From an optimization exercise on the open Yosys and OpenROAD flow, aimed at small area; shortcuts taken in it are not production practice. In this exercise RTL edits were held to simulation tests only and were not proved equivalent to the original. Some runs may be left out. An edit can pass the tests and still lose a function that they never use. Power is estimated from default activity; no workload was simulated.

$ cat flow/config.mk
export PLATFORM = sky130hd
export DESIGN_NAME = CIPU
export DESIGN_NICKNAME = CIPU
export VERILOG_FILES = /design/flow/design.v
export SDC_FILE = /design/flow/constraint.sdc
export NUM_CORES = 4
export LEC_CHECK = 0
export CAP_MARGIN = 20
export CORE_MARGIN = 2
export CORE_UTILIZATION = 40
export SLEW_MARGIN = 20
$ cat flow/constraint.sdc
create_clock -name core_clock -period 5.0 [get_ports {clk}]
set_input_delay 1.0000 -clock core_clock [delete_from_list [all_inputs] [get_ports {clk}]]
set_output_delay 1.0000 -clock core_clock [all_outputs]
set_load 0.01 [all_outputs]
$ cat flow/design.v
module CIPU(
    input clk,
    input rst,
    input [7:0] people_thing_in,
    input ready_fifo,
    input ready_lifo,
    input [7:0] thing_in,
    input [3:0] thing_num,
    output reg valid_fifo,
    output reg valid_lifo,
    output reg valid_fifo2,
    output reg [7:0] people_thing_out,
    output reg [7:0] thing_out,
    output reg done_thing,
    output reg done_fifo,
    output reg done_lifo,
    output reg done_fifo2
);
reg [2:0] state, next_state;
parameter IDLE = 3'd0,
          READ = 3'd1,
          FIFO_OUT = 3'd2,
          LIFO_OUT = 3'd3,
          FINISH = 3'd4;
reg [7:0] passenger_fifo[0:15];
reg [7:0] baggage_lifo[0:15];
reg [4:0] fifo_head, fifo_tail, lifo_top, lifo_tail;
reg [3:0] thing_num_buf;
reg done_flag, read_done_flag, flag;
always @(posedge clk or posedge rst) begin
    if (rst) state <= IDLE;
    else state <= next_state;
end
always @(*) begin
    if (rst) next_state = IDLE;
    else begin
        case (state)
            IDLE:
                if (ready_fifo) next_state = READ;
                else next_state = IDLE;
            READ:
                if (done_lifo) next_state = FIFO_OUT;
                else next_state = READ;
            FIFO_OUT:
                if (fifo_tail < fifo_head ) next_state = LIFO_OUT;
                else next_state = FIFO_OUT;
            LIFO_OUT:
                if (done_fifo2) next_state = FINISH;
                else next_state = LIFO_OUT;
            FINISH:
                next_state = FINISH;
            default:
                next_state = IDLE;
        endcase
    end
end
always @(posedge clk or posedge rst) begin
    if (rst) begin
        fifo_head <= 0;
        fifo_tail <= 0;
        lifo_top <= 0;
        lifo_tail <= 0;
        valid_fifo <= 0;
        done_fifo <= 0;
        valid_lifo <= 0;
        valid_fifo2 <= 0;
        done_thing <= 0;
        thing_num_buf <= 0;
        done_flag <= 1;
        read_done_flag <= 0;
        flag <= 0;
        done_lifo <= 0;
        done_fifo2 <= 0;
    end else begin
        case (state)
            READ: begin
                if (people_thing_in >= "A" && people_thing_in <= "Z") begin
                    passenger_fifo[fifo_tail] <= people_thing_in;
                    fifo_tail <= fifo_tail + 1;
                end 
                if (thing_in != ";" && thing_in != "$") begin
                    if (lifo_top < 15) begin   
                        lifo_top <= lifo_top + 1;
                        baggage_lifo[lifo_top] <= thing_in;
                    end
                end
                else if (thing_in == ";" && thing_num_buf == 0 && !valid_lifo && !done_thing) begin
                    if(thing_num)
                        thing_num_buf <= thing_num; 
                    else if(flag == 0)
                    begin
                        flag <= 1;
                    end
                end
                else if (thing_in == "$" ) begin
                    read_done_flag <= 1;
                    done_lifo <= 1;
                end
                if (thing_num_buf > 0) begin
                    thing_out <= baggage_lifo[lifo_top -1];
                    lifo_top <= lifo_top - 1;
                    thing_num_buf <= thing_num_buf - 1;  
                    valid_lifo <= 1;  
                    done_flag <= 0;
                end 
                else if(flag)begin
                    thing_out <= "0";
                    valid_lifo <= 1;
                    done_flag <= 0;
                    flag <= 0;
                end
                else if(thing_num_buf == 0 && !done_flag) begin
                    valid_lifo <= 0;
                    done_thing <= 1;
                    done_flag <= 1;
                end
                else begin
                    valid_lifo <= 0;
                    done_thing <= 0;
                end
            end
            FIFO_OUT: begin
                if (fifo_head < fifo_tail) begin
                    people_thing_out <= passenger_fifo[fifo_head];
                    valid_fifo <= 1;
                    done_fifo <= 0;
                end
                else if (fifo_head == fifo_tail)begin
                    valid_fifo <= 0;
                    done_fifo <= 1;
                end
                fifo_head <= fifo_head + 1;
            end
            LIFO_OUT:
            begin
                if (lifo_top > lifo_tail) begin
                    thing_out <= baggage_lifo[lifo_tail];
                    lifo_tail <= lifo_tail + 1;
                    valid_fifo2 <= 1;  
                end 
                else  begin
                    valid_fifo2 <= 0;
                    done_fifo2 <= 1;
                end
            end
            FINISH: begin
            end
        endcase
    end
end
endmodule
$ cat flow/run.sh
#!/bin/bash
# synth_recipe.tcl (not shown) runs the flow's synth.tcl, then flattens the netlist and writes it again
# the make line also repeats each setting of config.mk as NAME=value (left out here)
make -C /OpenROAD-flow-scripts/flow DESIGN_CONFIG=/design/flow/config.mk WORK_HOME=/design/flow/orfs CLKGATE_MAP_FILE= SYNTH_SCRIPT=/design/flow/synth_recipe.tcl finish
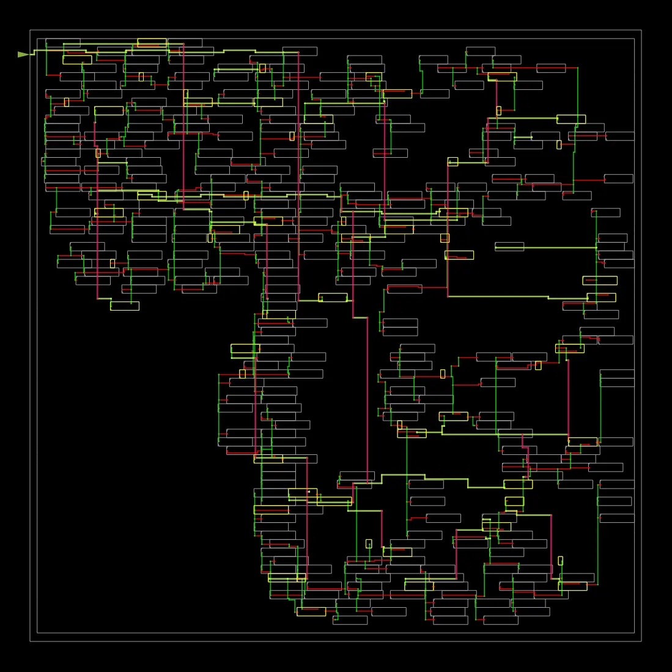
*The clock network, run 1*
Clk power: 2.47 mW
CLK BUF: 48

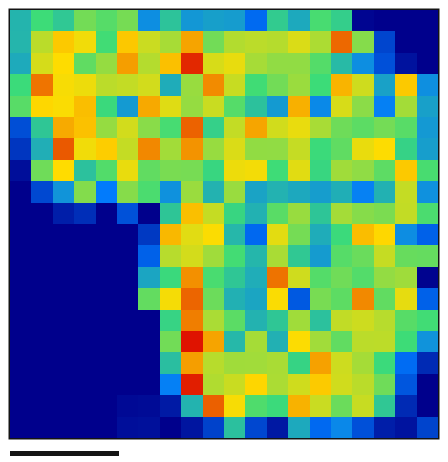
*Placement density heat map, run 1*
Scale bar: 50 µm. The die is cut into 20 by 20 equal tiles; dark blue is low, red is high, 0 to 100% covered.
The emptiest ninth of the die: bottom left. 20% of the tiles are nearly empty. The mean over all tiles is 43%. 11% of the tiles are over 75% full. The fullest tile reaches 98%.
Initial Util: 0.404
core area: 36400 µm²
final core utilization: 0.472

==> flow_summary.json, run 1 <==
{
  "ant_nets": 0,
  "mappedNetlistArea_um2": 14700,
  "yosysWarnings": 3,
  "crit_arrival_ns": 4.05,
  "cts.clk_slew.worst_paths_ns": 0.06,
  "holdWs_ns": 0.475,
  "peakVddDrop_mv": 0.230,
  "cp.required_ns": 5.27,
  "timing.fmax_mhz": 265,
  "layout.cells.non_filler": 1753,
  "gr-usage-met2": 0.357,
  "synth_compound_area_frac": 0.162,
  "hold_path.class": "reg -> reg",
  "grt_max_degree": 37,
  "cpPeakStageDelay_ns": 0.50,
  "fin_ws_ns": 1.23,
  "cts_resized": 0,
  "synthTopCellsByArea": "edfxtp_1 55%, dfrtp_1 5.9%, a22oi_1 2.9%, ha_1 2.5%, nand2_1 2.2%",
  "wl_mm": 47.0,
  "worst-path-max-fanout": 20,
  "status": "complete, no violations",
  "viasPerCell": 6.36,
  "synth_mux_area_frac": 0.0409,
  "synth_top_area_share": 0.555,
  "die_area_um2": 38400,
  "area_delta_synth_final_pct": 16.8,
  "ios": 47,
  "grt_pass1_wl_mm": 69.6,
  "grt_pass1_vias": 10800,
  "drt-pass1-iter-count": 8,
  "drt_iter0_drc": 1593,
  "synth_edf_count": 272,
  "maxSlewViolCount": 0,
  "path_buf_inv": 3,
  "yosys.area.top_type": "edfxtp_1",
  "hold_viol_final": 0,
  "nets": 1310,
  "syn_avg_cell_area_um2": 12.7,
  "clock-sinks": 308,
  "power_density_nw_per_um2": 564,
  "critPathMostFrequentCell": "buf_4",
  "synth_adder_area_share": 0.0246,
  "critPathKind": "reg -> reg",
  "dieHeight_um": 196,
  "finalCritPeriodShare": 0.755,
  "hold_buffers": 0,
  "wl_per_cell_um": 26.8,
  "mostFrequentLayoutCell": "edfxtp_1",
  "fp.dieW_um": 196,
  "place_ws_ns": 0.877,
  "cts-buffers-inserted": 35,
  "ys.flop_type": "edfxtp_1",
  "grt_antenna_before_repair": 3,
  "use_met3": 0.0633,
  "tightestPinTransition_ns": 0.986,
  "mostFrequentLayoutCells": "272 x edfxtp_1, 92 x buf_4, 86 x nand2_1",
  "post_synth_num_cell_types": 80,
  "cts_tree": "done",
  "ys_seq_elements": 308,
  "placed_cells": 1688,
  "gp_congestion": 0.994,
  "maxCapViolCount": 0,
  "synth_xor_area_frac": 0.0138,
  "cp_top_family": "compound AO/OA/AOI/OAI gates",
  "vias": 11200,
  "finalWorstPathRequiredPeriod_ns": 3.77
}
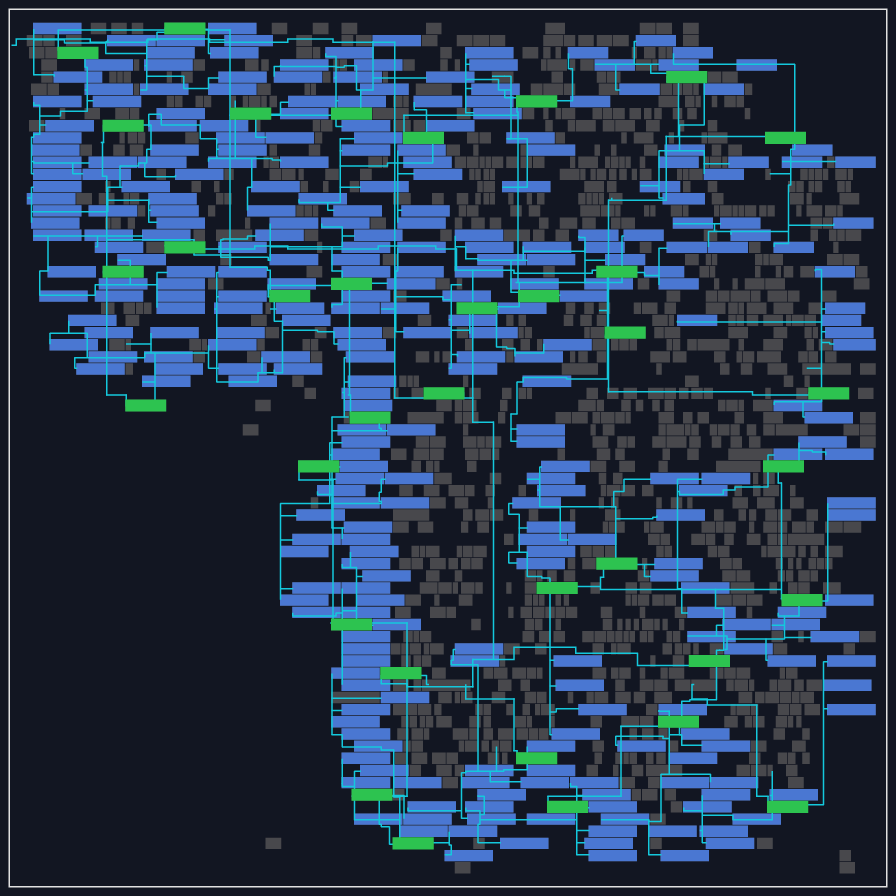
*Clock network drawn from the DEF, run 1*
Cyan shows clock wires, length 3990 µm. Blue shows flip-flops, count 308. Green shows clock-net drivers, count 35.
There are 36 routed clock nets.
Clk network pwr share: 0.254
worst skew pair latency: 0.55 ns
Layout Skew: 0.0240 ns

-- run 1: worst reg2reg max path: stages, from the launching register on --
cell	delay (ns)
dfrtp_1	0.37
buf_4	0.20
inv_1	0.12
ha_2	0.50
buf_4	0.37
nor2b_1	0.44
nand2_1	0.17
a21boi_0	0.35
a31o_2	0.26
a221o_1	0.17
a221oi_1	0.04
a31oi_1	0.50
-- run 1: logic make-up (layout without fill, tap and decap cells) --
kind of cell,Yosys count,count (layout)
buffers and inverters,98,223
AOI/OAI and AO/OA,324,324
adders and majority gates,29,29
other,0,3
xor gates and xnor gates,19,19
and+or+nand+nor,331,331
DFF,308,308
muxes,48,48
-- run 1: synth_stat cells (all sizes together) (8+ instances only) --
cell type,count
a21oi,40
a221oi,19
a222oi,25
a22o,23
a22oi,57
a31oi,22
a32oi,18
and2,10
and3,12
buf,33
clkbuf,41
dfrtp,35
edfxtp,272
ha,29
inv,22
mux2,15
mux2i,25
mux4,8
nand2,87
nand2b,13
nand3,47
nand4,18
nor2,79
nor2b,14
nor3,23
o21ai,49
o22ai,9
xnor2,16
-- run 1: final timing paths --
path                                               start                       end  slack [ns]  depth (start not counted)
worst max-delay path             lifo_top[1]$_DFFE_PP0P_    thing_out[4]$_DFFE_PP_        1.23                         11
worst min-delay path            lifo_tail[4]$_DFFE_PP0P_  lifo_tail[4]$_DFFE_PP0P_        0.48                          1
worst max register to register   lifo_top[1]$_DFFE_PP0P_    thing_out[4]$_DFFE_PP_        1.23                         11
worst min register to register  lifo_tail[4]$_DFFE_PP0P_  lifo_tail[4]$_DFFE_PP0P_        0.48                          1
max in group asynchronous                            rst   lifo_top[3]$_DFFE_PP0P_        3.46                          3
min in group asynchronous                            rst    done_thing$_DFFE_PP0P_        1.19                          3
-- run 1: sequential cells by signal, indices dropped and copies added, names as in the netlist, 5 cells and up --
name / cells
passenger_fifo: 128
thing_out: 8
lifo_top: 5
fifo_tail: 5
people_thing_out: 8
lifo_tail: 5
baggage_lifo: 128
fifo_head: 5
-- run 1: per-stage QoR --
stage	util	cell area [µm²]
floorplan	-	14700
global placement	0.442	16100
detailed placement	0.442	16100
CTS	0.472	17200
global route	0.472	17200
finish	0.472	17200
-- run 1: area by class of cell --
type	count	area (µm²)
Sequential cell	308	9070
Tap cell	468	586
Multi-Input combinational cell	751	5220
Antenna cell	3	7.51
Inverter	24	90.1
Clock inverter	14	161
Timing Repair Buffer	137	1140
Clock buffer	48	935
Fill cell	3237	19200
-- run 1: power breakdown --
part,switching [mW],leakage (nW),internal [mW]
clock,1.04,0.524,1.43
combinational,2.62,2.39,1.44
sequential,0.189,2.89,3.00
total,3.85,5.80,5.86
-- run 1: layer usage --
metal	wire [µm]	vias up
met5	25	-
met4	2560	2
met3	5340	182
met2	20100	725
met1	19000	5421
li1	-	4822
==> inputs of run 2 (changes only) <==
==> flow/design.v (replaced) <==
module CIPU(
    input clk,
    input rst,
    input [7:0] people_thing_in,
    input ready_fifo,
    input ready_lifo,
    input [7:0] thing_in,
    input [3:0] thing_num,
    output reg valid_fifo,
    output reg valid_lifo,
    output reg valid_fifo2,
    output [7:0] people_thing_out,
    output reg [7:0] thing_out,
    output reg done_thing,
    output reg done_fifo,
    output reg done_lifo,
    output reg done_fifo2
);
reg [1:0] st;
wire s_read = (st == 2'b01);
wire s_fout = (st == 2'b10);
wire s_lout = (st == 2'b11);
reg [4:0] pq [0:15];
reg [4:0] qi;           
reg [4:0] pout;
assign people_thing_out = {3'b010, pout};
reg [7:0] stk [0:14];
reg [3:0] top;
reg [3:0] cnt;
reg       zflag;
wire letter  = s_read && (people_thing_in[7:5] == 3'b010) && (people_thing_in[4:0] != 5'd0) &&
               (people_thing_in[4:0] <= 5'd26);
wire is_semi = (thing_in == 8'h3B);
wire is_end  = (thing_in == 8'h24);
wire push    = s_read && !is_semi && !is_end && (top != 4'd15);
wire load    = is_semi && (cnt == 4'd0) && !valid_lifo && !done_thing;
wire popping = (cnt != 4'd0);
wire [3:0] topm1 = top - 4'd1;
wire [3:0] raddr = s_lout ? qi[3:0] : topm1;
wire lout_go = (top != 4'd0);
wire q_more  = !qi[4];
integer i;
always @(posedge clk) begin
    if (letter) begin
        pq[0] <= people_thing_in[4:0];
        for (i = 1; i < 16; i = i + 1) pq[i] <= pq[i-1];
    end
    if (push) stk[top] <= thing_in;
    pout <= pq[qi[3:0]];
    thing_out <= (s_read && !popping) ? 8'h30 : stk[raddr];
end
always @(posedge clk or posedge rst) begin
    if (rst) begin
        st <= 2'b00;
        qi <= 5'h1f;
        top <= 4'd0;
        cnt <= 4'd0;
        zflag <= 1'b0;
        valid_fifo <= 1'b0;
        valid_lifo <= 1'b0;
        valid_fifo2 <= 1'b0;
        done_thing <= 1'b0;
        done_fifo <= 1'b0;
        done_lifo <= 1'b0;
        done_fifo2 <= 1'b0;
    end else begin
        case (st)
            2'b00: if (ready_fifo) st <= 2'b01;
            2'b01: begin
                if (done_lifo) st <= 2'b10;
                if (letter) qi <= qi + 5'd1;
                if (push) top <= top + 4'd1;
                if (load && thing_num != 4'd0) cnt <= thing_num;
                if (is_end) done_lifo <= 1'b1;
                if (popping) begin
                    top <= topm1;
                    cnt <= cnt - 4'd1;
                end
                zflag <= !zflag && load && (thing_num == 4'd0);
                valid_lifo <= popping || zflag;
                done_thing <= !popping && !zflag && valid_lifo;
            end
            2'b10: begin
                if (done_fifo) begin
                    st <= 2'b11;
                    qi <= qi + 5'd1;
                end else begin
                    valid_fifo <= q_more;
                    done_fifo <= !q_more;
                    if (q_more) qi <= qi - 5'd1;
                end
            end
            2'b11: begin
                valid_fifo2 <= lout_go;
                done_fifo2 <= !lout_go;
                if (lout_go) begin
                    top <= topm1;
                    qi <= qi + 5'd1;
                end
            end
        endcase
    end
end
endmodule
==> flow/flow/run.sh (new file) <==
#!/bin/bash
# Standard ORFS layout with smaller port buffers, smaller clock buffers and no CTS dummy loads.
set -euo pipefail
export BUFFER_PORTS_ARGS="-buffer_cell sky130_fd_sc_hd__buf_1"
export CTS_ARGS="-sink_clustering_enable -repair_clock_nets -dont_use_dummy_load -buf_list {sky130_fd_sc_hd__clkbuf_2 sky130_fd_sc_hd__clkbuf_4}"
bash standard.sh > standard.log 2>&1
==> flow/standard.sh (new file) <==
#!/bin/bash
# synth_recipe.tcl (not shown) runs the flow's synth.tcl, then flattens the netlist and writes it again
# the make line also repeats each setting of config.mk as NAME=value (left out here)
make -C /OpenROAD-flow-scripts/flow DESIGN_CONFIG=/design/flow/config.mk WORK_HOME=/design/flow/orfs CLKGATE_MAP_FILE= SYNTH_SCRIPT=/design/flow/synth_recipe.tcl "${@:-finish}"
removed: flow/run.sh
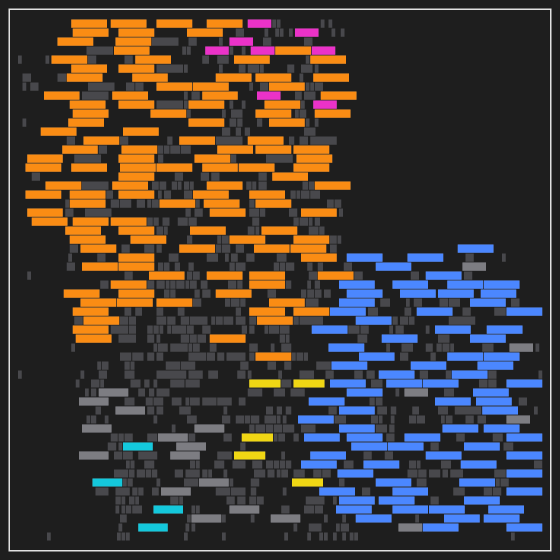
*Register map, names as in the netlist, run 2*
Other sequential cells in the stronger grey, the rest of the logic in the fainter grey.
Blue shows `pq`, sequential cells 80. Cyan shows `cnt`, sequential cells 4, where bottom left. Orange shows `stk`, sequential cells 120. Magenta shows `thing_out`, sequential cells 8, where top middle. Yellow shows `qi`, sequential cells 5, where bottom middle.
Another 19 sequential cells are not coloured.
sequential fraction of total cell area: 0.614
Register Area: 6850 µm²
final core utilization: 0.445
Seq. pwr: 2.73 mW

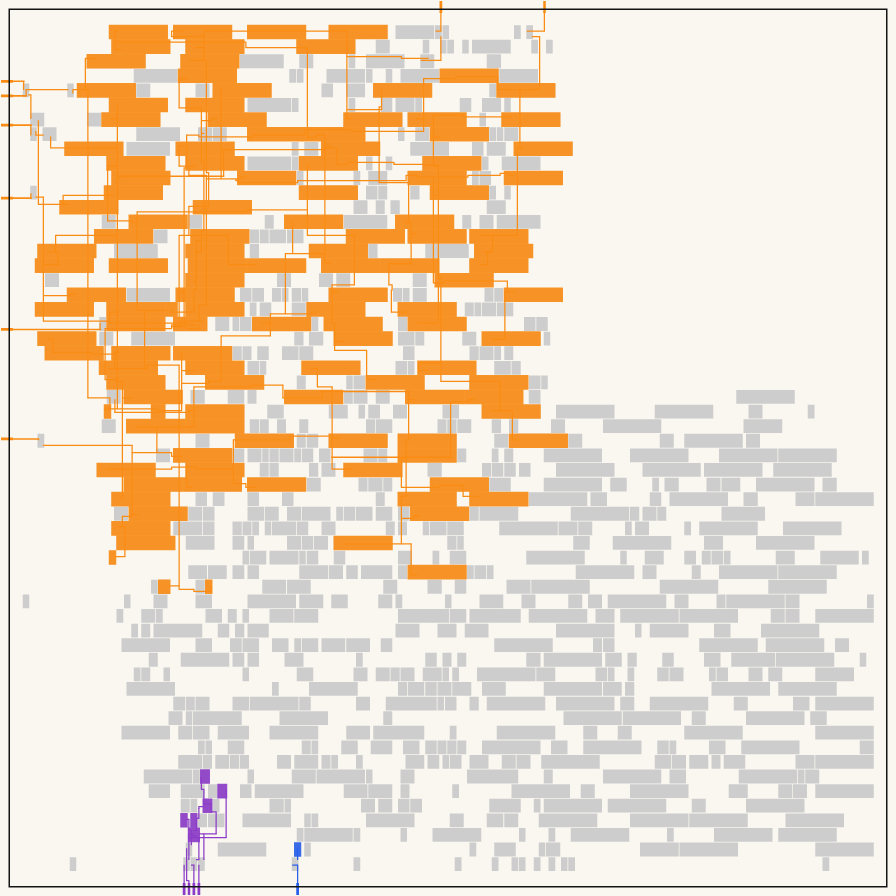
*Nets reached from selected ports, run 2*
Purple shows `thing_num`, direction input, end cells 6, buffers 4, wire 78.4 µm. Blue shows `rst`, direction input, end cells 1, buffers 1, wire 6.70 µm. Orange shows `thing_in`, direction input, end cells 128, buffers 13, wire 1980 µm.
Port Buffer Count: 42
I/O Pins: 47

==> run 2 against run 1 <==
Via count is 43% lower. Still clean. Utilization is 2.7 points lower. Non-clock buffer count is 77 lower. First-iteration DRC count is 64% lower.
==> flow_summary.json, run 2 <==
{
  "drc_errors": 0,
  "synth_mux_area_frac": 0.0385,
  "grt_pass1_vias": 6398,
  "async_flop_share": 0.0975,
  "gp_congestion": 0.820,
  "viasPerCell": 5.67,
  "holdPathEnd": "pq[12][1]$_DFFE_PP_",
  "syn_avg_cell_area_um2": 14.1,
  "hold_viol_final": 0,
  "wl_per_cell_um": 20.2,
  "worstSetupStartpointType": "flop",
  "worst_hold_path.num_cells": 0,
  "nets": 841,
  "clk_path_buf_depth": 3,
  "crit_slowest_cell": "dfstp_2",
  "seq_area_frac_synth": 0.675,
  "reg_top3": "stk: 120 flops, pq: 80 flops, thing_out: 8 flops",
  "largest_register_ffs": 120,
  "synth_adder_area_share": 0.0210,
  "rsz0062_at_grt": "false",
  "synthCells": 718,
  "ant_nets": 0,
  "ys.flop_type": "edfxtp_1",
  "timing.fmax_mhz": 297,
  "synth.most_common_cell": "edfxtp_1",
  "ys_seq_elements": 236,
  "hpwl_mm": 14.3,
  "maxSlewViolCount": 0,
  "mappedNetlistArea_um2": 10100,
  "crit_arrival_ns": 3.83,
  "power_density_nw_per_um2": 621,
  "overflow": 0,
  "dieHeight_um": 163,
  "peakVddDrop_mv": 0.275,
  "synth_top_family_by_area": "compound AO/OA/AOI/OAI gates",
  "tightestPinTransition_ns": 0.976,
  "grt_pass1_wl_mm": 35.6,
  "endpoint_kind": "flop",
  "finalWorstPathRequiredPeriod_ns": 3.37,
  "synth_compound_area_frac": 0.119,
  "vias": 6405,
  "fp.dieW_um": 163,
  "yosysWarnings": 2,
  "worst-path-max-fanout": 27,
  "r2r_end": "pout[4]$_DFF_P_",
  "hold_path.class": "reg -> reg",
  "post_synth_num_cell_types": 83,
  "critPathKind": "reg -> reg",
  "setup_viol": 0,
  "worst-r2r-cell-count": 7,
  "drt-pass1-iter-count": 5,
  "power_mw": 6.92,
  "reg2reg_from": "qi[0]$_DFFE_PP1P_",
  "die_area_um2": 26600,
  "fillCellCount": 2293,
  "yosys.area.top_type": "edfxtp_1",
  "finClkSkew_ns": 0.152,
  "path_buf_inv": 1,
  "synthTopCellsByArea": "edfxtp_1 59%, dfrtp_1 4.4%, mux4_2 3.1%, dfxtp_1 2.6%, ha_1 2.1%",
  "synth_xor_area_frac": 0.00518,
  "cts_setup_buffers": 0,
  "grt_usage": 0.173,
  "hold_buffers": 0,
  "cts.clk_slew.worst_paths_ns": 0.06,
  "multiInputGateArea_um2": 3080,
  "grt_antenna_before_repair": 1,
  "status": "complete, no violations",
  "synth_top_area_share": 0.592,
  "maxSlewHeadroom": 0.349,
  "mostFrequentLayoutCell": "edfxtp_1",
  "finalCritPeriodShare": 0.674,
  "yosys.area_share.simple": 0.113,
  "top_register": "stk",
  "maxCapViolCount": 0,
  "synth_commonest_cells": "200 x edfxtp_1, 45 x nand2_1, 44 x nor2_1",
  "layout-drive-gt1-share": 0.152,
  "cts_max_level": 2,
  "cts_root_buffer": "clkbuf_4",
  "crit_chain": "clkinv_1 -> ha_1 -> a22o_1 -> a211oi_1 -> o22ai_1 -> a221oi_1 -> a21oi_1",
  "cpPeakStageDelay_ns": 0.89,
  "cts-buffers-inserted": 61,
  "r2r_slack_ns": 1.63,
  "hold_start": "pq[11][1]$_DFFE_PP_",
  "cp_top_family": "compound AO/OA/AOI/OAI gates",
  "clock-sinks": 236,
  "grt_max_degree": 81,
  "cp.required_ns": 5.46,
  "finalSetupTns_ns": 0,
  "wl_mm": 22.8,
  "drt_iter0_drc": 571,
  "cts_tree": "done",
  "mostFrequentLayoutCells": "200 x edfxtp_1, 61 x clkbuf_4, 45 x nand2_1",
  "p_leak_nw": 3.70,
  "cts_resized": 0,
  "row_count": 58,
  "area_delta_synth_final_pct": 9.94,
  "synth_edf_count": 200
}
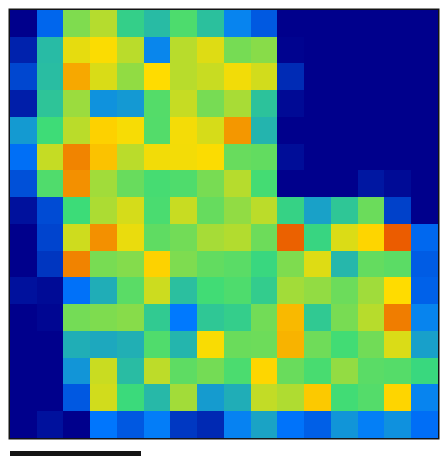
*Placement density heat map, run 2*
Scale bar: 50 µm. The die is cut into 16 by 16 equal tiles; dark blue is low, red is high, 0 to 100% covered.
The mean over all tiles is 40%. The densest ninth of the die: middle. 20% of the tiles are nearly empty. The fullest tile reaches 90%. 7.4% of the tiles are over 75% full.
Initial Util: 0.405
core area: 25000 µm²

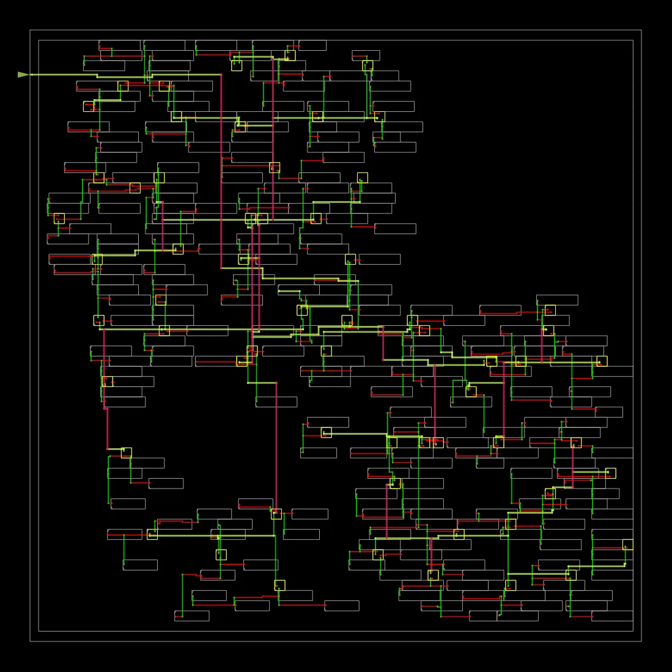
*The clock network, run 2*
FFs & Latches: 236
Clk power: 1.20 mW
worst skew pair latency: 0.73 ns
CLK BUF: 61

-- run 2: cell types whose count changed after synthesis, sizes merged, moves of 22 or more --
cell	change
edfxtp	-72
a22oi	-46
nand3	-30
mux2i	-22
nor2	-32
nand2	-42
-- run 2: where the power goes --
group,switching (mW),internal [mW],total (mW)
registers,0.270,2.46,2.73
clock network,0.658,0.547,1.20
logic,1.82,1.18,2.99
-- run 2: cell type report --
type,count,area share
repair buffers,60,0.0263
flip-flops and latches,236,0.614
multi-input cells,425,0.276
clock buffers,61,0.0411
diodes,1,0.000224
inverters,16,0.00539
well taps,330,0.0370
-- run 2: worst max-delay path by stage --
stage | to | depth (start not counted) | start
6_report | pout[4]$_DFF_P_ | 7 | qi[0]$_DFFE_PP1P_
3_5_place_dp | stk[10][3]$_DFFE_PP_ | 5 | thing_in[1]
2_1_floorplan | pq[0][0]$_DFFE_PP_ | 2 | people_thing_in[7]
3_3_place_gp | stk[3][2]$_DFFE_PP_ | 8 | thing_in[2]
5_1_grt | pout[4]$_DFF_P_ | 7 | qi[0]$_DFFE_PP1P_
4_1_cts | pout[4]$_DFF_P_ | 7 | qi[0]$_DFFE_PP1P_
-- run 2: routing by layer --
layer / up-vias / GRT usage / wire (µm)
met5: - / 0 / 0
met4: 0 / 0.0684 / 604
met3: 53 / 0.0429 / 1430
met2: 222 / 0.277 / 10800
met1: 3149 / 0.228 / 9950
li1: 2981 / - / -
-- run 2: through the flow --
step	instance area (µm²)	instances	hold WS [ns]	worst slack [ns]
floorplan	10100	719	0.426	0.146
global placement	10700	1067	0.428	1.59
detailed placement	10700	1067	0.435	1.51
CTS	11100	1128	0.334	1.64
global route	11100	1129	0.380	1.39
finish	11100	1129	0.393	1.63
-- run 2: worst reg2reg max path, delay by kind of cell, from the launching register on --
kind	cells	cell delay (ns)
compound gates	5	1.09
flops	1	0.89
buf+inv	1	0.53
fa+ha+maj	1	0.70
-- run 2: cells by family (layout without fill, tap and decap cells) --
logic type,Yosys count,count (layout)
DFF,236,236
xor gates and xnor gates,6,6
other,2,4
muxes,21,21
AOI/OAI and AO/OA,169,169
and+or+nand+nor,209,209
buffers and inverters,58,137
adders and majority gates,17,17
==> inputs of run 3 (changes only) <==
==> flow/run.sh (new file) <==
#!/bin/bash
# synth_recipe.tcl (not shown) runs the flow's synth.tcl, then flattens the netlist and writes it again
# the make line also repeats each setting of config.mk as NAME=value (left out here)
make -C /OpenROAD-flow-scripts/flow DESIGN_CONFIG=/design/flow/config.mk WORK_HOME=/design/flow/orfs CLKGATE_MAP_FILE= SYNTH_SCRIPT=/design/flow/synth_recipe.tcl finish
removed: flow/flow/run.sh
removed: flow/standard.sh
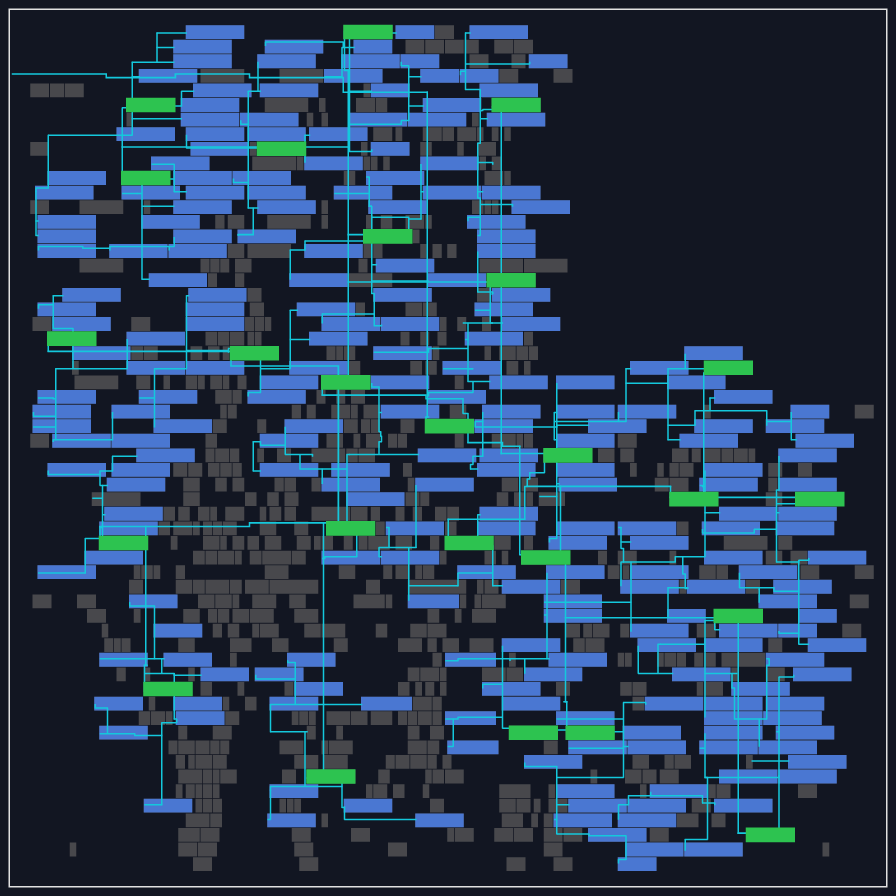
*Clock network drawn from the DEF, run 3*
Blue shows flip-flops, count 236. Green shows clock-net drivers, count 25. Cyan shows clock wires, length 2850 µm.
Position of the flops: all over the die. There are 26 routed clock nets.
Clk power: 1.76 mW
worst skew pair latency: 0.53 ns
Layout Skew: 0.0166 ns
Clk network pwr share: 0.232

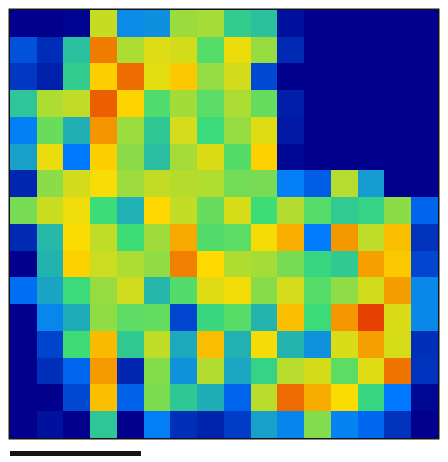
*Placement density heat map, run 3*
Scale bar: 50 µm. The die is cut into 16 by 16 equal tiles; dark blue is low, red is high, 0 to 100% covered.
The fullest tile reaches 93%. The emptiest ninth of the die: top right. 12% of the tiles are over 75% full. The densest ninth of the die: middle. 19% of the tiles are nearly empty.
final core utilization: 0.466

==> run 3 against run 2 <==
Highest routed layer unchanged. Via count decreased by 0.39%. Critical endpoint unchanged. Synthesized cell count unchanged. Largest power group unchanged. Still clean. Die area unchanged. First-iteration DRC count increased by 8.8%.
==> flow_summary.json, run 3 <==
{
  "synth_commonest_cells": "200 x edfxtp_1, 45 x nand2_1, 44 x nor2_1",
  "area_delta_synth_final_pct": 15.1,
  "maxSlewHeadroom": 0.278,
  "cts_root_buffer": "clkbuf_16",
  "crit_arrival_ns": 3.63,
  "ys_seq_elements": 236,
  "hold_viol_final": 0,
  "synth.most_common_cell": "edfxtp_1",
  "yosysWarnings": 2,
  "busiest_layer": "met2",
  "largest_register_ffs": 120,
  "async_flop_share": 0.0975,
  "clock-sinks": 236,
  "coreArea_um2": 25000,
  "nets": 802,
  "status": "complete, no violations",
  "syn_avg_cell_area_um2": 14.1,
  "setup.worst_path.end": "pout[4]$_DFF_P_",
  "multiInputGateArea_um2": 3040,
  "row_count": 58,
  "grt_pass1_wl_mm": 36.7,
  "tightestPinTransition_ns": 1.08,
  "cts_setup_buffers": 0,
  "gr-usage-met2": 0.297,
  "grt_pass1_vias": 6468,
  "viasPerCell": 5.75,
  "drt_iter0_drc": 621,
  "mappedNetlistArea_um2": 10100,
  "top_register": "stk",
  "reg_top3": "stk: 120 flops, pq: 80 flops, thing_out: 8 flops",
  "die_area_um2": 26600,
  "peakVddDrop_mv": 0.297,
  "ios": 47,
  "cts_tree": "done",
  "maxCapViolCount": 0,
  "rsz0062_at_grt": "false",
  "crit_chain": "clkinv_1 -> ha_1 -> a22o_1 -> a211oi_1 -> o22ai_1 -> a221oi_1 -> a21oi_1",
  "mostFrequentLayoutCell": "edfxtp_1",
  "r2r_slack_ns": 1.76,
  "fillCellCount": 2203,
  "finalSetupTns_ns": 0,
  "cp-startpoint": "qi[0]$_DFFE_PP1P_",
  "wl_per_cell_um": 20.9,
  "cpPeakStageDelay_ns": 0.87,
  "wl_mm": 23.2,
  "p_leak_nw": 3.89,
  "yosys.area.top_type": "edfxtp_1",
  "fp.dieW_um": 163,
  "crit_slowest_cell": "dfstp_2",
  "vias": 6380,
  "start_util": 0.405,
  "ant_nets": 0,
  "cts_resized": 0,
  "io_buffer_count": 42,
  "layout.cells.non_filler": 1110,
  "timing.fmax_mhz": 309,
  "use_met3": 0.0287,
  "register_area_um2": 6850,
  "cp.required_ns": 5.40,
  "diodes": 0,
  "worstSetupStartpointType": "flop",
  "finalWorstPathRequiredPeriod_ns": 3.24,
  "cts-buffers-inserted": 25,
  "met1_usage": 0.234,
  "hold_path.class": "reg -> reg",
  "hpwl_mm": 14.8,
  "grt_usage": 0.177,
  "synth_top_area_share": 0.592,
  "worst-r2r-cell-count": 7,
  "mostFrequentLayoutCells": "200 x edfxtp_1, 45 x nand2_1, 44 x nor2_1",
  "hold_buffers": 0,
  "endpoint_kind": "flop",
  "synth_edf_count": 200,
  "post_synth_num_cell_types": 83,
  "placed_cells": 1064,
  "power_density_nw_per_um2": 650,
  "drt-pass1-iter-count": 5,
  "overflow": 0,
  "finalCritPeriodShare": 0.647,
  "clk_path_buf_depth": 3,
  "seq_area_frac_synth": 0.675,
  "layout-drive-gt1-share": 0.108,
  "cts.clk_slew.worst_paths_ns": 0.06
}
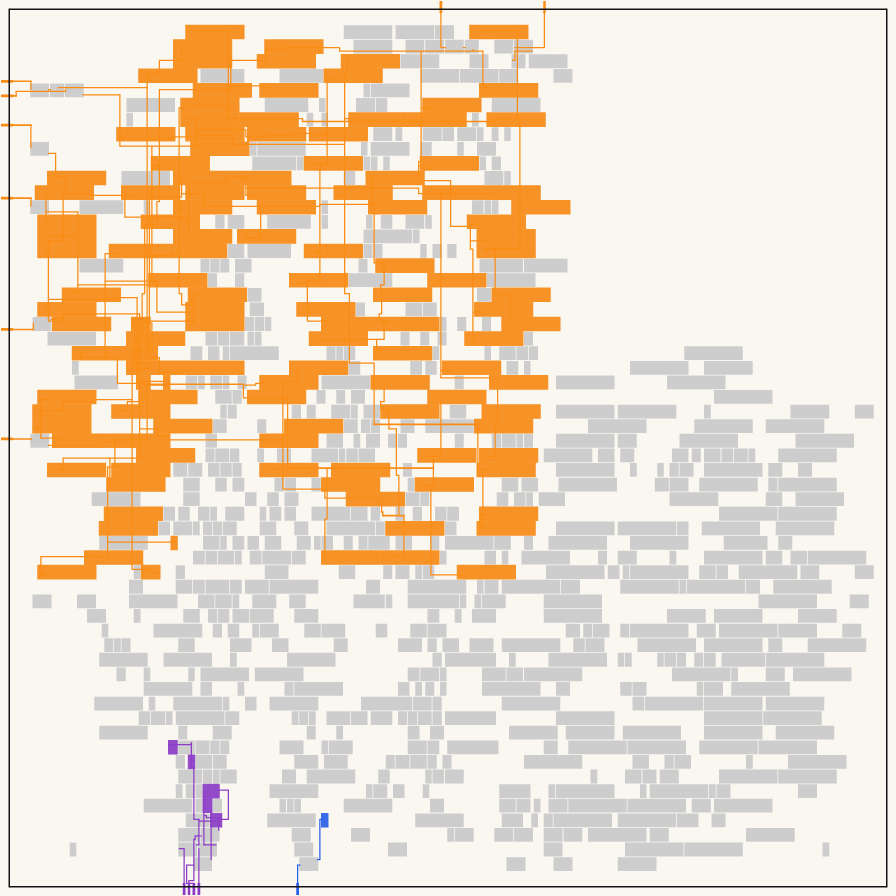
*Nets reached from selected ports, run 3*
Purple shows `thing_num`, direction input, end cells 6, buffers 4, wire 98.6 µm. Blue shows `rst`, direction input, end cells 1, buffers 1, wire 12.6 µm. Orange shows `thing_in`, direction input, end cells 128, buffers 11, wire 1950 µm.

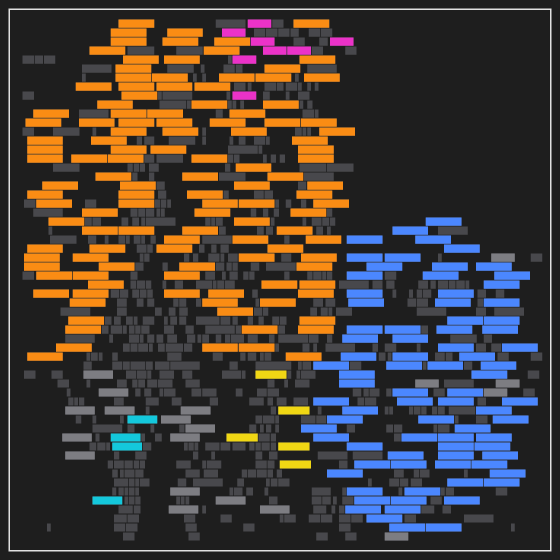
*Register map, names as in the netlist, run 3*
Other sequential cells in the stronger grey, the rest of the logic in the fainter grey.
Yellow shows `qi`, sequential cells 5, where bottom middle. Orange shows `stk`, sequential cells 120. Magenta shows `thing_out`, sequential cells 8, where top middle. Blue shows `pq`, sequential cells 80. Cyan shows `cnt`, sequential cells 4, where bottom left.
Another 19 sequential cells are not coloured.
Seq. pwr: 2.72 mW
sequential fraction of total cell area: 0.587

[run 3: cell counts after synthesis]
No cell type changed its count.
[run 3: area by class of cell]
cell class	count	share of cell area
well taps	330	0.0354
clock buffers	39	0.0616
clock inverters	7	0.00525
multi-input cells	425	0.260
inverters	16	0.00515
flip-flops and latches	236	0.587
repair buffers	57	0.0457
[run 3: power breakdown]
group          switching (mW)  leakage, nW  total [mW]  internal (mW)
clock                   0.726        0.381        1.76           1.04
combinational            1.84         1.33        3.10           1.27
sequential              0.265         2.18        2.72           2.46
[run 3: how the worst min path moves through the flow]
| stage | from | to | slack [ns] | cells after the start |
|---|---|---|---|---|
| final | pq[9][4]$_DFFE_PP_ | pq[10][4]$_DFFE_PP_ | 0.44 | 0 |
| after global routing | pq[4][2]$_DFFE_PP_ | pq[5][2]$_DFFE_PP_ | 0.45 | 0 |
| after CTS | pq[9][4]$_DFFE_PP_ | pq[10][4]$_DFFE_PP_ | 0.44 | 0 |
| after detailed placement | pq[10][1]$_DFFE_PP_ | pq[11][1]$_DFFE_PP_ | 0.44 | 0 |
| after global placement | pq[6][3]$_DFFE_PP_ | pq[7][3]$_DFFE_PP_ | 0.43 | 0 |
| after floorplan | pq[12][4]$_DFFE_PP_ | pq[13][4]$_DFFE_PP_ | 0.43 | 0 |
[run 3: critical path, delay by kind of cell, from the launching register on]
family	cells	cell delay (ns)
AO/OA/AOI/OAI	5	1.06
flip-flops	1	0.87
adder cells (fa/ha/maj)	1	0.68
buffers and inverters	1	0.49
[run 3: cell families (layout without fill, tap and decap cells)]
group,Yosys count,after routing,synth area share
compound gates,169,169,0.119
xor+xnor,6,6,0.00518
fa+ha+maj,17,17,0.0210
buf+inv,58,119,0.0273
flops,236,236,0.675
mux,21,21,0.0385
other cells,2,3,0.000741
simple gates,209,209,0.113
[run 3: metal layers]
layer,part of all wire,vias up,routed length [µm]
met5,0,-,0
met4,0.028,0,659
met3,0.062,37,1450
met2,0.49,244,11400
met1,0.42,3206,9680
li1,-,2893,-
[run 3: metrics by stage]
| stage | power [mW] | area [µm²] | hold slack (ns) | setup WS, ns |
|---|---|---|---|---|
| after floorplan | 4.90 | 10100 | 0.426 | 0.146 |
| after global placement | 5.77 | 10900 | 0.429 | 1.32 |
| after detailed placement | 5.84 | 10900 | 0.436 | 1.23 |
| after CTS | 7.62 | 11700 | 0.443 | 1.74 |
| after global routing | 8.03 | 11700 | 0.451 | 1.53 |
| final | 7.59 | 11700 | 0.443 | 1.76 |
==> inputs of run 4 (changes only) <==
==> flow/flow/run.sh (new file) <==
#!/bin/bash
# Standard ORFS layout, with the combinational logic of the standard synthesis
# re-mapped for area (registers untouched), small port buffers, and a clock tree
# of small clock buffers without dummy loads.
set -euo pipefail
export RDIR=$PWD/orfs/results/sky130hd/CIPU/base
export BUFFER_PORTS_ARGS="-buffer_cell sky130_fd_sc_hd__buf_1"
export CTS_ARGS="-sink_clustering_enable -repair_clock_nets -dont_use_dummy_load -buf_list {sky130_fd_sc_hd__clkbuf_8} -sink_clustering_size 20 -sink_clustering_max_diameter 60"
export ABC_SCRIPT="+strash;&get,-n;&deepsyn,-T,90;&dch,-f;&nf,-R,1000;&put"
bash standard.sh synth > synth.log 2>&1
cp $RDIR/1_2_yosys.v $RDIR/1_2_yosys_std.v
if yosys -c flow/resynth.tcl > resynth.log 2>&1 && yosys -c flow/equiv.tcl > equiv.log 2>&1; then
  cp $RDIR/1_2_yosys_rs.v $RDIR/1_2_yosys.v
  rm -f $RDIR/1_synth.odb $RDIR/1_synth.sdc
  echo "using the re-mapped netlist" > resynth_used.log
else
  echo "re-mapping failed; using the standard netlist" > resynth_used.log
fi
bash standard.sh > standard.log 2>&1
==> flow/flow/equiv.tcl (new file) <==
# Prove the re-mapped netlist equal to the standard one, register for register.
set lib $::env(FLOW_HOME)/platforms/sky130hd/lib/sky130_fd_sc_hd__tt_025C_1v80.lib
set rdir $::env(RDIR)
set top $::env(FLOW_TOP)
yosys read_liberty -ignore_miss_func $lib
yosys read_verilog $rdir/1_2_yosys_std.v
yosys rename $top gold
yosys read_verilog $rdir/1_2_yosys_rs.v
yosys rename $top gate
yosys flatten gold gate
yosys async2sync
yosys opt_clean
yosys equiv_make gold gate eq
yosys hierarchy -top eq
yosys equiv_simple -undef
yosys equiv_induct -undef
yosys equiv_status -assert
==> flow/flow/resynth.tcl (new file) <==
# Re-map the combinational logic of the standard synthesis netlist for area.
# Every register cell of the standard synthesis is kept as it is (same instance,
# name and cell type); only the logic between them is re-synthesized.
set lib $::env(FLOW_HOME)/platforms/sky130hd/lib/sky130_fd_sc_hd__tt_025C_1v80.lib
set rdir $::env(RDIR)
set top $::env(FLOW_TOP)
yosys read_liberty -ignore_miss_func $lib
yosys read_verilog $rdir/1_2_yosys_std.v
yosys hierarchy -top $top
yosys blackbox *df* *dlx* *dlr* *dlclkp* *sdlclkp*
yosys flatten
yosys opt -purge
yosys abc -liberty $lib -dont_use sky130_fd_sc_hd__probe_p_8 -dont_use sky130_fd_sc_hd__probec_p_8 \
  -dont_use sky130_fd_sc_hd__lpflow_* -script $::env(ABC_SCRIPT)
yosys opt_clean -purge
yosys setundef -zero
yosys hilomap -singleton -hicell sky130_fd_sc_hd__conb_1 HI -locell sky130_fd_sc_hd__conb_1 LO
yosys splitnets
yosys opt_clean -purge
yosys rename -hide w:*.*
# left out here: hide names made inside functions
yosys tee -o $rdir/resynth_stat.txt stat -liberty $lib
yosys write_verilog -noattr -noexpr -nohex -nodec $rdir/1_2_yosys_rs.v
==> flow/standard.sh (new file) <==
#!/bin/bash
# synth_recipe.tcl (not shown) runs the flow's synth.tcl, then flattens the netlist and writes it again
# the make line also repeats each setting of config.mk as NAME=value (left out here)
make -C /OpenROAD-flow-scripts/flow DESIGN_CONFIG=/design/flow/config.mk WORK_HOME=/design/flow/orfs CLKGATE_MAP_FILE= SYNTH_SCRIPT=/design/flow/synth_recipe.tcl "${@:-finish}"
--- a/flow/config.mk
+++ b/flow/config.mk
@@ -10,2 +10,3 @@
 export CORE_UTILIZATION = 40
+export GPL_TIMING_DRIVEN = 0
 export SLEW_MARGIN = 20
removed: flow/run.sh
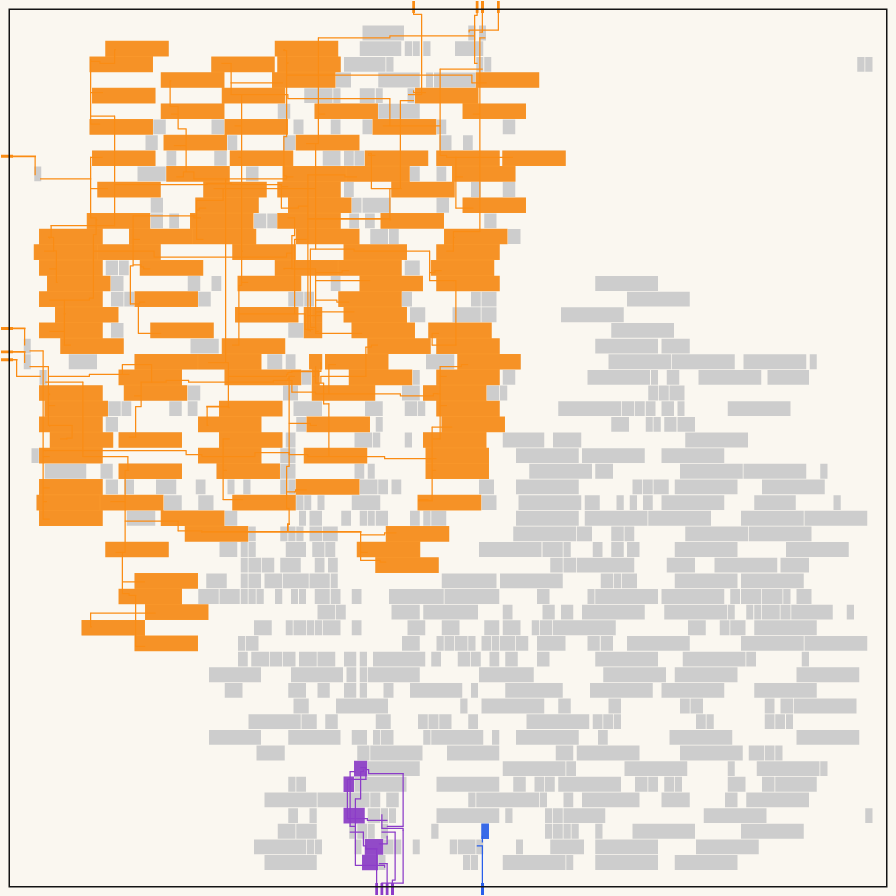
*Nets reached from selected ports, run 4*
Orange shows `thing_in`, direction input, end cells 126, buffers 8, wire 1550 µm. Blue shows `rst`, direction input, end cells 1, buffers 1, wire 8.60 µm. Purple shows `thing_num`, direction input, end cells 5, buffers 4, wire 127 µm.

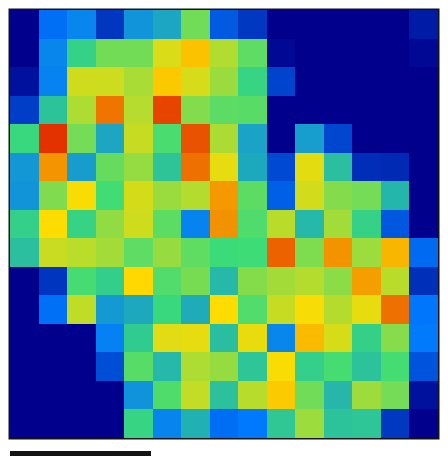
*Placement density heat map, run 4*
Scale bar: 50 µm. The die is cut into 15 by 15 equal tiles; dark blue is low, red is high, 0 to 100% covered.
The fullest tile reaches 94%. 8.0% of the tiles are over 75% full. 21% of the tiles are nearly empty.
final core utilization: 0.447
Initial Util: 0.405
core area: 21700 µm²

==> run 4 against run 3 <==
Still clean. Area after synthesis fell by 13%. Sequential power is 7.4% lower. Combinational power decreased by 36%. Clock-buffer cell count decreased by 20. Largest cell class unchanged. Highest routed layer unchanged.
==> flow_summary.json, run 4 <==
{
  "comb_power_share": 0.366,
  "synthCells": 575,
  "timing.fmax_mhz": 274,
  "syn_avg_cell_area_um2": 15.3,
  "dieHeight_um": 152,
  "place_ws_ns": 1.13,
  "fin_ws_ns": 1.35,
  "status": "complete, no violations",
  "maxSlewHeadroom": 0.295,
  "crit_arrival_ns": 4.08,
  "io_buffer_count": 42,
  "endpoint_kind": "flop",
  "mostFrequentLayoutCells": "200 x edfxtp_1, 44 x o22ai_1, 43 x nor2_1",
  "grt_pass1_vias": 5293,
  "diodes": 0,
  "row_count": 54,
  "ios": 47,
  "ant_nets": 0,
  "overflow": 0,
  "worstSetupStartpointType": "flop",
  "finalWorstPathRequiredPeriod_ns": 3.65,
  "drc_errors": 0,
  "grt_pass1_wl_mm": 29.9,
  "cts-buffers-inserted": 19,
  "power.internal_mw": 3.33,
  "grt_max_degree": 28,
  "hpwl_mm": 12.4,
  "cts_resized": 0,
  "cts_root_buffer": "clkbuf_8",
  "yosysWarnings": 2,
  "top_register": "stk",
  "switchingPower_mw": 2.08,
  "p_leak_nw": 3.00,
  "gp_congestion": 0.801,
  "cts.clk_slew.worst_paths_ns": 0.12,
  "grt_antenna_before_repair": 0,
  "hold_buffers": 0,
  "wl_mm": 19.1,
  "tightestPinTransition_ns": 1.05,
  "mostFrequentLayoutCell": "edfxtp_1",
  "placed_cells": 902,
  "viasPerCell": 5.73,
  "largest_register_ffs": 120,
  "fp.dieW_um": 152,
  "layout-drive-gt1-share": 0.0530,
  "cp.required_ns": 5.43,
  "worst-path-max-fanout": 17,
  "power_density_nw_per_um2": 559,
  "area_delta_synth_final_pct": 10.2,
  "die_area_um2": 23200,
  "maxCapViolCount": 0,
  "rsz0062_at_grt": "false",
  "drt_iter0_drc": 439,
  "clk_path_buf_depth": 3,
  "nets": 667,
  "hold_viol_final": 0,
  "critPathKind": "reg -> reg",
  "maxSlewViolCount": 0,
  "layout.cells.non_filler": 921,
  "peakVddDrop_mv": 0.299,
  "hold_path.class": "reg -> reg",
  "wl_per_cell_um": 20.7,
  "cts_setup_buffers": 0,
  "seq_power_share": 0.466,
  "mappedNetlistArea_um2": 8790,
  "reg_top3": "stk: 120 flops, pq: 80 flops, thing_out: 8 flops",
  "cts_max_level": 1,
  "setup_viol": 0,
  "grt_usage": 0.161,
  "vias": 5280,
  "cts_tree": "done",
  "drt-pass1-iter-count": 5,
  "switching_share": 0.385,
  "finalCritPeriodShare": 0.731,
  "clock-sinks": 236
}
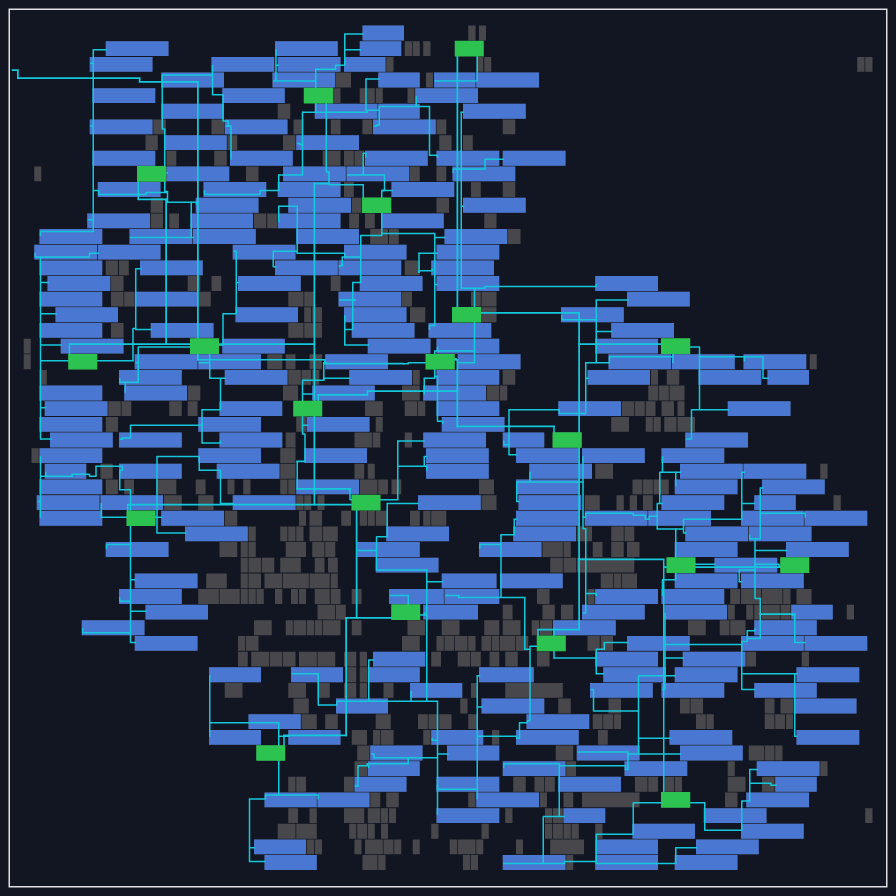
*Clock network drawn from the DEF, run 4*
Blue shows flip-flops, count 236. Cyan shows clock wires, length 2540 µm. Green shows clock-net drivers, count 19.
There are 20 routed clock nets.
worst skew pair latency: 0.54 ns
Clk network pwr share: 0.168
Clk power: 0.912 mW
Layout Skew: 0.0998 ns

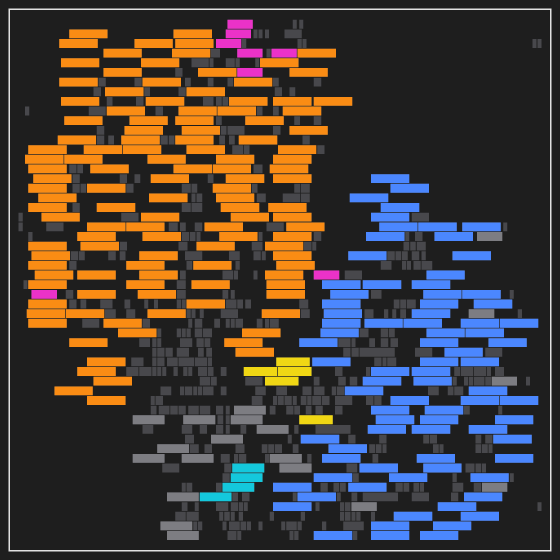
*Register map, names as in the netlist, run 4*
Other sequential cells in the stronger grey, the rest of the logic in the fainter grey.
Yellow shows `qi`, sequential cells 5. Magenta shows `thing_out`, sequential cells 8. Cyan shows `cnt`, sequential cells 4, where bottom middle. Orange shows `stk`, sequential cells 120. Blue shows `pq`, sequential cells 80.
sequential fraction of total cell area: 0.707
Seq. pwr: 2.52 mW

run 4: changes by cell type in the layout (fill, tap and decap cells not counted), sizes merged, moves of 15 or more:
cell | previous run | this run
ha | 17 | 0
buf | 15 | 46
o22ai | 13 | 44
inv | 15 | 0
clkdlybuf4s50 | 42 | 0
clkbuf | 39 | 19
run 4: cell type report:
| class | instances | area (µm²) |
|---|---|---|
| Clock buffer | 19 | 262 |
| Fill cell | 1888 | 12000 |
| Inverter | 4 | 15.0 |
| Multi-Input combinational cell | 336 | 1970 |
| Sequential cell | 236 | 6850 |
| Tap cell | 280 | 350 |
| Timing Repair Buffer | 46 | 245 |
run 4: critical path, cell delays in order, from the launching register on:
cell and delay [ns]:
dfrtp_1 0.55, nand2_1 0.28, o21ai_0 0.74, nand2_1 0.74, nor3_1 0.78, a221oi_1 0.26, o31ai_1 0.17
run 4: final timing paths:
| check | start | end | slack [ns] | depth (start not counted) |
|---|---|---|---|---|
| min in group asynchronous | rst | valid_fifo$_DFFE_PP0P_ | 0.47 | 2 |
| setup reg to reg | st[1]$_DFFE_PP0P_ | thing_out[6]$_SDFF_PP0_ | 1.35 | 6 |
| setup / recovery | st[1]$_DFFE_PP0P_ | thing_out[6]$_SDFF_PP0_ | 1.35 | 6 |
| hold / removal | pq[3][2]$_DFFE_PP_ | pq[4][2]$_DFFE_PP_ | 0.43 | 0 |
| hold reg to reg | pq[3][2]$_DFFE_PP_ | pq[4][2]$_DFFE_PP_ | 0.43 | 0 |
| max in group asynchronous | rst | top[3]$_DFFE_PP0P_ | 4.09 | 2 |
run 4: stage by stage:
step	hold slack [ns]	utilization	total power, mW	TNS (ns)	cell area (µm²)
floorplan	0.421	-	3.82	0	8800
global placement	0.427	0.429	4.49	-4.25	9310
detailed placement	0.433	0.435	4.53	0	9430
CTS	0.441	0.447	5.42	0	9690
global route	0.449	0.447	5.74	0	9690
finish	0.431	0.447	5.42	0	9690
run 4: power groups by stage:
stage	logic, mW	clock network, mW	registers (mW)
4_1_cts	1.97	0.933	2.52
3_5_place_dp	1.96	0	2.56
6_report	1.98	0.912	2.52
2_1_floorplan	1.27	0	2.55
5_1_grt	2.18	1.01	2.55
3_3_place_gp	1.94	0	2.55
run 4: layer usage:
metal | GRT usage | vias up | part of all wire
li1 | - | 2430 | -
met2 | 0.273 | 147 | 0.49
met4 | 0.0454 | 0 | 0.027
met5 | 0 | - | 0
met3 | 0.0242 | 34 | 0.045
met1 | 0.218 | 2669 | 0.44
==> inputs of run 5 (changes only) <==
--- a/flow/flow/run.sh
+++ b/flow/flow/run.sh
@@ -7,3 +7,3 @@
 export BUFFER_PORTS_ARGS="-buffer_cell sky130_fd_sc_hd__buf_1"
-export CTS_ARGS="-sink_clustering_enable -repair_clock_nets -dont_use_dummy_load -buf_list {sky130_fd_sc_hd__clkbuf_8} -sink_clustering_size 20 -sink_clustering_max_diameter 60"
+export CTS_ARGS="-sink_clustering_enable -repair_clock_nets -dont_use_dummy_load -buf_list {sky130_fd_sc_hd__clkbuf_4 sky130_fd_sc_hd__clkbuf_8} -sink_clustering_size 16 -sink_clustering_max_diameter 60"
 export ABC_SCRIPT="+strash;&get,-n;&deepsyn,-T,90;&dch,-f;&nf,-R,1000;&put"
--- a/flow/config.mk
+++ b/flow/config.mk
@@ -10,3 +10,2 @@
 export CORE_UTILIZATION = 40
-export GPL_TIMING_DRIVEN = 0
 export SLEW_MARGIN = 20
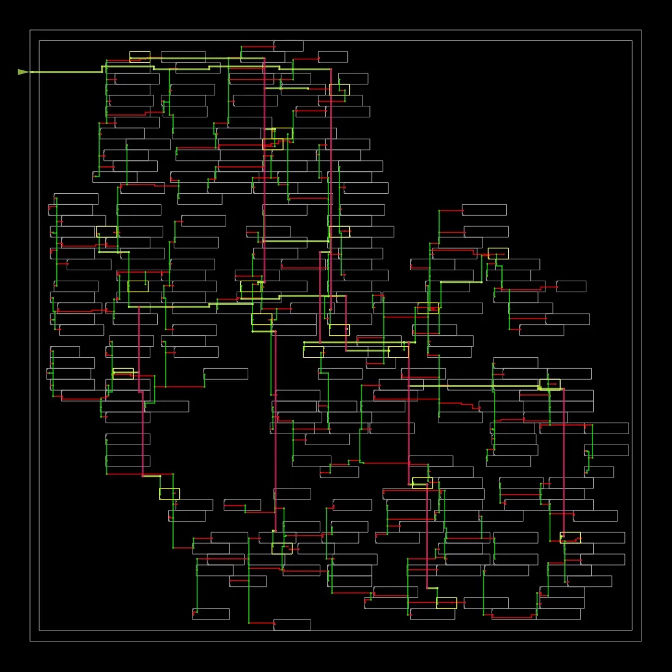
*The clock network, run 5*
worst skew pair latency: 0.55 ns
Clk power: 0.951 mW
TritonCTS sink count: 236
CLK BUF: 21
Num CTS Buffers: 21

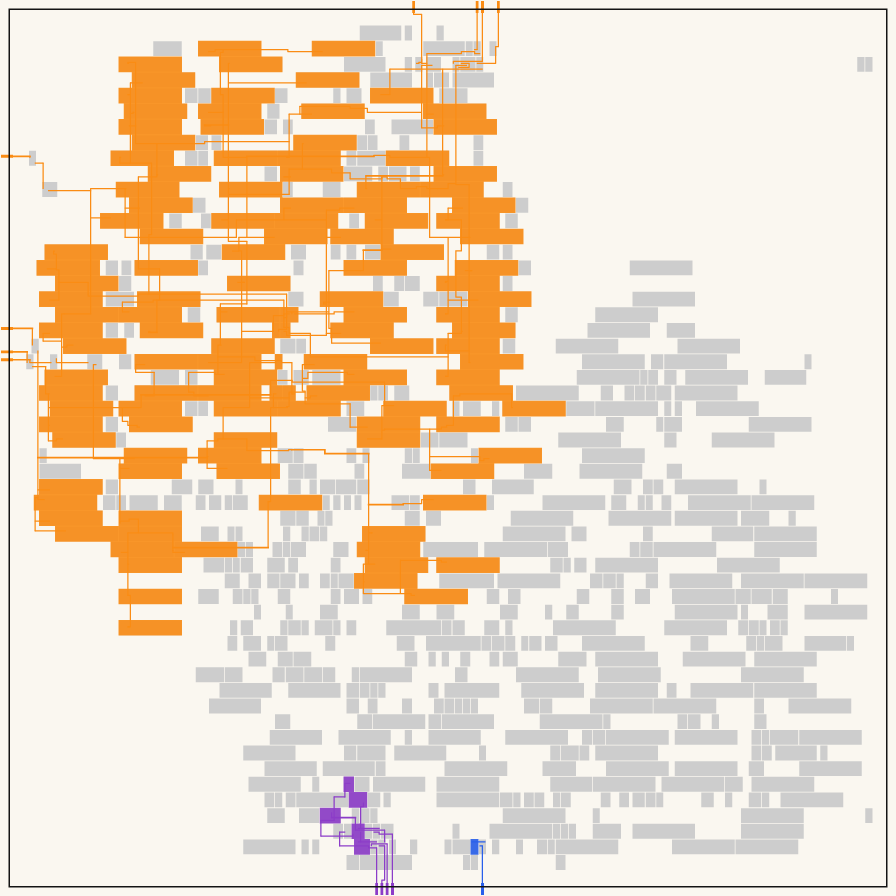
*Nets reached from selected ports, run 5*
Purple shows `thing_num`, direction input, end cells 5, buffers 4, wire 94.6 µm. Blue shows `rst`, direction input, end cells 1, buffers 1, wire 9.40 µm. Orange shows `thing_in`, direction input, end cells 126, buffers 12, wire 1710 µm.

==> run 5 against run 4 <==
Highest routed layer unchanged. Setup slack improved by 0.062 ns. Maximum frequency rose by 1.7%. Total power rose by 0.90%. Synthesized cell count did not move. Largest cell class unchanged. Critical endpoint unchanged. Still clean. Sequential share of layout area fell by 0.12 points. Critical path depth rose by 3.
==> flow_summary.json, run 5 <==
{
  "worst-path-max-fanout": 12,
  "critPathMostFrequentCell": "o21ai_0",
  "gp_congestion": 0.805,
  "cts_max_level": 1,
  "worstSetupPathDepth": 9,
  "grt_pass1_wl_mm": 29.9,
  "wl_per_cell_um": 20.4,
  "syn_avg_cell_area_um2": 15.3,
  "synthCells": 575,
  "wl_mm": 19.0,
  "drt-pass1-iter-count": 5,
  "crit_slowest_cell": "nand3_1",
  "crit_chain": "nand2b_1 -> or2_0 -> nor4_1 -> o21ai_0 -> o21ai_0 -> nand3_1 -> o221ai_1 -> a31oi_1 -> o31ai_1",
  "viasPerCell": 5.64,
  "cp.required_ns": 5.43,
  "hold_path.class": "reg -> reg",
  "reg2reg_from": "st[1]$_DFFE_PP0P_",
  "mostFrequentLayoutCell": "edfxtp_1",
  "setup_viol": 0,
  "drt_iter0_drc": 540,
  "maxSlewViolCount": 0,
  "crit_arrival_ns": 4.02,
  "power.internal_mw": 3.39,
  "tightestPinTransition_ns": 0.999,
  "drc_errors": 0,
  "switchingPower_mw": 2.07,
  "mappedNetlistArea_um2": 8790,
  "critPathKind": "reg -> reg",
  "rsz0062_at_grt": "false",
  "cpPeakStageDelay_ns": 0.51,
  "maxSlewHeadroom": 0.327,
  "coreArea_um2": 21700,
  "hpwl_mm": 12.3,
  "vias": 5256,
  "mostFrequentLayoutCells": "200 x edfxtp_1, 44 x o22ai_1, 43 x nor2_1",
  "diodes": 0,
  "endpoint_kind": "flop",
  "clk_path_buf_depth": 3,
  "io_buffer_count": 42,
  "r2r_slack_ns": 1.41,
  "nets": 678,
  "setup.worst_path.end": "thing_out[6]$_SDFF_PP0_",
  "path_buf_inv": 0,
  "reg_top3": "stk: 120 flops, pq: 80 flops, thing_out: 8 flops",
  "area_delta_synth_final_pct": 10.4,
  "hold_viol_final": 0,
  "r2r_end": "thing_out[6]$_SDFF_PP0_",
  "cts.clk_slew.worst_paths_ns": 0.10,
  "worst-r2r-cell-count": 9,
  "power_density_nw_per_um2": 563,
  "grt_pass1_vias": 5330,
  "timing.fmax_mhz": 278,
  "cp-startpoint": "st[1]$_DFFE_PP0P_",
  "peakVddDrop_mv": 0.282,
  "ios": 47,
  "grt_max_degree": 57,
  "grt_antenna_before_repair": 1,
  "finalCritPeriodShare": 0.718,
  "status": "complete, no violations",
  "cts_resized": 0,
  "maxCapViolCount": 0,
  "cp_top_family": "simple AND/OR/NAND/NOR gates",
  "comb_power_share": 0.365,
  "overflow": 0,
  "yosysWarnings": 2,
  "worstSetupStartpointType": "flop",
  "cts_root_buffer": "clkbuf_8",
  "fp.dieW_um": 152,
  "row_count": 54,
  "layout-drive-gt1-share": 0.0629,
  "grt_usage": 0.163,
  "p_leak_nw": 3.04,
  "finalSetupTns_ns": 0,
  "cts_tree": "done",
  "hold_buffers": 0,
  "seq_power_share": 0.461,
  "die_area_um2": 23200,
  "cts_setup_buffers": 0,
  "fillCellCount": 1893,
  "dieHeight_um": 152,
  "largest_register_ffs": 120,
  "top_register": "stk",
  "switching_share": 0.379,
  "ant_nets": 0,
  "finalWorstPathRequiredPeriod_ns": 3.59,
  "start_util": 0.405
}
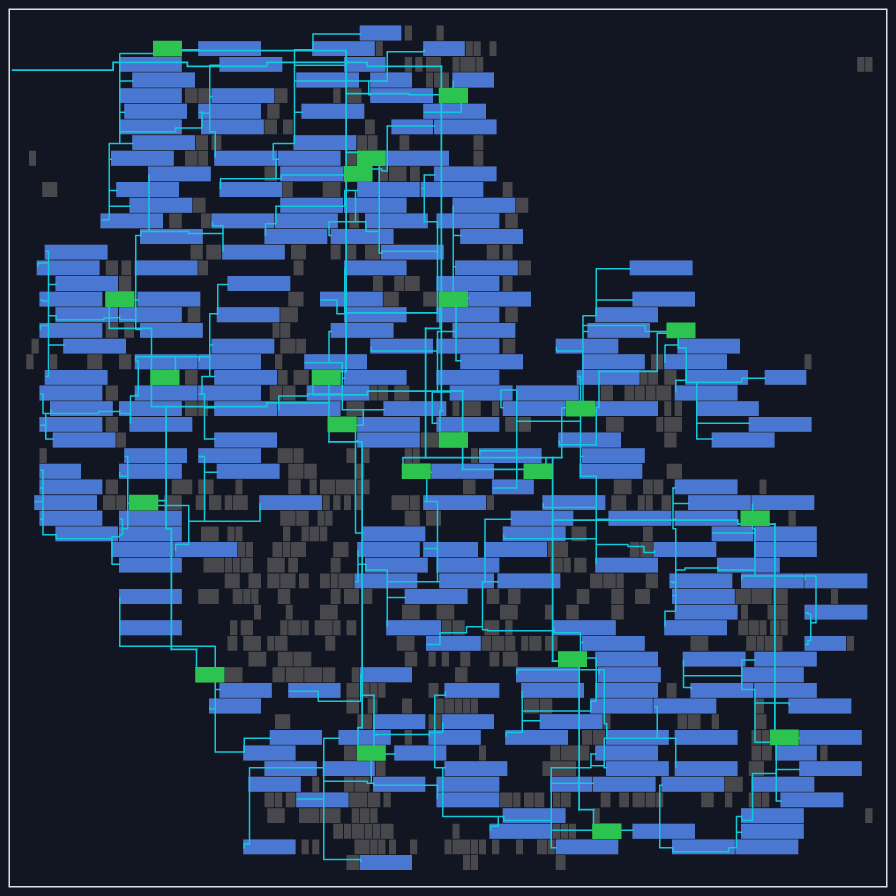
*Clock network drawn from the DEF, run 5*
Cyan shows clock wires, length 2550 µm. Green shows clock-net drivers, count 21. Blue shows flip-flops, count 236.
Position of the flops: all over the die. There are 22 routed clock nets.
Layout Skew: 0.0606 ns
Clk network pwr share: 0.174

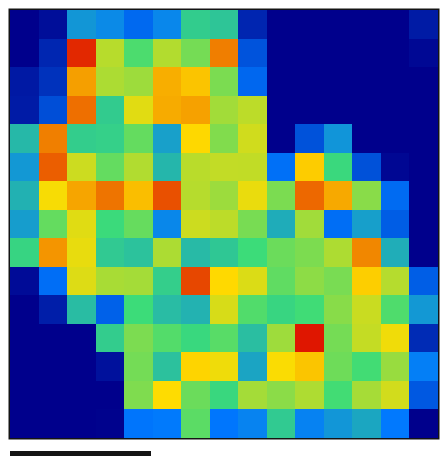
*Placement density heat map, run 5*
Scale bar: 50 µm. The die is cut into 15 by 15 equal tiles; dark blue is low, red is high, 0 to 100% covered.
The fullest tile reaches 98%. 12% of the tiles are over 75% full. The emptiest ninth of the die: top right. 22% of the tiles are nearly empty. The mean over all tiles is 40%.
final core utilization: 0.448

==> run 5: cell types whose count changed in the layout (fill, tap and decap cells not counted), sizes merged <==
cell,change
buf,+9
clkbuf,+2
==> run 5: worst min-delay path by stage <==
stage | start | endpoint | slack, ns | cells past startpoint
after floorplan | pq[9][2]$_DFFE_PP_ | pq[10][2]$_DFFE_PP_ | 0.42 | 0
after global routing | pq[12][2]$_DFFE_PP_ | pq[13][2]$_DFFE_PP_ | 0.43 | 0
after global placement | pq[12][2]$_DFFE_PP_ | pq[13][2]$_DFFE_PP_ | 0.43 | 0
final | pq[12][2]$_DFFE_PP_ | pq[13][2]$_DFFE_PP_ | 0.42 | 0
after CTS | pq[12][2]$_DFFE_PP_ | pq[13][2]$_DFFE_PP_ | 0.43 | 0
after detailed placement | pq[12][2]$_DFFE_PP_ | pq[13][2]$_DFFE_PP_ | 0.43 | 0
==> run 5: routing by layer <==
metal / vias to the layer above / global-route usage / part of all wire
li1: 2449 / - / -
met1: 2610 / 0.223 / 0.44
met2: 162 / 0.270 / 0.49
met3: 35 / 0.0239 / 0.051
met4: 0 / 0.0507 / 0.026
met5: - / 0 / 0
==> run 5: through the flow <==
step	instances	total power [mW]	setup slack (ns)	instance area (µm²)	hold WS [ns]
CTS	932	5.48	1.37	9700	0.426
detailed placement	911	4.54	1.16	9410	0.429
global placement	911	4.50	1.29	9410	0.425
global route	932	5.81	1.02	9710	0.426
finish	932	5.46	1.41	9710	0.423
floorplan	576	3.82	0.179	8800	0.421
==> run 5: layout make-up <==
cell class                      instances  area [µm²]  share of cell area
Multi-Input combinational cell        336        1950               0.201
Timing Repair Buffer                   55         255              0.0263
Clock buffer                           21         289              0.0298
Tap cell                              280         350              0.0361
Sequential cell                       236        6850               0.706
Inverter                                4        15.0             0.00155
==> run 5: power groups by stage <==
| stage | Clock, mW | Sequential, mW | Combinational, mW |
|---|---|---|---|
| detailed placement | 0 | 2.56 | 1.98 |
| global placement | 0 | 2.55 | 1.96 |
| floorplan | 0 | 2.55 | 1.27 |
| global route | 1.05 | 2.55 | 2.21 |
| finish | 0.951 | 2.52 | 2.00 |
| CTS | 0.976 | 2.51 | 1.99 |
==> inputs of run 6 (changes only) <==
--- a/flow/design.v
+++ b/flow/design.v
@@ -22,3 +22,3 @@
 wire s_lout = (st == 2'b11);
-reg [4:0] pq [0:15];
+reg [4:0] pq [0:14];
 reg [4:0] qi;           
@@ -39,2 +39,4 @@
 wire [3:0] raddr = s_lout ? qi[3:0] : topm1;
+wire [3:0] pq_ra = s_read ? (letter ? 4'd14 : 4'd15) : qi[3:0];
+wire [4:0] pq_rd = (pq_ra == 4'd15) ? pout : pq[pq_ra];
 wire lout_go = (top != 4'd0);
@@ -45,6 +47,6 @@
         pq[0] <= people_thing_in[4:0];
-        for (i = 1; i < 16; i = i + 1) pq[i] <= pq[i-1];
+        for (i = 1; i < 15; i = i + 1) pq[i] <= pq[i-1];
     end
     if (push) stk[top] <= thing_in;
-    pout <= pq[qi[3:0]];
+    pout <= pq_rd;
     thing_out <= (s_read && !popping) ? 8'h30 : stk[raddr];
--- a/flow/flow/run.sh
+++ b/flow/flow/run.sh
@@ -8,3 +8,3 @@
 export CTS_ARGS="-sink_clustering_enable -repair_clock_nets -dont_use_dummy_load -buf_list {sky130_fd_sc_hd__clkbuf_4 sky130_fd_sc_hd__clkbuf_8} -sink_clustering_size 16 -sink_clustering_max_diameter 60"
-export ABC_SCRIPT="+strash;&get,-n;&deepsyn,-T,90;&dch,-f;&nf,-R,1000;&put"
+export ABC_SCRIPT="+strash;&get,-n;&deepsyn,-T,240;&dch,-f;&nf,-R,1000;&put"
 bash standard.sh synth > synth.log 2>&1
--- a/flow/config.mk
+++ b/flow/config.mk
@@ -10,2 +10,3 @@
 export CORE_UTILIZATION = 40
+export GPL_TIMING_DRIVEN = 0
 export SLEW_MARGIN = 20
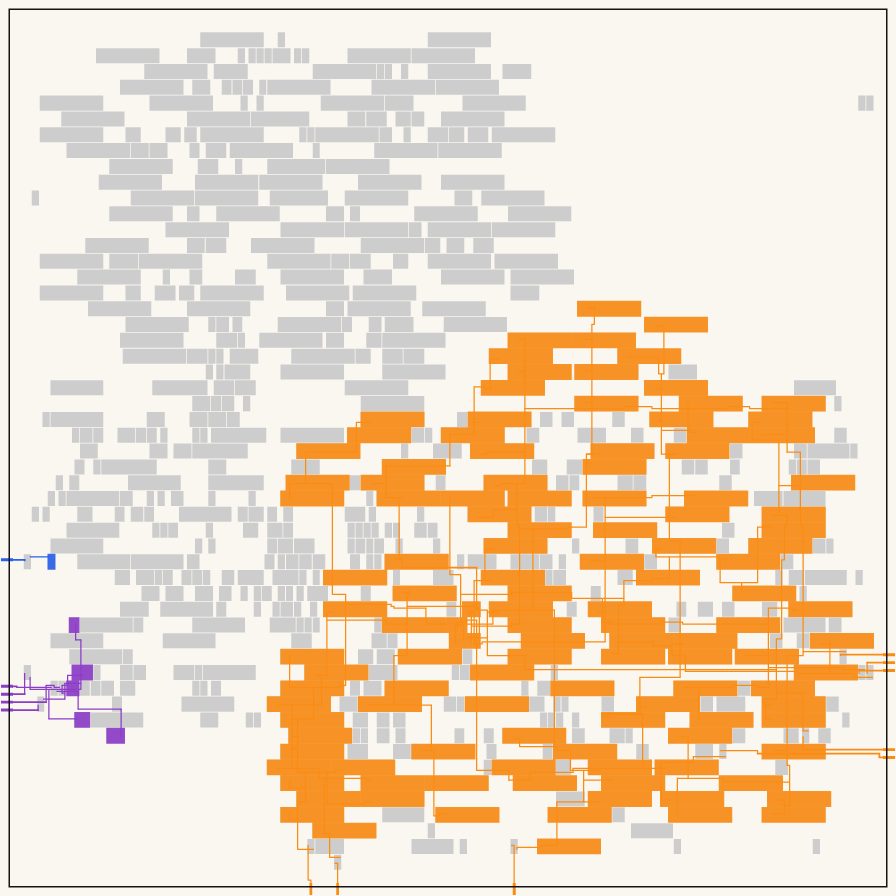
*Nets reached from selected ports, run 6*
Blue shows `rst`, direction input, end cells 1, buffers 1, wire 5.50 µm. Purple shows `thing_num`, direction input, end cells 5, buffers 4, wire 96.8 µm. Orange shows `thing_in`, direction input, end cells 126, buffers 8, wire 1690 µm.

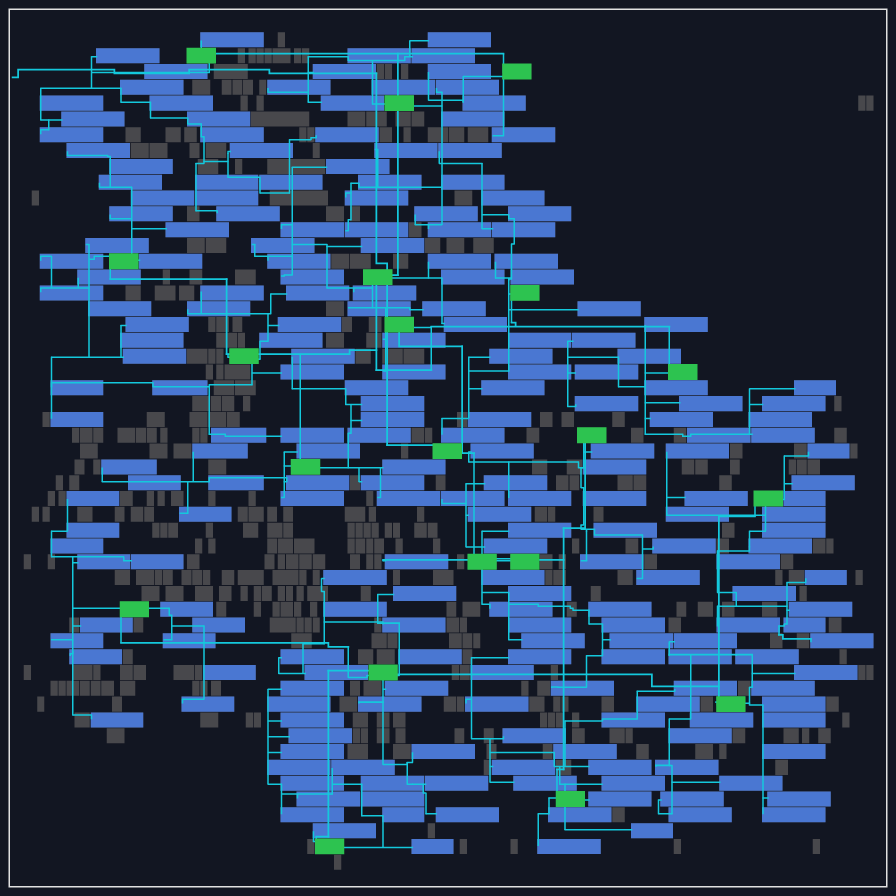
*Clock network drawn from the DEF, run 6*
Green shows clock-net drivers, count 20. Cyan shows clock wires, length 2600 µm. Blue shows flip-flops, count 231.
There are 21 routed clock nets. Position of the flops: all over the die.
Layout Skew: 0.0527 ns
worst skew pair latency: 0.53 ns
Clk power: 0.930 mW

==> run 6 against run 5 <==
Utilization increased by 0.59 points. Highest routed layer unchanged. Area after synthesis decreased by 2.1%. Largest power group unchanged. Clock-buffer cell count decreased by 1. Cell area decreased by 1.5%. Still clean. Cell count decreased by 4.1%. Flip-flop and latch count decreased by 5. Sequential share of layout area about the same. Largest cell class unchanged. Maximum frequency decreased by 10%. First-iteration DRC count decreased by 6.3%. Worst hold slack got worse by 0.0014 ns.
==> flow_summary.json, run 6 <==
{
  "status": "complete, no violations",
  "drt_iter0_drc": 506,
  "hpwl_mm": 13.1,
  "tightestPinTransition_ns": 0.984,
  "maxSlewHeadroom": 0.342,
  "reg_top3": "stk: 120 flops, pq: 75 flops, thing_out: 8 flops",
  "wl_mm": 19.8,
  "comb_power_share": 0.347,
  "p_leak_nw": 3.03,
  "synthCells": 549,
  "cts.clk_slew.worst_paths_ns": 0.10,
  "hold_buffers": 0,
  "hold_viol_final": 0,
  "viasPerCell": 5.94,
  "setup_viol": 0,
  "grt_antenna_before_repair": 0,
  "fillCellCount": 1875,
  "overflow": 0,
  "grt_max_degree": 26,
  "hold_start": "pq[4][3]$_DFFE_PP_",
  "largest_register_ffs": 120,
  "ios": 47,
  "fp.dieW_um": 151,
  "power.internal_mw": 3.29,
  "die_area_um2": 22700,
  "yosysWarnings": 2,
  "crit_arrival_ns": 4.45,
  "holdPathEnd": "pq[5][3]$_DFFE_PP_",
  "power_density_nw_per_um2": 551,
  "power_mw": 5.26,
  "cts_setup_buffers": 0,
  "mostFrequentLayoutCell": "edfxtp_1",
  "dieHeight_um": 151,
  "top_register": "stk",
  "switching_share": 0.374,
  "r2r_end": "qi[4]$_DFFE_PP1P_",
  "worst_hold_path.num_cells": 0,
  "clk_path_buf_depth": 3,
  "maxCapViolCount": 0,
  "worstSetupStartpointType": "flop",
  "stdcell_area_um2": 9560,
  "layout-drive-gt1-share": 0.0711,
  "switchingPower_mw": 1.97,
  "clock-sinks": 231,
  "wl_per_cell_um": 22.2,
  "grt_usage": 0.176,
  "cp-startpoint": "st[1]$_DFFE_PP0P_",
  "maxSlewViolCount": 0,
  "drc_errors": 0,
  "mostFrequentLayoutCells": "200 x edfxtp_1, 46 x nand2_1, 42 x buf_1",
  "syn_avg_cell_area_um2": 15.7,
  "rsz0062_at_grt": "false",
  "worst-r2r-cell-count": 12,
  "ant_nets": 0,
  "seq_power_share": 0.476,
  "cts_resized": 0,
  "finalCritPeriodShare": 0.798,
  "cts_root_buffer": "clkbuf_8",
  "peakVddDrop_mv": 0.235,
  "clkPwrFrac": 0.177,
  "cts-buffers-inserted": 20,
  "mappedNetlistArea_um2": 8600,
  "hold_path.class": "reg -> reg",
  "drt-pass1-iter-count": 5,
  "worst-path-max-fanout": 25,
  "area_delta_synth_final_pct": 11.1,
  "grt_pass1_vias": 5221,
  "gp_congestion": 0.812,
  "cts_max_level": 1,
  "nets": 645,
  "finalWorstPathRequiredPeriod_ns": 3.99,
  "vias": 5306,
  "row_count": 53,
  "cts_tree": "done",
  "timing.fmax_mhz": 251,
  "cpPeakStageDelay_ns": 0.62,
  "diodes": 0,
  "r2r_slack_ns": 1.01,
  "crit_slowest_cell": "a21oi_4",
  "placed_area_um2": 9290,
  "cp.required_ns": 5.46,
  "crit_chain": "nand2b_1 -> nor4b_1 -> o21ai_0 -> a21oi_4 -> buf_16 -> buf_16 -> or2_0 -> nand2_1 -> nand2_1 -> a41oi_1 -> nor2_1 -> xor2_1",
  "reg2reg_from": "st[1]$_DFFE_PP0P_",
  "critPathKind": "reg -> reg",
  "io_buffer_count": 42,
  "grt_pass1_wl_mm": 30.0,
  "endpoint_kind": "flop"
}
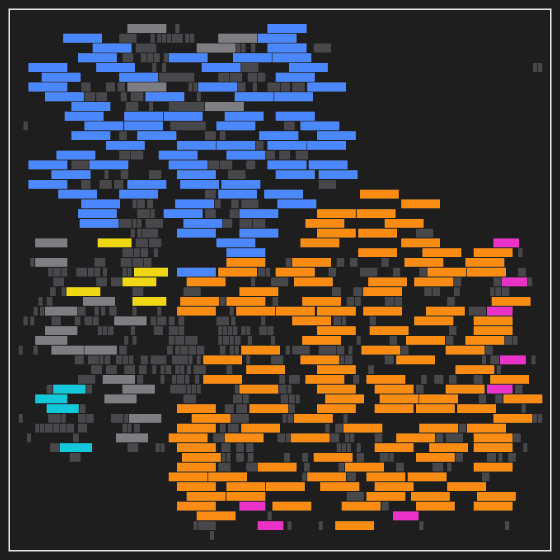
*Register map, names as in the netlist, run 6*
Other sequential cells in the stronger grey, the rest of the logic in the fainter grey.
Yellow shows `qi`, sequential cells 5, where left middle. Orange shows `stk`, sequential cells 120. Blue shows `pq`, sequential cells 75. Magenta shows `thing_out`, sequential cells 8. Cyan shows `cnt`, sequential cells 4, where bottom left.
final core utilization: 0.453
Register Area: 6750 µm²
sequential fraction of total cell area: 0.706

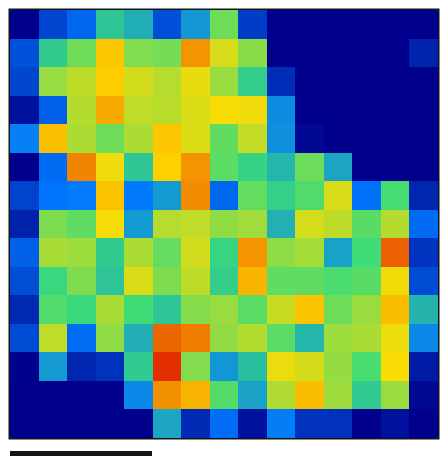
*Placement density heat map, run 6*
Scale bar: 50 µm. The die is cut into 15 by 15 equal tiles; dark blue is low, red is high, 0 to 100% covered.
The densest ninth of the die: middle. The emptiest ninth of the die: top right. The mean over all tiles is 41%.
Initial Util: 0.408
core area: 21100 µm²

## run 6: power groups by stage
stage | sequential [mW] | combinational, mW | clock (mW)
2_1_floorplan | 2.54 | 1.15 | 0
3_3_place_gp | 2.53 | 1.77 | 0
3_5_place_dp | 2.55 | 1.82 | 0
4_1_cts | 2.51 | 1.83 | 0.953
5_1_grt | 2.54 | 2.00 | 1.01
6_report | 2.51 | 1.83 | 0.930
## run 6: worst max-delay path by stage
stage | to | cells past startpoint
5_1_grt | qi[4]$_DFFE_PP1P_ | 12
4_1_cts | qi[4]$_DFFE_PP1P_ | 12
6_report | qi[4]$_DFFE_PP1P_ | 12
3_3_place_gp | pout[2]$_DFFE_PP_ | 8
3_5_place_dp | qi[4]$_DFFE_PP1P_ | 12
2_1_floorplan | pout[0]$_DFFE_PP_ | 7
## run 6: critical path, delay by kind of cell (launching register included)
family                    cells  cell delay [ns]
and+or+nand+nor               6             1.91
AOI/OAI and AO/OA             3             0.91
DFF                           1             0.51
buffers and inverters         2             0.43
xor gates and xnor gates      1             0.16
## run 6: cell type report
cell class	count	area, µm²	share of cell area
clock buffers	20	275	0.0288
multi-input cells	313	1910	0.200
inverters	6	22.5	0.00236
repair buffers	49	263	0.0275
well taps	275	344	0.0360
flip-flops and latches	231	6750	0.706
## run 6: per-stage QoR
| stage | hold WS (ns) | worst slack [ns] | setup TNS (ns) | instances |
|---|---|---|---|---|
| after global routing | 0.434 | 0.581 | 0 | 894 |
| after global placement | 0.430 | -1.47 | -14.20 | 867 |
| final | 0.422 | 1.01 | 0 | 894 |
| after floorplan | 0.425 | 0.126 | 0 | 550 |
| after CTS | 0.415 | 0.954 | 0 | 894 |
| after detailed placement | 0.435 | 0.959 | 0 | 874 |
## run 6: layer usage
layer  vias to the layer above  wire length (µm)  track usage
met2                       220              9420        0.278
li1                       2371                 -            -
met1                      2682              8700        0.253
met5                         -                 0            0
met3                        33              1330       0.0267
met4                         0               358       0.0519
==> inputs of run 7 (changes only) <==
--- a/flow/design.v
+++ b/flow/design.v
@@ -28,4 +28,3 @@
 reg [3:0] top;
-reg [3:0] cnt;
-reg       zflag;
+reg [3:0] cnt;          
 wire letter  = s_read && (people_thing_in[7:5] == 3'b010) && (people_thing_in[4:0] != 5'd0) &&
@@ -41,2 +40,3 @@
 wire [4:0] pq_rd = (pq_ra == 4'd15) ? pout : pq[pq_ra];
+wire num0    = (thing_num == 4'd0);    
 wire lout_go = (top != 4'd0);
@@ -51,3 +51,3 @@
     pout <= pq_rd;
-    thing_out <= (s_read && !popping) ? 8'h30 : stk[raddr];
+    thing_out <= (s_read && num0) ? 8'h30 : stk[raddr];
 end
@@ -59,3 +59,2 @@
         cnt <= 4'd0;
-        zflag <= 1'b0;
         valid_fifo <= 1'b0;
@@ -74,11 +73,10 @@
                 if (push) top <= top + 4'd1;
-                if (load && thing_num != 4'd0) cnt <= thing_num;
+                if (load) cnt <= num0 ? 4'd1 : thing_num;
                 if (is_end) done_lifo <= 1'b1;
                 if (popping) begin
-                    top <= topm1;
+                    if (!num0) top <= topm1;
                     cnt <= cnt - 4'd1;
                 end
-                zflag <= !zflag && load && (thing_num == 4'd0);
-                valid_lifo <= popping || zflag;
-                done_thing <= !popping && !zflag && valid_lifo;
+                valid_lifo <= popping;
+                done_thing <= !popping && valid_lifo;
             end
--- a/flow/config.mk
+++ b/flow/config.mk
@@ -9,4 +9,5 @@
 export CORE_MARGIN = 2
-export CORE_UTILIZATION = 40
+export CORE_UTILIZATION = 65
 export GPL_TIMING_DRIVEN = 0
+export PLACE_DENSITY = 0.75
 export SLEW_MARGIN = 20
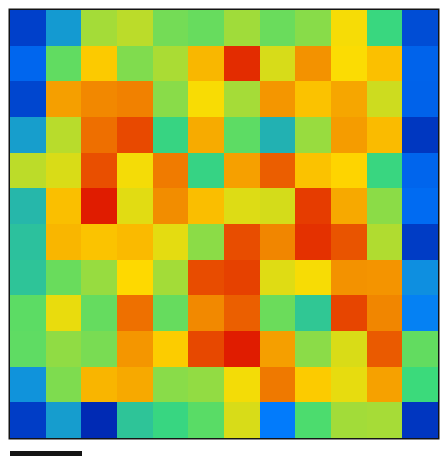
*Placement density heat map, run 7*
Scale bar: 20 µm. The die is cut into 12 by 12 equal tiles; dark blue is low, red is high, 0 to 100% covered.
The mean over all tiles is 64%. The fullest tile reaches 97%. 39% of the tiles are over 75% full. The densest ninth of the die: middle.
final core utilization: 0.712
Initial Util: 0.657
core area: 13100 µm²

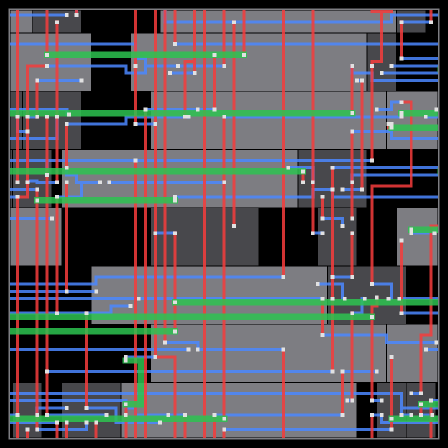
*Layout detail, run 7*
Region (79, 79) to (99, 99) µm. Cells in grey, sequential cells in the stronger grey; small squares are vias.
Green shows M3. Blue shows M1. Red shows M2.
Most frequent: edfxtp_1 (6), nor2_1 (3), a22oi_1 (2). 17 logic cells have their middle in the window. Netlist names of flops here include `stk` (6). Sequential cells in the window: 6.

==> run 7 against run 6 <==
Area after synthesis about the same. Die area decreased by 38%. Clock skew decreased by 0.011 ns. Utilization increased by 26 points. Combinational power increased by 2%. Via count decreased by 0.40%. Flip-flop and latch count decreased by 1. Cell count decreased by 12%. Register-to-register slack got worse by 0.17 ns. Setup slack got worse by 0.37 ns. Critical endpoint is now pout[2]$_DFFE_PP_. Wire length decreased by 10%.
==> flow_summary.json, run 7 <==
{
  "grt_max_degree": 48,
  "finalCritPeriodShare": 0.873,
  "io_buffer_count": 42,
  "power_mw": 5.19,
  "finalSetupTns_ns": 0,
  "clkPwrFrac": 0.168,
  "finalWorstPathRequiredPeriod_ns": 4.36,
  "drt-pass1-iter-count": 6,
  "cpPeakStageDelay_ns": 0.78,
  "cts_tree": "done",
  "critPathKind": "in -> reg",
  "timing.fmax_mhz": 229,
  "ant_nets": 0,
  "hold_viol_final": 0,
  "overflow": 0,
  "seq_power_share": 0.473,
  "status": "complete, no violations",
  "nets": 640,
  "r2r_slack_ns": 0.84,
  "dr_wl_met3_mm": 1.69,
  "reg_top3": "stk: 120 flops, pq: 75 flops, thing_out: 8 flops",
  "peakVddDrop_mv": 0.323,
  "largest_register_ffs": 120,
  "cp.required_ns": 5.35,
  "grt_usage": 0.252,
  "cts.clk_slew.worst_paths_ns": 0.09,
  "register_area_um2": 6720,
  "dieHeight_um": 119,
  "wl_met2_mm": 8.05,
  "drc_errors": 0,
  "switchingPower_mw": 1.93,
  "worst-path-max-fanout": 47,
  "grt_antenna_before_repair": 0,
  "power_density_nw_per_um2": 558,
  "place_ws_ns": 0.0617,
  "row_count": 42,
  "wl_mm": 17.8,
  "cp-startpoint": "people_thing_in[2]",
  "worst-r2r-cell-count": 9,
  "crit_chain": "buf_1 -> or2_0 -> or4_1 -> nand3_1 -> clkinv_2 -> buf_12 -> a21oi_1 -> nand2_1 -> o41ai_2 -> a221o_1",
  "layout-drive-gt1-share": 0.0570,
  "power.internal_mw": 3.26,
  "m1WireLength_mm": 7.82,
  "r2r_end": "pout[2]$_DFFE_PP_",
  "hpwl_mm": 11.6,
  "maxCapViolCount": 0,
  "syn_avg_cell_area_um2": 15.6,
  "worstSetupStartpointType": "input pin",
  "diodes": 0,
  "fillCellCount": 836,
  "crit_arrival_ns": 4.71,
  "gp_congestion": 0.848,
  "mappedNetlistArea_um2": 8600,
  "yosysWarnings": 2,
  "cts_setup_buffers": 0,
  "path_buf_inv": 3,
  "viasPerCell": 6.69,
  "drt_iter0_drc": 714,
  "setup_viol": 0,
  "tightestPinTransition_ns": 0.987,
  "cp_top_family": "compound AO/OA/AOI/OAI gates",
  "cts_max_level": 1,
  "clk_path_buf_depth": 3,
  "placed_area_um2": 9050,
  "grt_pass1_wl_mm": 27.5,
  "worstSetupPathDepth": 10,
  "placed_cells": 772,
  "ios": 47,
  "fp.dieW_um": 119,
  "synthCells": 550,
  "hold_path.class": "reg -> reg",
  "vias": 5285,
  "hold_buffers": 0,
  "cts_root_buffer": "clkbuf_8",
  "area_delta_synth_final_pct": 8.31,
  "reg2reg_from": "st[1]$_DFFE_PP0P_",
  "multiInputGateArea_um2": 1900,
  "mostFrequentLayoutCells": "200 x edfxtp_1, 56 x nor2_1, 42 x buf_1",
  "layout.cells.non_filler": 790,
  "endpoint_kind": "flop",
  "wl_per_cell_um": 22.5,
  "comb_power_share": 0.359,
  "top_register": "stk",
  "grt_pass1_vias": 5003,
  "fin_ws_ns": 0.636,
  "die_area_um2": 14200,
  "rsz0062_at_grt": "false",
  "topRoutingLayerUsed": "met4",
  "switching_share": 0.372,
  "cts_resized": 0,
  "crit_slowest_cell": "a21oi_1",
  "stdcell_area_um2": 9310,
  "p_leak_nw": 2.94,
  "maxSlewHeadroom": 0.342,
  "maxSlewViolCount": 0,
  "setup.worst_path.end": "pout[2]$_DFFE_PP_",
  "mostFrequentLayoutCell": "edfxtp_1"
}
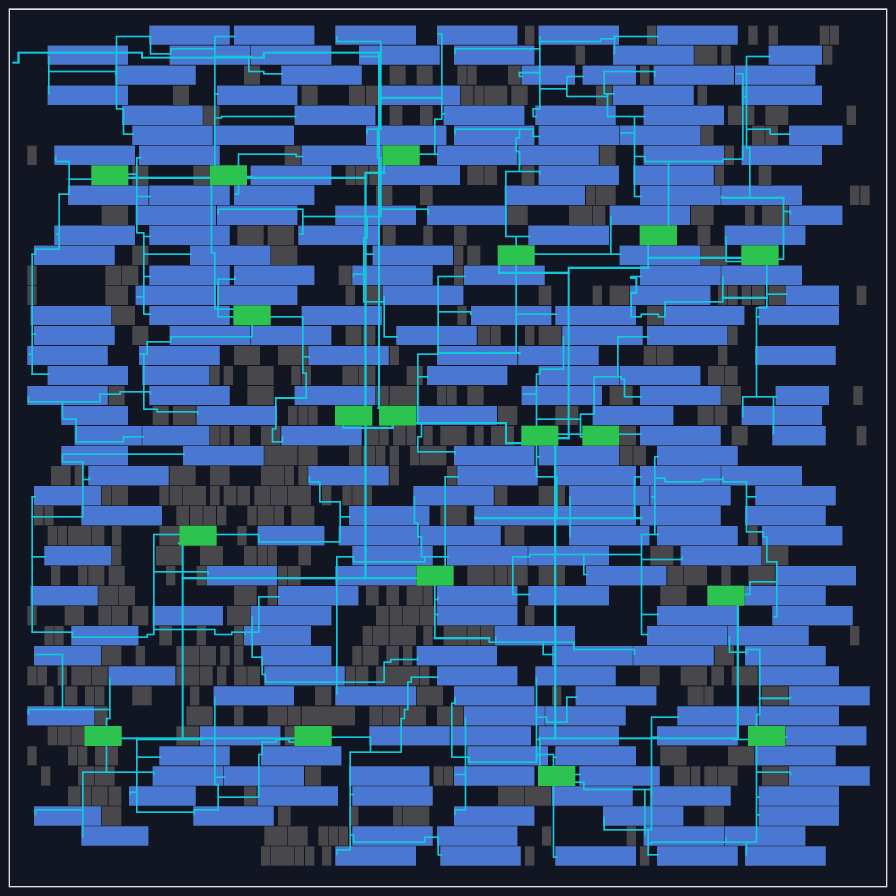
*Clock network drawn from the DEF, run 7*
Cyan shows clock wires, length 2270 µm. Green shows clock-net drivers, count 18. Blue shows flip-flops, count 230.
Position of the flops: all over the die.
worst skew pair latency: 0.51 ns
Clk power: 0.872 mW

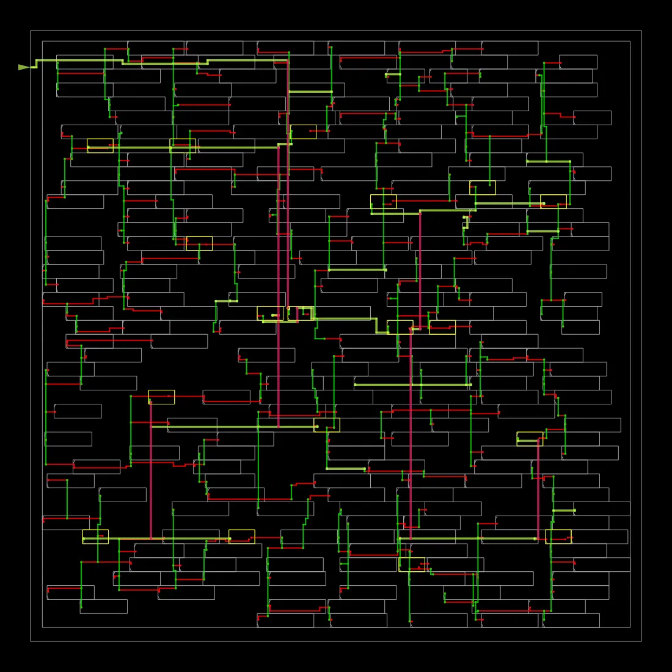
*The clock network, run 7*
CLK BUF: 18
TritonCTS sink count: 230
Num CTS Buffers: 18
Layout Skew: 0.0412 ns
FFs & Latches: 230

## run 7: worst min path at each step
stage | startpoint | to | slack [ns] | cells past startpoint
after floorplan | pq[9][4]$_DFFE_PP_ | pq[10][4]$_DFFE_PP_ | 0.42 | 0
after global placement | pq[10][2]$_DFFE_PP_ | pq[11][2]$_DFFE_PP_ | 0.43 | 0
after detailed placement | pq[6][1]$_DFFE_PP_ | pq[7][1]$_DFFE_PP_ | 0.44 | 0
after CTS | pq[6][1]$_DFFE_PP_ | pq[7][1]$_DFFE_PP_ | 0.45 | 0
after global routing | pq[1][1]$_DFFE_PP_ | pq[2][1]$_DFFE_PP_ | 0.47 | 0
final | pq[6][1]$_DFFE_PP_ | pq[7][1]$_DFFE_PP_ | 0.46 | 0
## run 7: area by class of cell
cell class                 count  share of cell area
sequential                   230               0.722
multi-input combinational    315               0.204
clock buffer                  18              0.0266
tap                          176              0.0236
timing repair buffer          45              0.0215
inverter                       6             0.00255
## run 7: layer usage
metal  GRT usage  vias to the layer above
met4      0.0595                        0
met3      0.0436                       20
met2       0.369                      293
met5           0                        -
met1       0.406                     2619
li1            -                     2353
## run 7: through the flow
stage | hold WS [ns] | utilization
finish | 0.455 | 0.712
floorplan | 0.421 | -
CTS | 0.454 | 0.711
global route | 0.472 | 0.712
global placement | 0.428 | 0.686
detailed placement | 0.435 | 0.692
## run 7: power by group through the flow
stage / registers [mW] / logic (mW) / clock network (mW)
5_1_grt: 2.48 / 2.04 / 0.944
6_report: 2.45 / 1.87 / 0.872
2_1_floorplan: 2.49 / 1.19 / 0
4_1_cts: 2.45 / 1.84 / 0.875
3_5_place_dp: 2.49 / 1.82 / 0
3_3_place_gp: 2.47 / 1.75 / 0
## run 7: worst register-to-register path: stages, from the launching register on
cell      delay, ns
dfrtp_1        0.44
nand2b_1       0.45
nor4b_1        0.11
nand3_1        0.17
clkinv_2       0.63
buf_12         0.44
a21oi_1        0.79
nand2_1        0.45
o41ai_2        0.25
a221o_1        0.28
==> inputs of run 8 (changes only) <==
==> flow/flow/run.sh (replaced) <==
#!/bin/bash
# Standard ORFS layout, with the combinational logic of the standard synthesis
# re-mapped for area (registers untouched), small port buffers, and a clock tree
# of small clock buffers without dummy loads.
set -euo pipefail
export RDIR=$PWD/orfs/results/sky130hd/CIPU/base
export BUFFER_PORTS_ARGS="-buffer_cell sky130_fd_sc_hd__buf_1"
export CTS_ARGS="-sink_clustering_enable -repair_clock_nets -dont_use_dummy_load -buf_list {sky130_fd_sc_hd__clkbuf_4 sky130_fd_sc_hd__clkbuf_8} -sink_clustering_size 16 -sink_clustering_max_diameter 60"
bash standard.sh synth > synth.log 2>&1
cp $RDIR/1_2_yosys.v $RDIR/1_2_yosys_std.v
# re-map with four random seeds of ABC's deep synthesis in parallel; keep the smallest
for s in 1 2 3 4; do
  RS_TAG=$s ABC_SCRIPT="+strash;&get,-n;&deepsyn,-S,$s,-T,${DEEPSYN_T:-150};&dch,-f;&nf,-R,1000;&put" \
    yosys -c flow/resynth.tcl > resynth_$s.log 2>&1 &
done
wait || true
best=""; barea=""
for s in 1 2 3 4; do
  f=$RDIR/resynth_stat_$s.txt
  [ -f $f ] || continue
  a=$(grep "Chip area" $f | awk '{print $NF}')
  if [ -z "$best" ] || awk "BEGIN{exit !($a < $barea)}"; then best=$s; barea=$a; fi
done
echo "best seed: ${best:-none} area ${barea:-none}" > resynth_used.log
if [ -n "$best" ]; then
  cp $RDIR/1_2_yosys_rs_$best.v $RDIR/1_2_yosys_rs.v
  if yosys -c flow/equiv.tcl > equiv.log 2>&1; then
    cp $RDIR/1_2_yosys_rs.v $RDIR/1_2_yosys.v
    rm -f $RDIR/1_synth.odb $RDIR/1_synth.sdc
    echo "using the re-mapped netlist" >> resynth_used.log
  else
    echo "equivalence failed; using the standard netlist" >> resynth_used.log
  fi
fi
bash standard.sh > standard.log 2>&1
--- a/flow/flow/resynth.tcl
+++ b/flow/flow/resynth.tcl
@@ -21,3 +21,3 @@
 # left out here: hide names made inside functions
-yosys tee -o $rdir/resynth_stat.txt stat -liberty $lib
-yosys write_verilog -noattr -noexpr -nohex -nodec $rdir/1_2_yosys_rs.v
+yosys tee -o $rdir/resynth_stat_$::env(RS_TAG).txt stat -liberty $lib
+yosys write_verilog -noattr -noexpr -nohex -nodec $rdir/1_2_yosys_rs_$::env(RS_TAG).v
--- a/flow/config.mk
+++ b/flow/config.mk
@@ -9,5 +9,5 @@
 export CORE_MARGIN = 2
-export CORE_UTILIZATION = 65
+export CORE_UTILIZATION = 75
 export GPL_TIMING_DRIVEN = 0
-export PLACE_DENSITY = 0.75
+export PLACE_DENSITY = 0.85
 export SLEW_MARGIN = 20
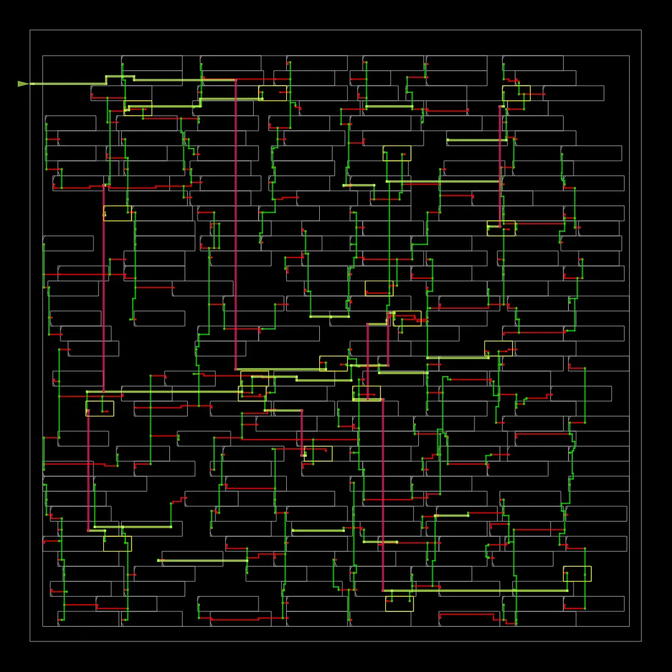
*The clock network, run 8*
Layout Skew: 0.0661 ns
Clk power: 0.859 mW

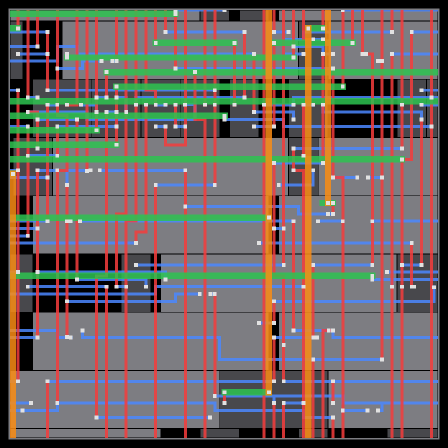
*Layout detail, run 8*
Region (73, 73) to (93, 93) µm. Cells in grey, sequential cells in the stronger grey; small squares are vias.
Blue shows M1. Green shows M3. Orange shows M4. Red shows M2.
Most frequent: edfxtp_1 (9), nand2_1 (3). Sequential cells in the window: 9. 22 logic cells have their middle in the window. Netlist names of flops here include `stk` (9).

==> run 8 against run 7 <==
Clock power fell by 1%. Largest cell class unchanged. Die area down 13%. Still clean on timing, DRC and antenna. Cell area decreased by 1.4%. Flip-flop and latch count stayed put. Area after synthesis decreased by 0.64%.
==> flow_summary.json, run 8 <==
{
  "area_delta_synth_final_pct": 7.47,
  "endpoint_kind": "flop",
  "ant_nets": 0,
  "synthCells": 551,
  "yosysWarnings": 2,
  "reg2reg_from": "top[1]$_DFFE_PP0P_",
  "place_ws_ns": 0.557,
  "cts_setup_buffers": 0,
  "p_leak_nw": 2.92,
  "cts_resized": 0,
  "clock-sinks": 230,
  "cts_root_buffer": "clkbuf_8",
  "setup_viol": 0,
  "drt-pass1-iter-count": 5,
  "crit_slowest_cell": "nor2_1",
  "row_count": 38,
  "hold_start": "pq[0][0]$_DFFE_PP_",
  "maxSlewViolCount": 0,
  "status": "complete, no violations",
  "crit_arrival_ns": 4.28,
  "hold_buffers": 0,
  "crit_chain": "buf_1 -> or2_0 -> or4_1 -> nand3_1 -> clkinv_2 -> nor2_1 -> nand2_1 -> o41ai_1 -> a221o_1",
  "ios": 47,
  "register_area_um2": 6720,
  "fin_ws_ns": 1.08,
  "layout-drive-gt1-share": 0.0505,
  "cts-buffers-inserted": 18,
  "tightestPinTransition_ns": 1.06,
  "drc_errors": 0,
  "fp.dieW_um": 111,
  "maxSlewHeadroom": 0.286,
  "die_area_um2": 12300,
  "worst-r2r-cell-count": 9,
  "grt_max_degree": 47,
  "viasPerCell": 7.12,
  "cpPeakStageDelay_ns": 0.89,
  "holdPathEnd": "pq[1][0]$_DFFE_PP_",
  "peakVddDrop_mv": 0.462,
  "mostFrequentLayoutCell": "edfxtp_1",
  "stdcell_area_um2": 9180,
  "grt_antenna_before_repair": 0,
  "grt_pass1_vias": 5317,
  "r2r_end": "thing_out[6]$_SDFF_PP0_",
  "mostFrequentLayoutCells": "200 x edfxtp_1, 57 x nor2_1, 46 x nand2_1",
  "grt_usage": 0.303,
  "vias": 5368,
  "clk_path_buf_depth": 3,
  "cts_max_level": 1,
  "cp.required_ns": 5.36,
  "io_buffer_count": 42,
  "placed_area_um2": 8930,
  "worstSetupStartpointType": "input pin",
  "power_density_nw_per_um2": 599,
  "hold_viol_final": 0,
  "wl_per_cell_um": 24.8,
  "gp_congestion": 0.871,
  "cts.clk_slew.worst_paths_ns": 0.10,
  "hpwl_mm": 11.9,
  "r2r_slack_ns": 1.33,
  "finalSetupTns_ns": 0,
  "worst_hold_path.num_cells": 0,
  "reg_top3": "stk: 120 flops, pq: 75 flops, thing_out: 8 flops",
  "hold_path.class": "reg -> reg",
  "rsz0062_at_grt": "false",
  "cts_tree": "done",
  "timing.fmax_mhz": 255,
  "drt_iter0_drc": 958,
  "cp_top_family": "simple AND/OR/NAND/NOR gates",
  "top_register": "stk",
  "mappedNetlistArea_um2": 8540,
  "fillCellCount": 554,
  "diodes": 0,
  "worst-path-max-fanout": 31,
  "clk_latency_ns": 0.51,
  "syn_avg_cell_area_um2": 15.5,
  "multiInputGateArea_um2": 1840,
  "dieHeight_um": 111,
  "maxCapViolCount": 0,
  "overflow": 0,
  "finalWorstPathRequiredPeriod_ns": 3.92,
  "holdWs_ns": 0.442,
  "largest_register_ffs": 120,
  "nets": 640,
  "finalCritPeriodShare": 0.785,
  "grt_pass1_wl_mm": 28.6,
  "critPathKind": "in -> reg",
  "wl_mm": 18.7,
  "path_buf_inv": 2
}
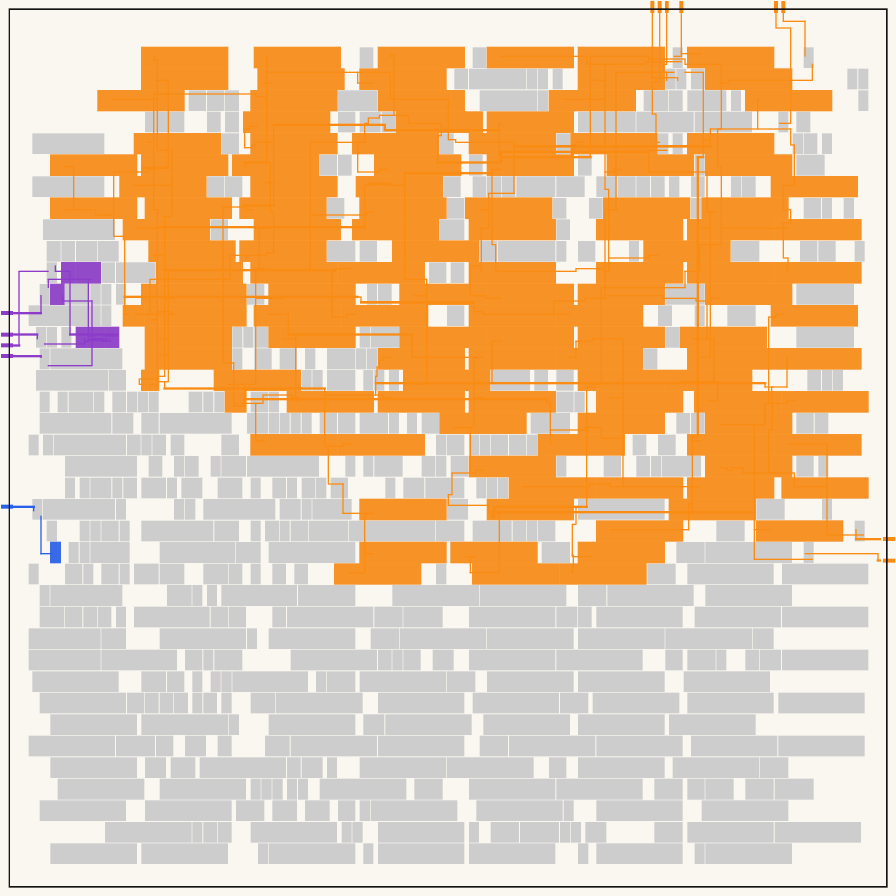
*Nets reached from selected ports, run 8*
Orange shows `thing_in`, direction input, end cells 125, buffers 8, wire 1820 µm. Purple shows `thing_num`, direction input, end cells 6, buffers 4, wire 89.8 µm. Blue shows `rst`, direction input, end cells 1, buffers 1, wire 9.20 µm.

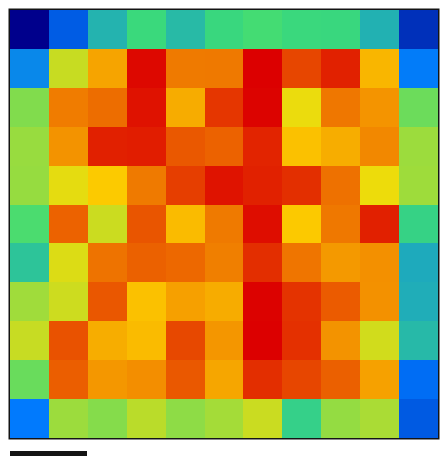
*Placement density heat map, run 8*
Scale bar: 20 µm. The die is cut into 11 by 11 equal tiles; dark blue is low, red is high, 0 to 100% covered.
60% of the tiles are over 75% full. The fullest tile reaches 100%. The mean over all tiles is 74%. The densest ninth of the die: middle. 0.80% of the tiles are nearly empty.
final core utilization: 0.836
core area: 11000 µm²
Initial Util: 0.778

run 8: cell count changes in the layout (fill, tap and decap cells not counted), sizes merged, moves of 3 or more:
| cell | change |
|---|---|
| o22ai | +3 |
| nor3 | -6 |
| a21oi | +11 |
| a21o | -4 |
| xor2 | +6 |
| nand2 | +10 |
| or2 | +4 |
run 8: worst max path at each step:
stage,from,end,cells after the start
3_3_place_gp,people_thing_in[0],pout[3]$_DFFE_PP_,9
2_1_floorplan,people_thing_in[0],pout[0]$_DFFE_PP_,7
3_5_place_dp,people_thing_in[0],pout[1]$_DFFE_PP_,9
6_report,people_thing_in[0],pout[3]$_DFFE_PP_,9
4_1_cts,people_thing_in[0],pout[0]$_DFFE_PP_,9
5_1_grt,people_thing_in[2],pout[0]$_DFFE_PP_,9
run 8: metrics by stage:
| step | util | total power, mW | instances |
|---|---|---|---|
| after floorplan | - | 3.85 | 552 |
| after global placement | 0.809 | 4.44 | 734 |
| after detailed placement | 0.814 | 4.58 | 736 |
| after CTS | 0.836 | 5.43 | 754 |
| after global routing | 0.836 | 5.74 | 754 |
| final | 0.836 | 5.50 | 754 |
run 8: final cells by class:
| cell class | instances | area share |
|---|---|---|
| inverters | 4 | 0.00177 |
| well taps | 140 | 0.0191 |
| flip-flops and latches | 230 | 0.732 |
| clock buffers | 18 | 0.0270 |
| repair buffers | 44 | 0.0202 |
| multi-input cells | 318 | 0.200 |
run 8: worst reg2reg max path: stages, from the launching register on:
cell	delay [ns]
dfrtp_1	0.65
xnor2_1	0.20
nor2_1	0.09
nand2_1	0.10
o21a_1	0.65
nand2_1	0.73
nor2_1	0.32
nor4_1	0.11
a2111oi_0	0.56
nand2_1	0.15
run 8: layer usage:
layer  up-vias  share of wire  track usage
li1       2323              -            -
met5         -              0            0
met4         0          0.031        0.113
met3        67           0.13       0.0716
met1      2566           0.37        0.442
met2       412           0.46        0.460
run 8: report_power, final:
part / leakage [nW] / switching, mW / internal (mW)
clock network: 0.129 / 0.534 / 0.325
logic: 0.660 / 1.46 / 0.670
registers: 2.13 / 0.172 / 2.34
total: 2.92 / 2.17 / 3.33
==> inputs of run 9 (changes only) <==
--- a/flow/flow/run.sh
+++ b/flow/flow/run.sh
@@ -7,3 +7,3 @@
 export BUFFER_PORTS_ARGS="-buffer_cell sky130_fd_sc_hd__buf_1"
-export CTS_ARGS="-sink_clustering_enable -repair_clock_nets -dont_use_dummy_load -buf_list {sky130_fd_sc_hd__clkbuf_4 sky130_fd_sc_hd__clkbuf_8} -sink_clustering_size 16 -sink_clustering_max_diameter 60"
+export CTS_ARGS="-sink_clustering_enable -repair_clock_nets -dont_use_dummy_load -buf_list {sky130_fd_sc_hd__clkbuf_4} -sink_clustering_size 10 -sink_clustering_max_diameter 40"
 bash standard.sh synth > synth.log 2>&1
--- a/flow/config.mk
+++ b/flow/config.mk
@@ -7,3 +7,3 @@
 export LEC_CHECK = 0
-export CAP_MARGIN = 20
+export CAP_MARGIN = 10
 export CORE_MARGIN = 2
@@ -12,2 +12,2 @@
 export PLACE_DENSITY = 0.85
-export SLEW_MARGIN = 20
+export SLEW_MARGIN = 10
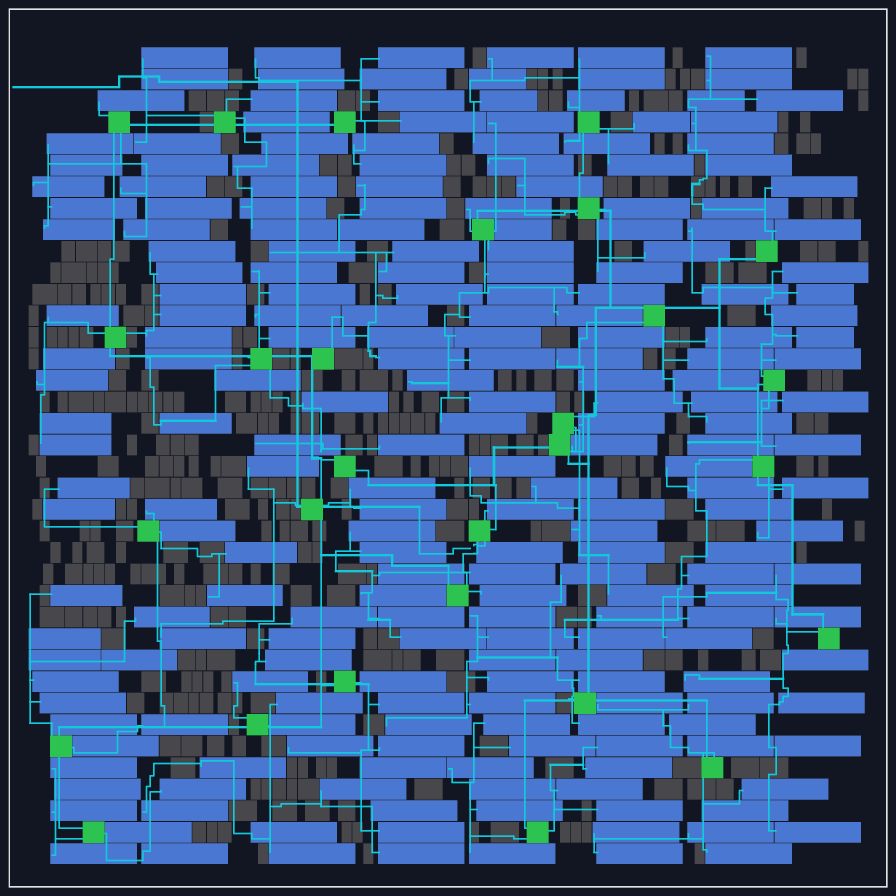
*Clock network drawn from the DEF, run 9*
Green shows clock-net drivers, count 28. Blue shows flip-flops, count 230. Cyan shows clock wires, length 2150 µm.
There are 29 routed clock nets.
worst skew pair latency: 0.62 ns
Layout Skew: 0.0331 ns
Clk power: 0.792 mW

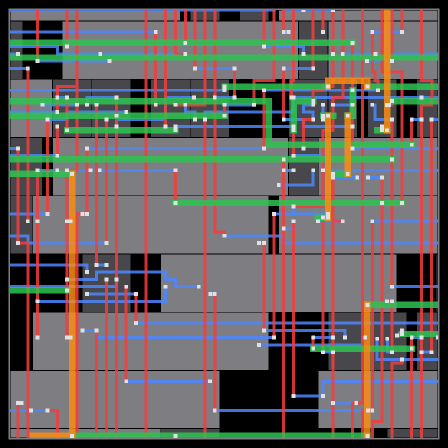
*Layout detail, run 9*
Region (73, 73) to (93, 93) µm. Cells in grey, sequential cells in the stronger grey; small squares are vias.
Red shows M2. Orange shows M4. Blue shows M1. Green shows M3.
Netlist names of flops here include `stk` (9). 22 logic cells have their middle in the window. Sequential cells in the window: 9. Most frequent: edfxtp_1 (9), a21oi_1 (4).

==> run 9 against run 8 <==
Clock-buffer cell count rose by 10. Maximum frequency fell by 1.2%. Total power fell by 1.9%. Largest power group unchanged. Sequential power barely moved. Cell area fell by 0.56%. Worst hold slack got worse by 0.058 ns. Global-route usage fell by 0.94 points. Synthesized cell count did not move. Clock power fell by 7.8%.
==> flow_summary.json, run 9 <==
{
  "viasPerCell": 7.13,
  "layout-drive-gt1-share": 0.0641,
  "wl_met2_mm": 8.52,
  "drt-pass1-iter-count": 7,
  "reg_top3": "stk: 120 flops, pq: 75 flops, thing_out: 8 flops",
  "mostFrequentLayoutCell": "edfxtp_1",
  "crit_chain": "clkinv_1 -> nand2_1 -> nor4b_1 -> nand3_1 -> inv_4 -> nor2_1 -> o41ai_1 -> a221o_1",
  "mappedNetlistArea_um2": 8540,
  "worstSetupPathDepth": 8,
  "place_ws_ns": -0.176,
  "ant_nets": 0,
  "row_count": 38,
  "p_leak_nw": 2.91,
  "top_register": "stk",
  "fp.dieW_um": 111,
  "topRoutingLayerUsed": "met4",
  "hpwl_mm": 11.6,
  "coreArea_um2": 11000,
  "rsz0062_at_grt": "false",
  "cts_setup_buffers": 0,
  "start_util": 0.778,
  "worst-r2r-cell-count": 8,
  "cpPeakStageDelay_ns": 1.04,
  "fillCellCount": 570,
  "hold_path.class": "in -> async",
  "peakVddDrop_mv": 0.425,
  "grt_usage": 0.294,
  "setup_viol": 0,
  "endpoint_kind": "flop",
  "die_area_um2": 12300,
  "maxSlewHeadroom": 0.270,
  "clk_path_buf_depth": 3,
  "cp_top_family": "compound AO/OA/AOI/OAI gates",
  "wl_mm": 18.3,
  "worst-path-max-fanout": 76,
  "dieHeight_um": 111,
  "tightestPinTransition_ns": 1.08,
  "grt_pass1_vias": 5203,
  "crit_slowest_cell": "o41ai_1",
  "largest_register_ffs": 120,
  "nets": 650,
  "hold_viol_final": 0,
  "dr_wl_met3_mm": 2.46,
  "power_density_nw_per_um2": 590,
  "path_buf_inv": 2,
  "mostFrequentLayoutCells": "200 x edfxtp_1, 57 x nor2_1, 46 x nand2_1",
  "cts_root_buffer": "clkbuf_4",
  "status": "complete, no violations",
  "holdWs_ns": 0.383,
  "syn_avg_cell_area_um2": 15.5,
  "finalCritPeriodShare": 0.794,
  "finalWorstPathRequiredPeriod_ns": 3.97,
  "grt_max_degree": 77,
  "cts_resized": 0,
  "maxCapViolCount": 0,
  "maxSlewViolCount": 0,
  "area_delta_synth_final_pct": 6.87,
  "drt_iter0_drc": 995,
  "hold_buffers": 0,
  "synthCells": 551,
  "io_buffer_count": 42,
  "vias": 5458,
  "clock-sinks": 230,
  "crit_arrival_ns": 4.46,
  "cts_tree": "done",
  "yosysWarnings": 2,
  "cts.clk_slew.worst_paths_ns": 0.11,
  "wl_per_cell_um": 24.0,
  "ios": 47,
  "overflow": 0,
  "fin_ws_ns": 1.03,
  "worstSetupStartpointType": "flop",
  "timing.fmax_mhz": 252,
  "critPathKind": "reg -> reg",
  "drc_errors": 0,
  "m1WireLength_mm": 6.92,
  "gp_congestion": 0.871,
  "grt_pass1_wl_mm": 27.7,
  "grt_antenna_before_repair": 1,
  "cp.required_ns": 5.49,
  "cts_max_level": 1
}
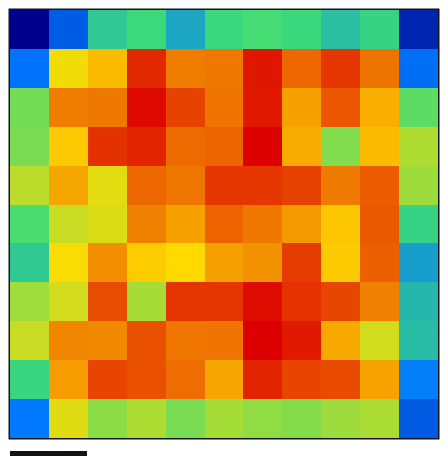
*Placement density heat map, run 9*
Scale bar: 20 µm. The die is cut into 11 by 11 equal tiles; dark blue is low, red is high, 0 to 100% covered.
60% of the tiles are over 75% full. The mean over all tiles is 73%. 0.80% of the tiles are nearly empty.
final core utilization: 0.831

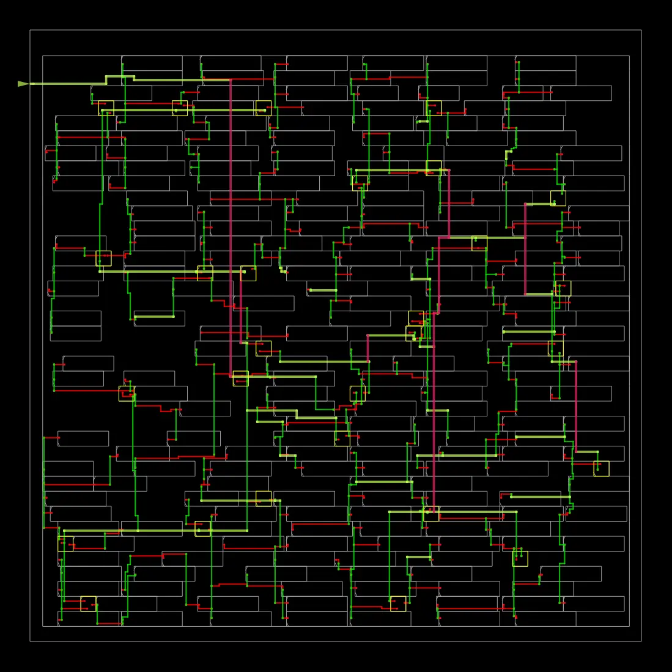
*The clock network, run 9*
Num CTS Buffers: 28
CLK BUF: 28

-- run 9: area by class of cell --
cell class,count,area (µm²),area share
timing repair buffer,44,173,0.0189
clock buffer,28,210,0.0230
tap,140,175,0.0192
antenna,1,2.50,0.000274
sequential,230,6720,0.736
multi-input combinational,318,1830,0.200
inverter,4,17.5,0.00192
-- run 9: power by group --
| part | switching [mW] | internal (mW) |
|---|---|---|
| registers | 0.170 | 2.34 |
| clock network | 0.535 | 0.257 |
| logic | 1.42 | 0.668 |
-- run 9: metal layers --
metal  up-vias  global-route usage
li1       2358                   -
met1      2588               0.437
met2       454               0.436
met3        58              0.0782
met4         0              0.0992
met5         -                   0
-- run 9: worst paths after layout --
path,start,endpoint,slack [ns]
worst max-delay path,st[1]$_DFFE_PP0P_,pout[0]$_DFFE_PP_,1.03
worst min-delay path,rst,top[0]$_DFFE_PP0P_,0.38
worst max register to register,st[1]$_DFFE_PP0P_,pout[0]$_DFFE_PP_,1.03
worst min register to register,pq[12][4]$_DFFE_PP_,pq[13][4]$_DFFE_PP_,0.43
max in group asynchronous,rst,qi[0]$_DFFE_PP1P_,4.21
min in group core_clock,pq[12][4]$_DFFE_PP_,pq[13][4]$_DFFE_PP_,0.43
-- run 9: stage by stage --
stage                     total power [mW]  instances  setup TNS [ns]  instance area (µm²)
after floorplan                       3.85        552               0                 8550
after global placement                4.44        734               0                 8880
after detailed placement              4.55        735          -0.726                 8890
after CTS                             5.31        763               0                 9100
after global routing                  5.64        765               0                 9130
final                                 5.39        765               0                 9130
-- run 9: worst register-to-register path: stages (launching register included) --
cell and delay (ns):
dfrtp_1 0.45, clkinv_1 0.11, nand2_1 0.23, nor4b_1 0.32, nand3_1 0.23, inv_4 0.71, nor2_1 0.46, o41ai_1 1.04
a221o_1 0.31

-- what the ideal ports hide --
No port has a modelled driver above. Below, the same layouts with a new extraction and two added sets of constraints.
Step 1 sets driving cells, clkbuf_16 on the clock port and buf_2 on the other inputs (assumed; they add their load-dependent delay and slew).
Step 2 adds t to the input delays and takes it off the output delays; t is the mean of the earliest and latest rising clock arrival at the registers after step 1. Input paths then give back, and output paths get back, about the clock's delay inside the block.
Slacks: no drivers / after step 1 / after step 2; pairs: no drivers / after step 1.
| run | t (ns) | slack for setup (ns) | worst setup path after step 2 | latest minus earliest clock arrival (ns) | cell pins on the clock port's net |
|---|---|---|---|---|---|
| run 1 | 0.599 | 1.227 / 1.227 / 0.827 | input to register | 0.024 / 0.024 | 1 |
| run 2 | 0.695 | 1.629 / 1.629 / 1.505 | input to register | 0.158 / 0.158 | 1 |
| run 3 | 0.569 | 1.764 / 1.764 / 1.223 | input to register | 0.020 / 0.020 | 1 |
| run 4 | 0.532 | 1.346 / 1.346 / 1.096 | input to register | 0.101 / 0.102 | 1 |
| run 5 | 0.559 | 1.408 / 1.408 / 1.137 | input to register | 0.061 / 0.061 | 1 |
| run 6 | 0.544 | 1.008 / 1.008 / 1.008 | register to register | 0.053 / 0.052 | 1 |
| run 7 | 0.521 | 0.636 / 0.649 / 0.128 | input to register | 0.042 / 0.042 | 1 |
| run 8 | 0.514 | 1.076 / 1.093 / 0.579 | input to register | 0.067 / 0.067 | 1 |
| run 9 | 0.646 | 1.029 / 1.029 / 0.713 | input to register | 0.034 / 0.034 | 1 |
After both steps setup and hold are still met in every run listed. The setup slack of run 3, which loses most, moves by 0.000 ns with the drivers and by -0.541 ns with both steps.
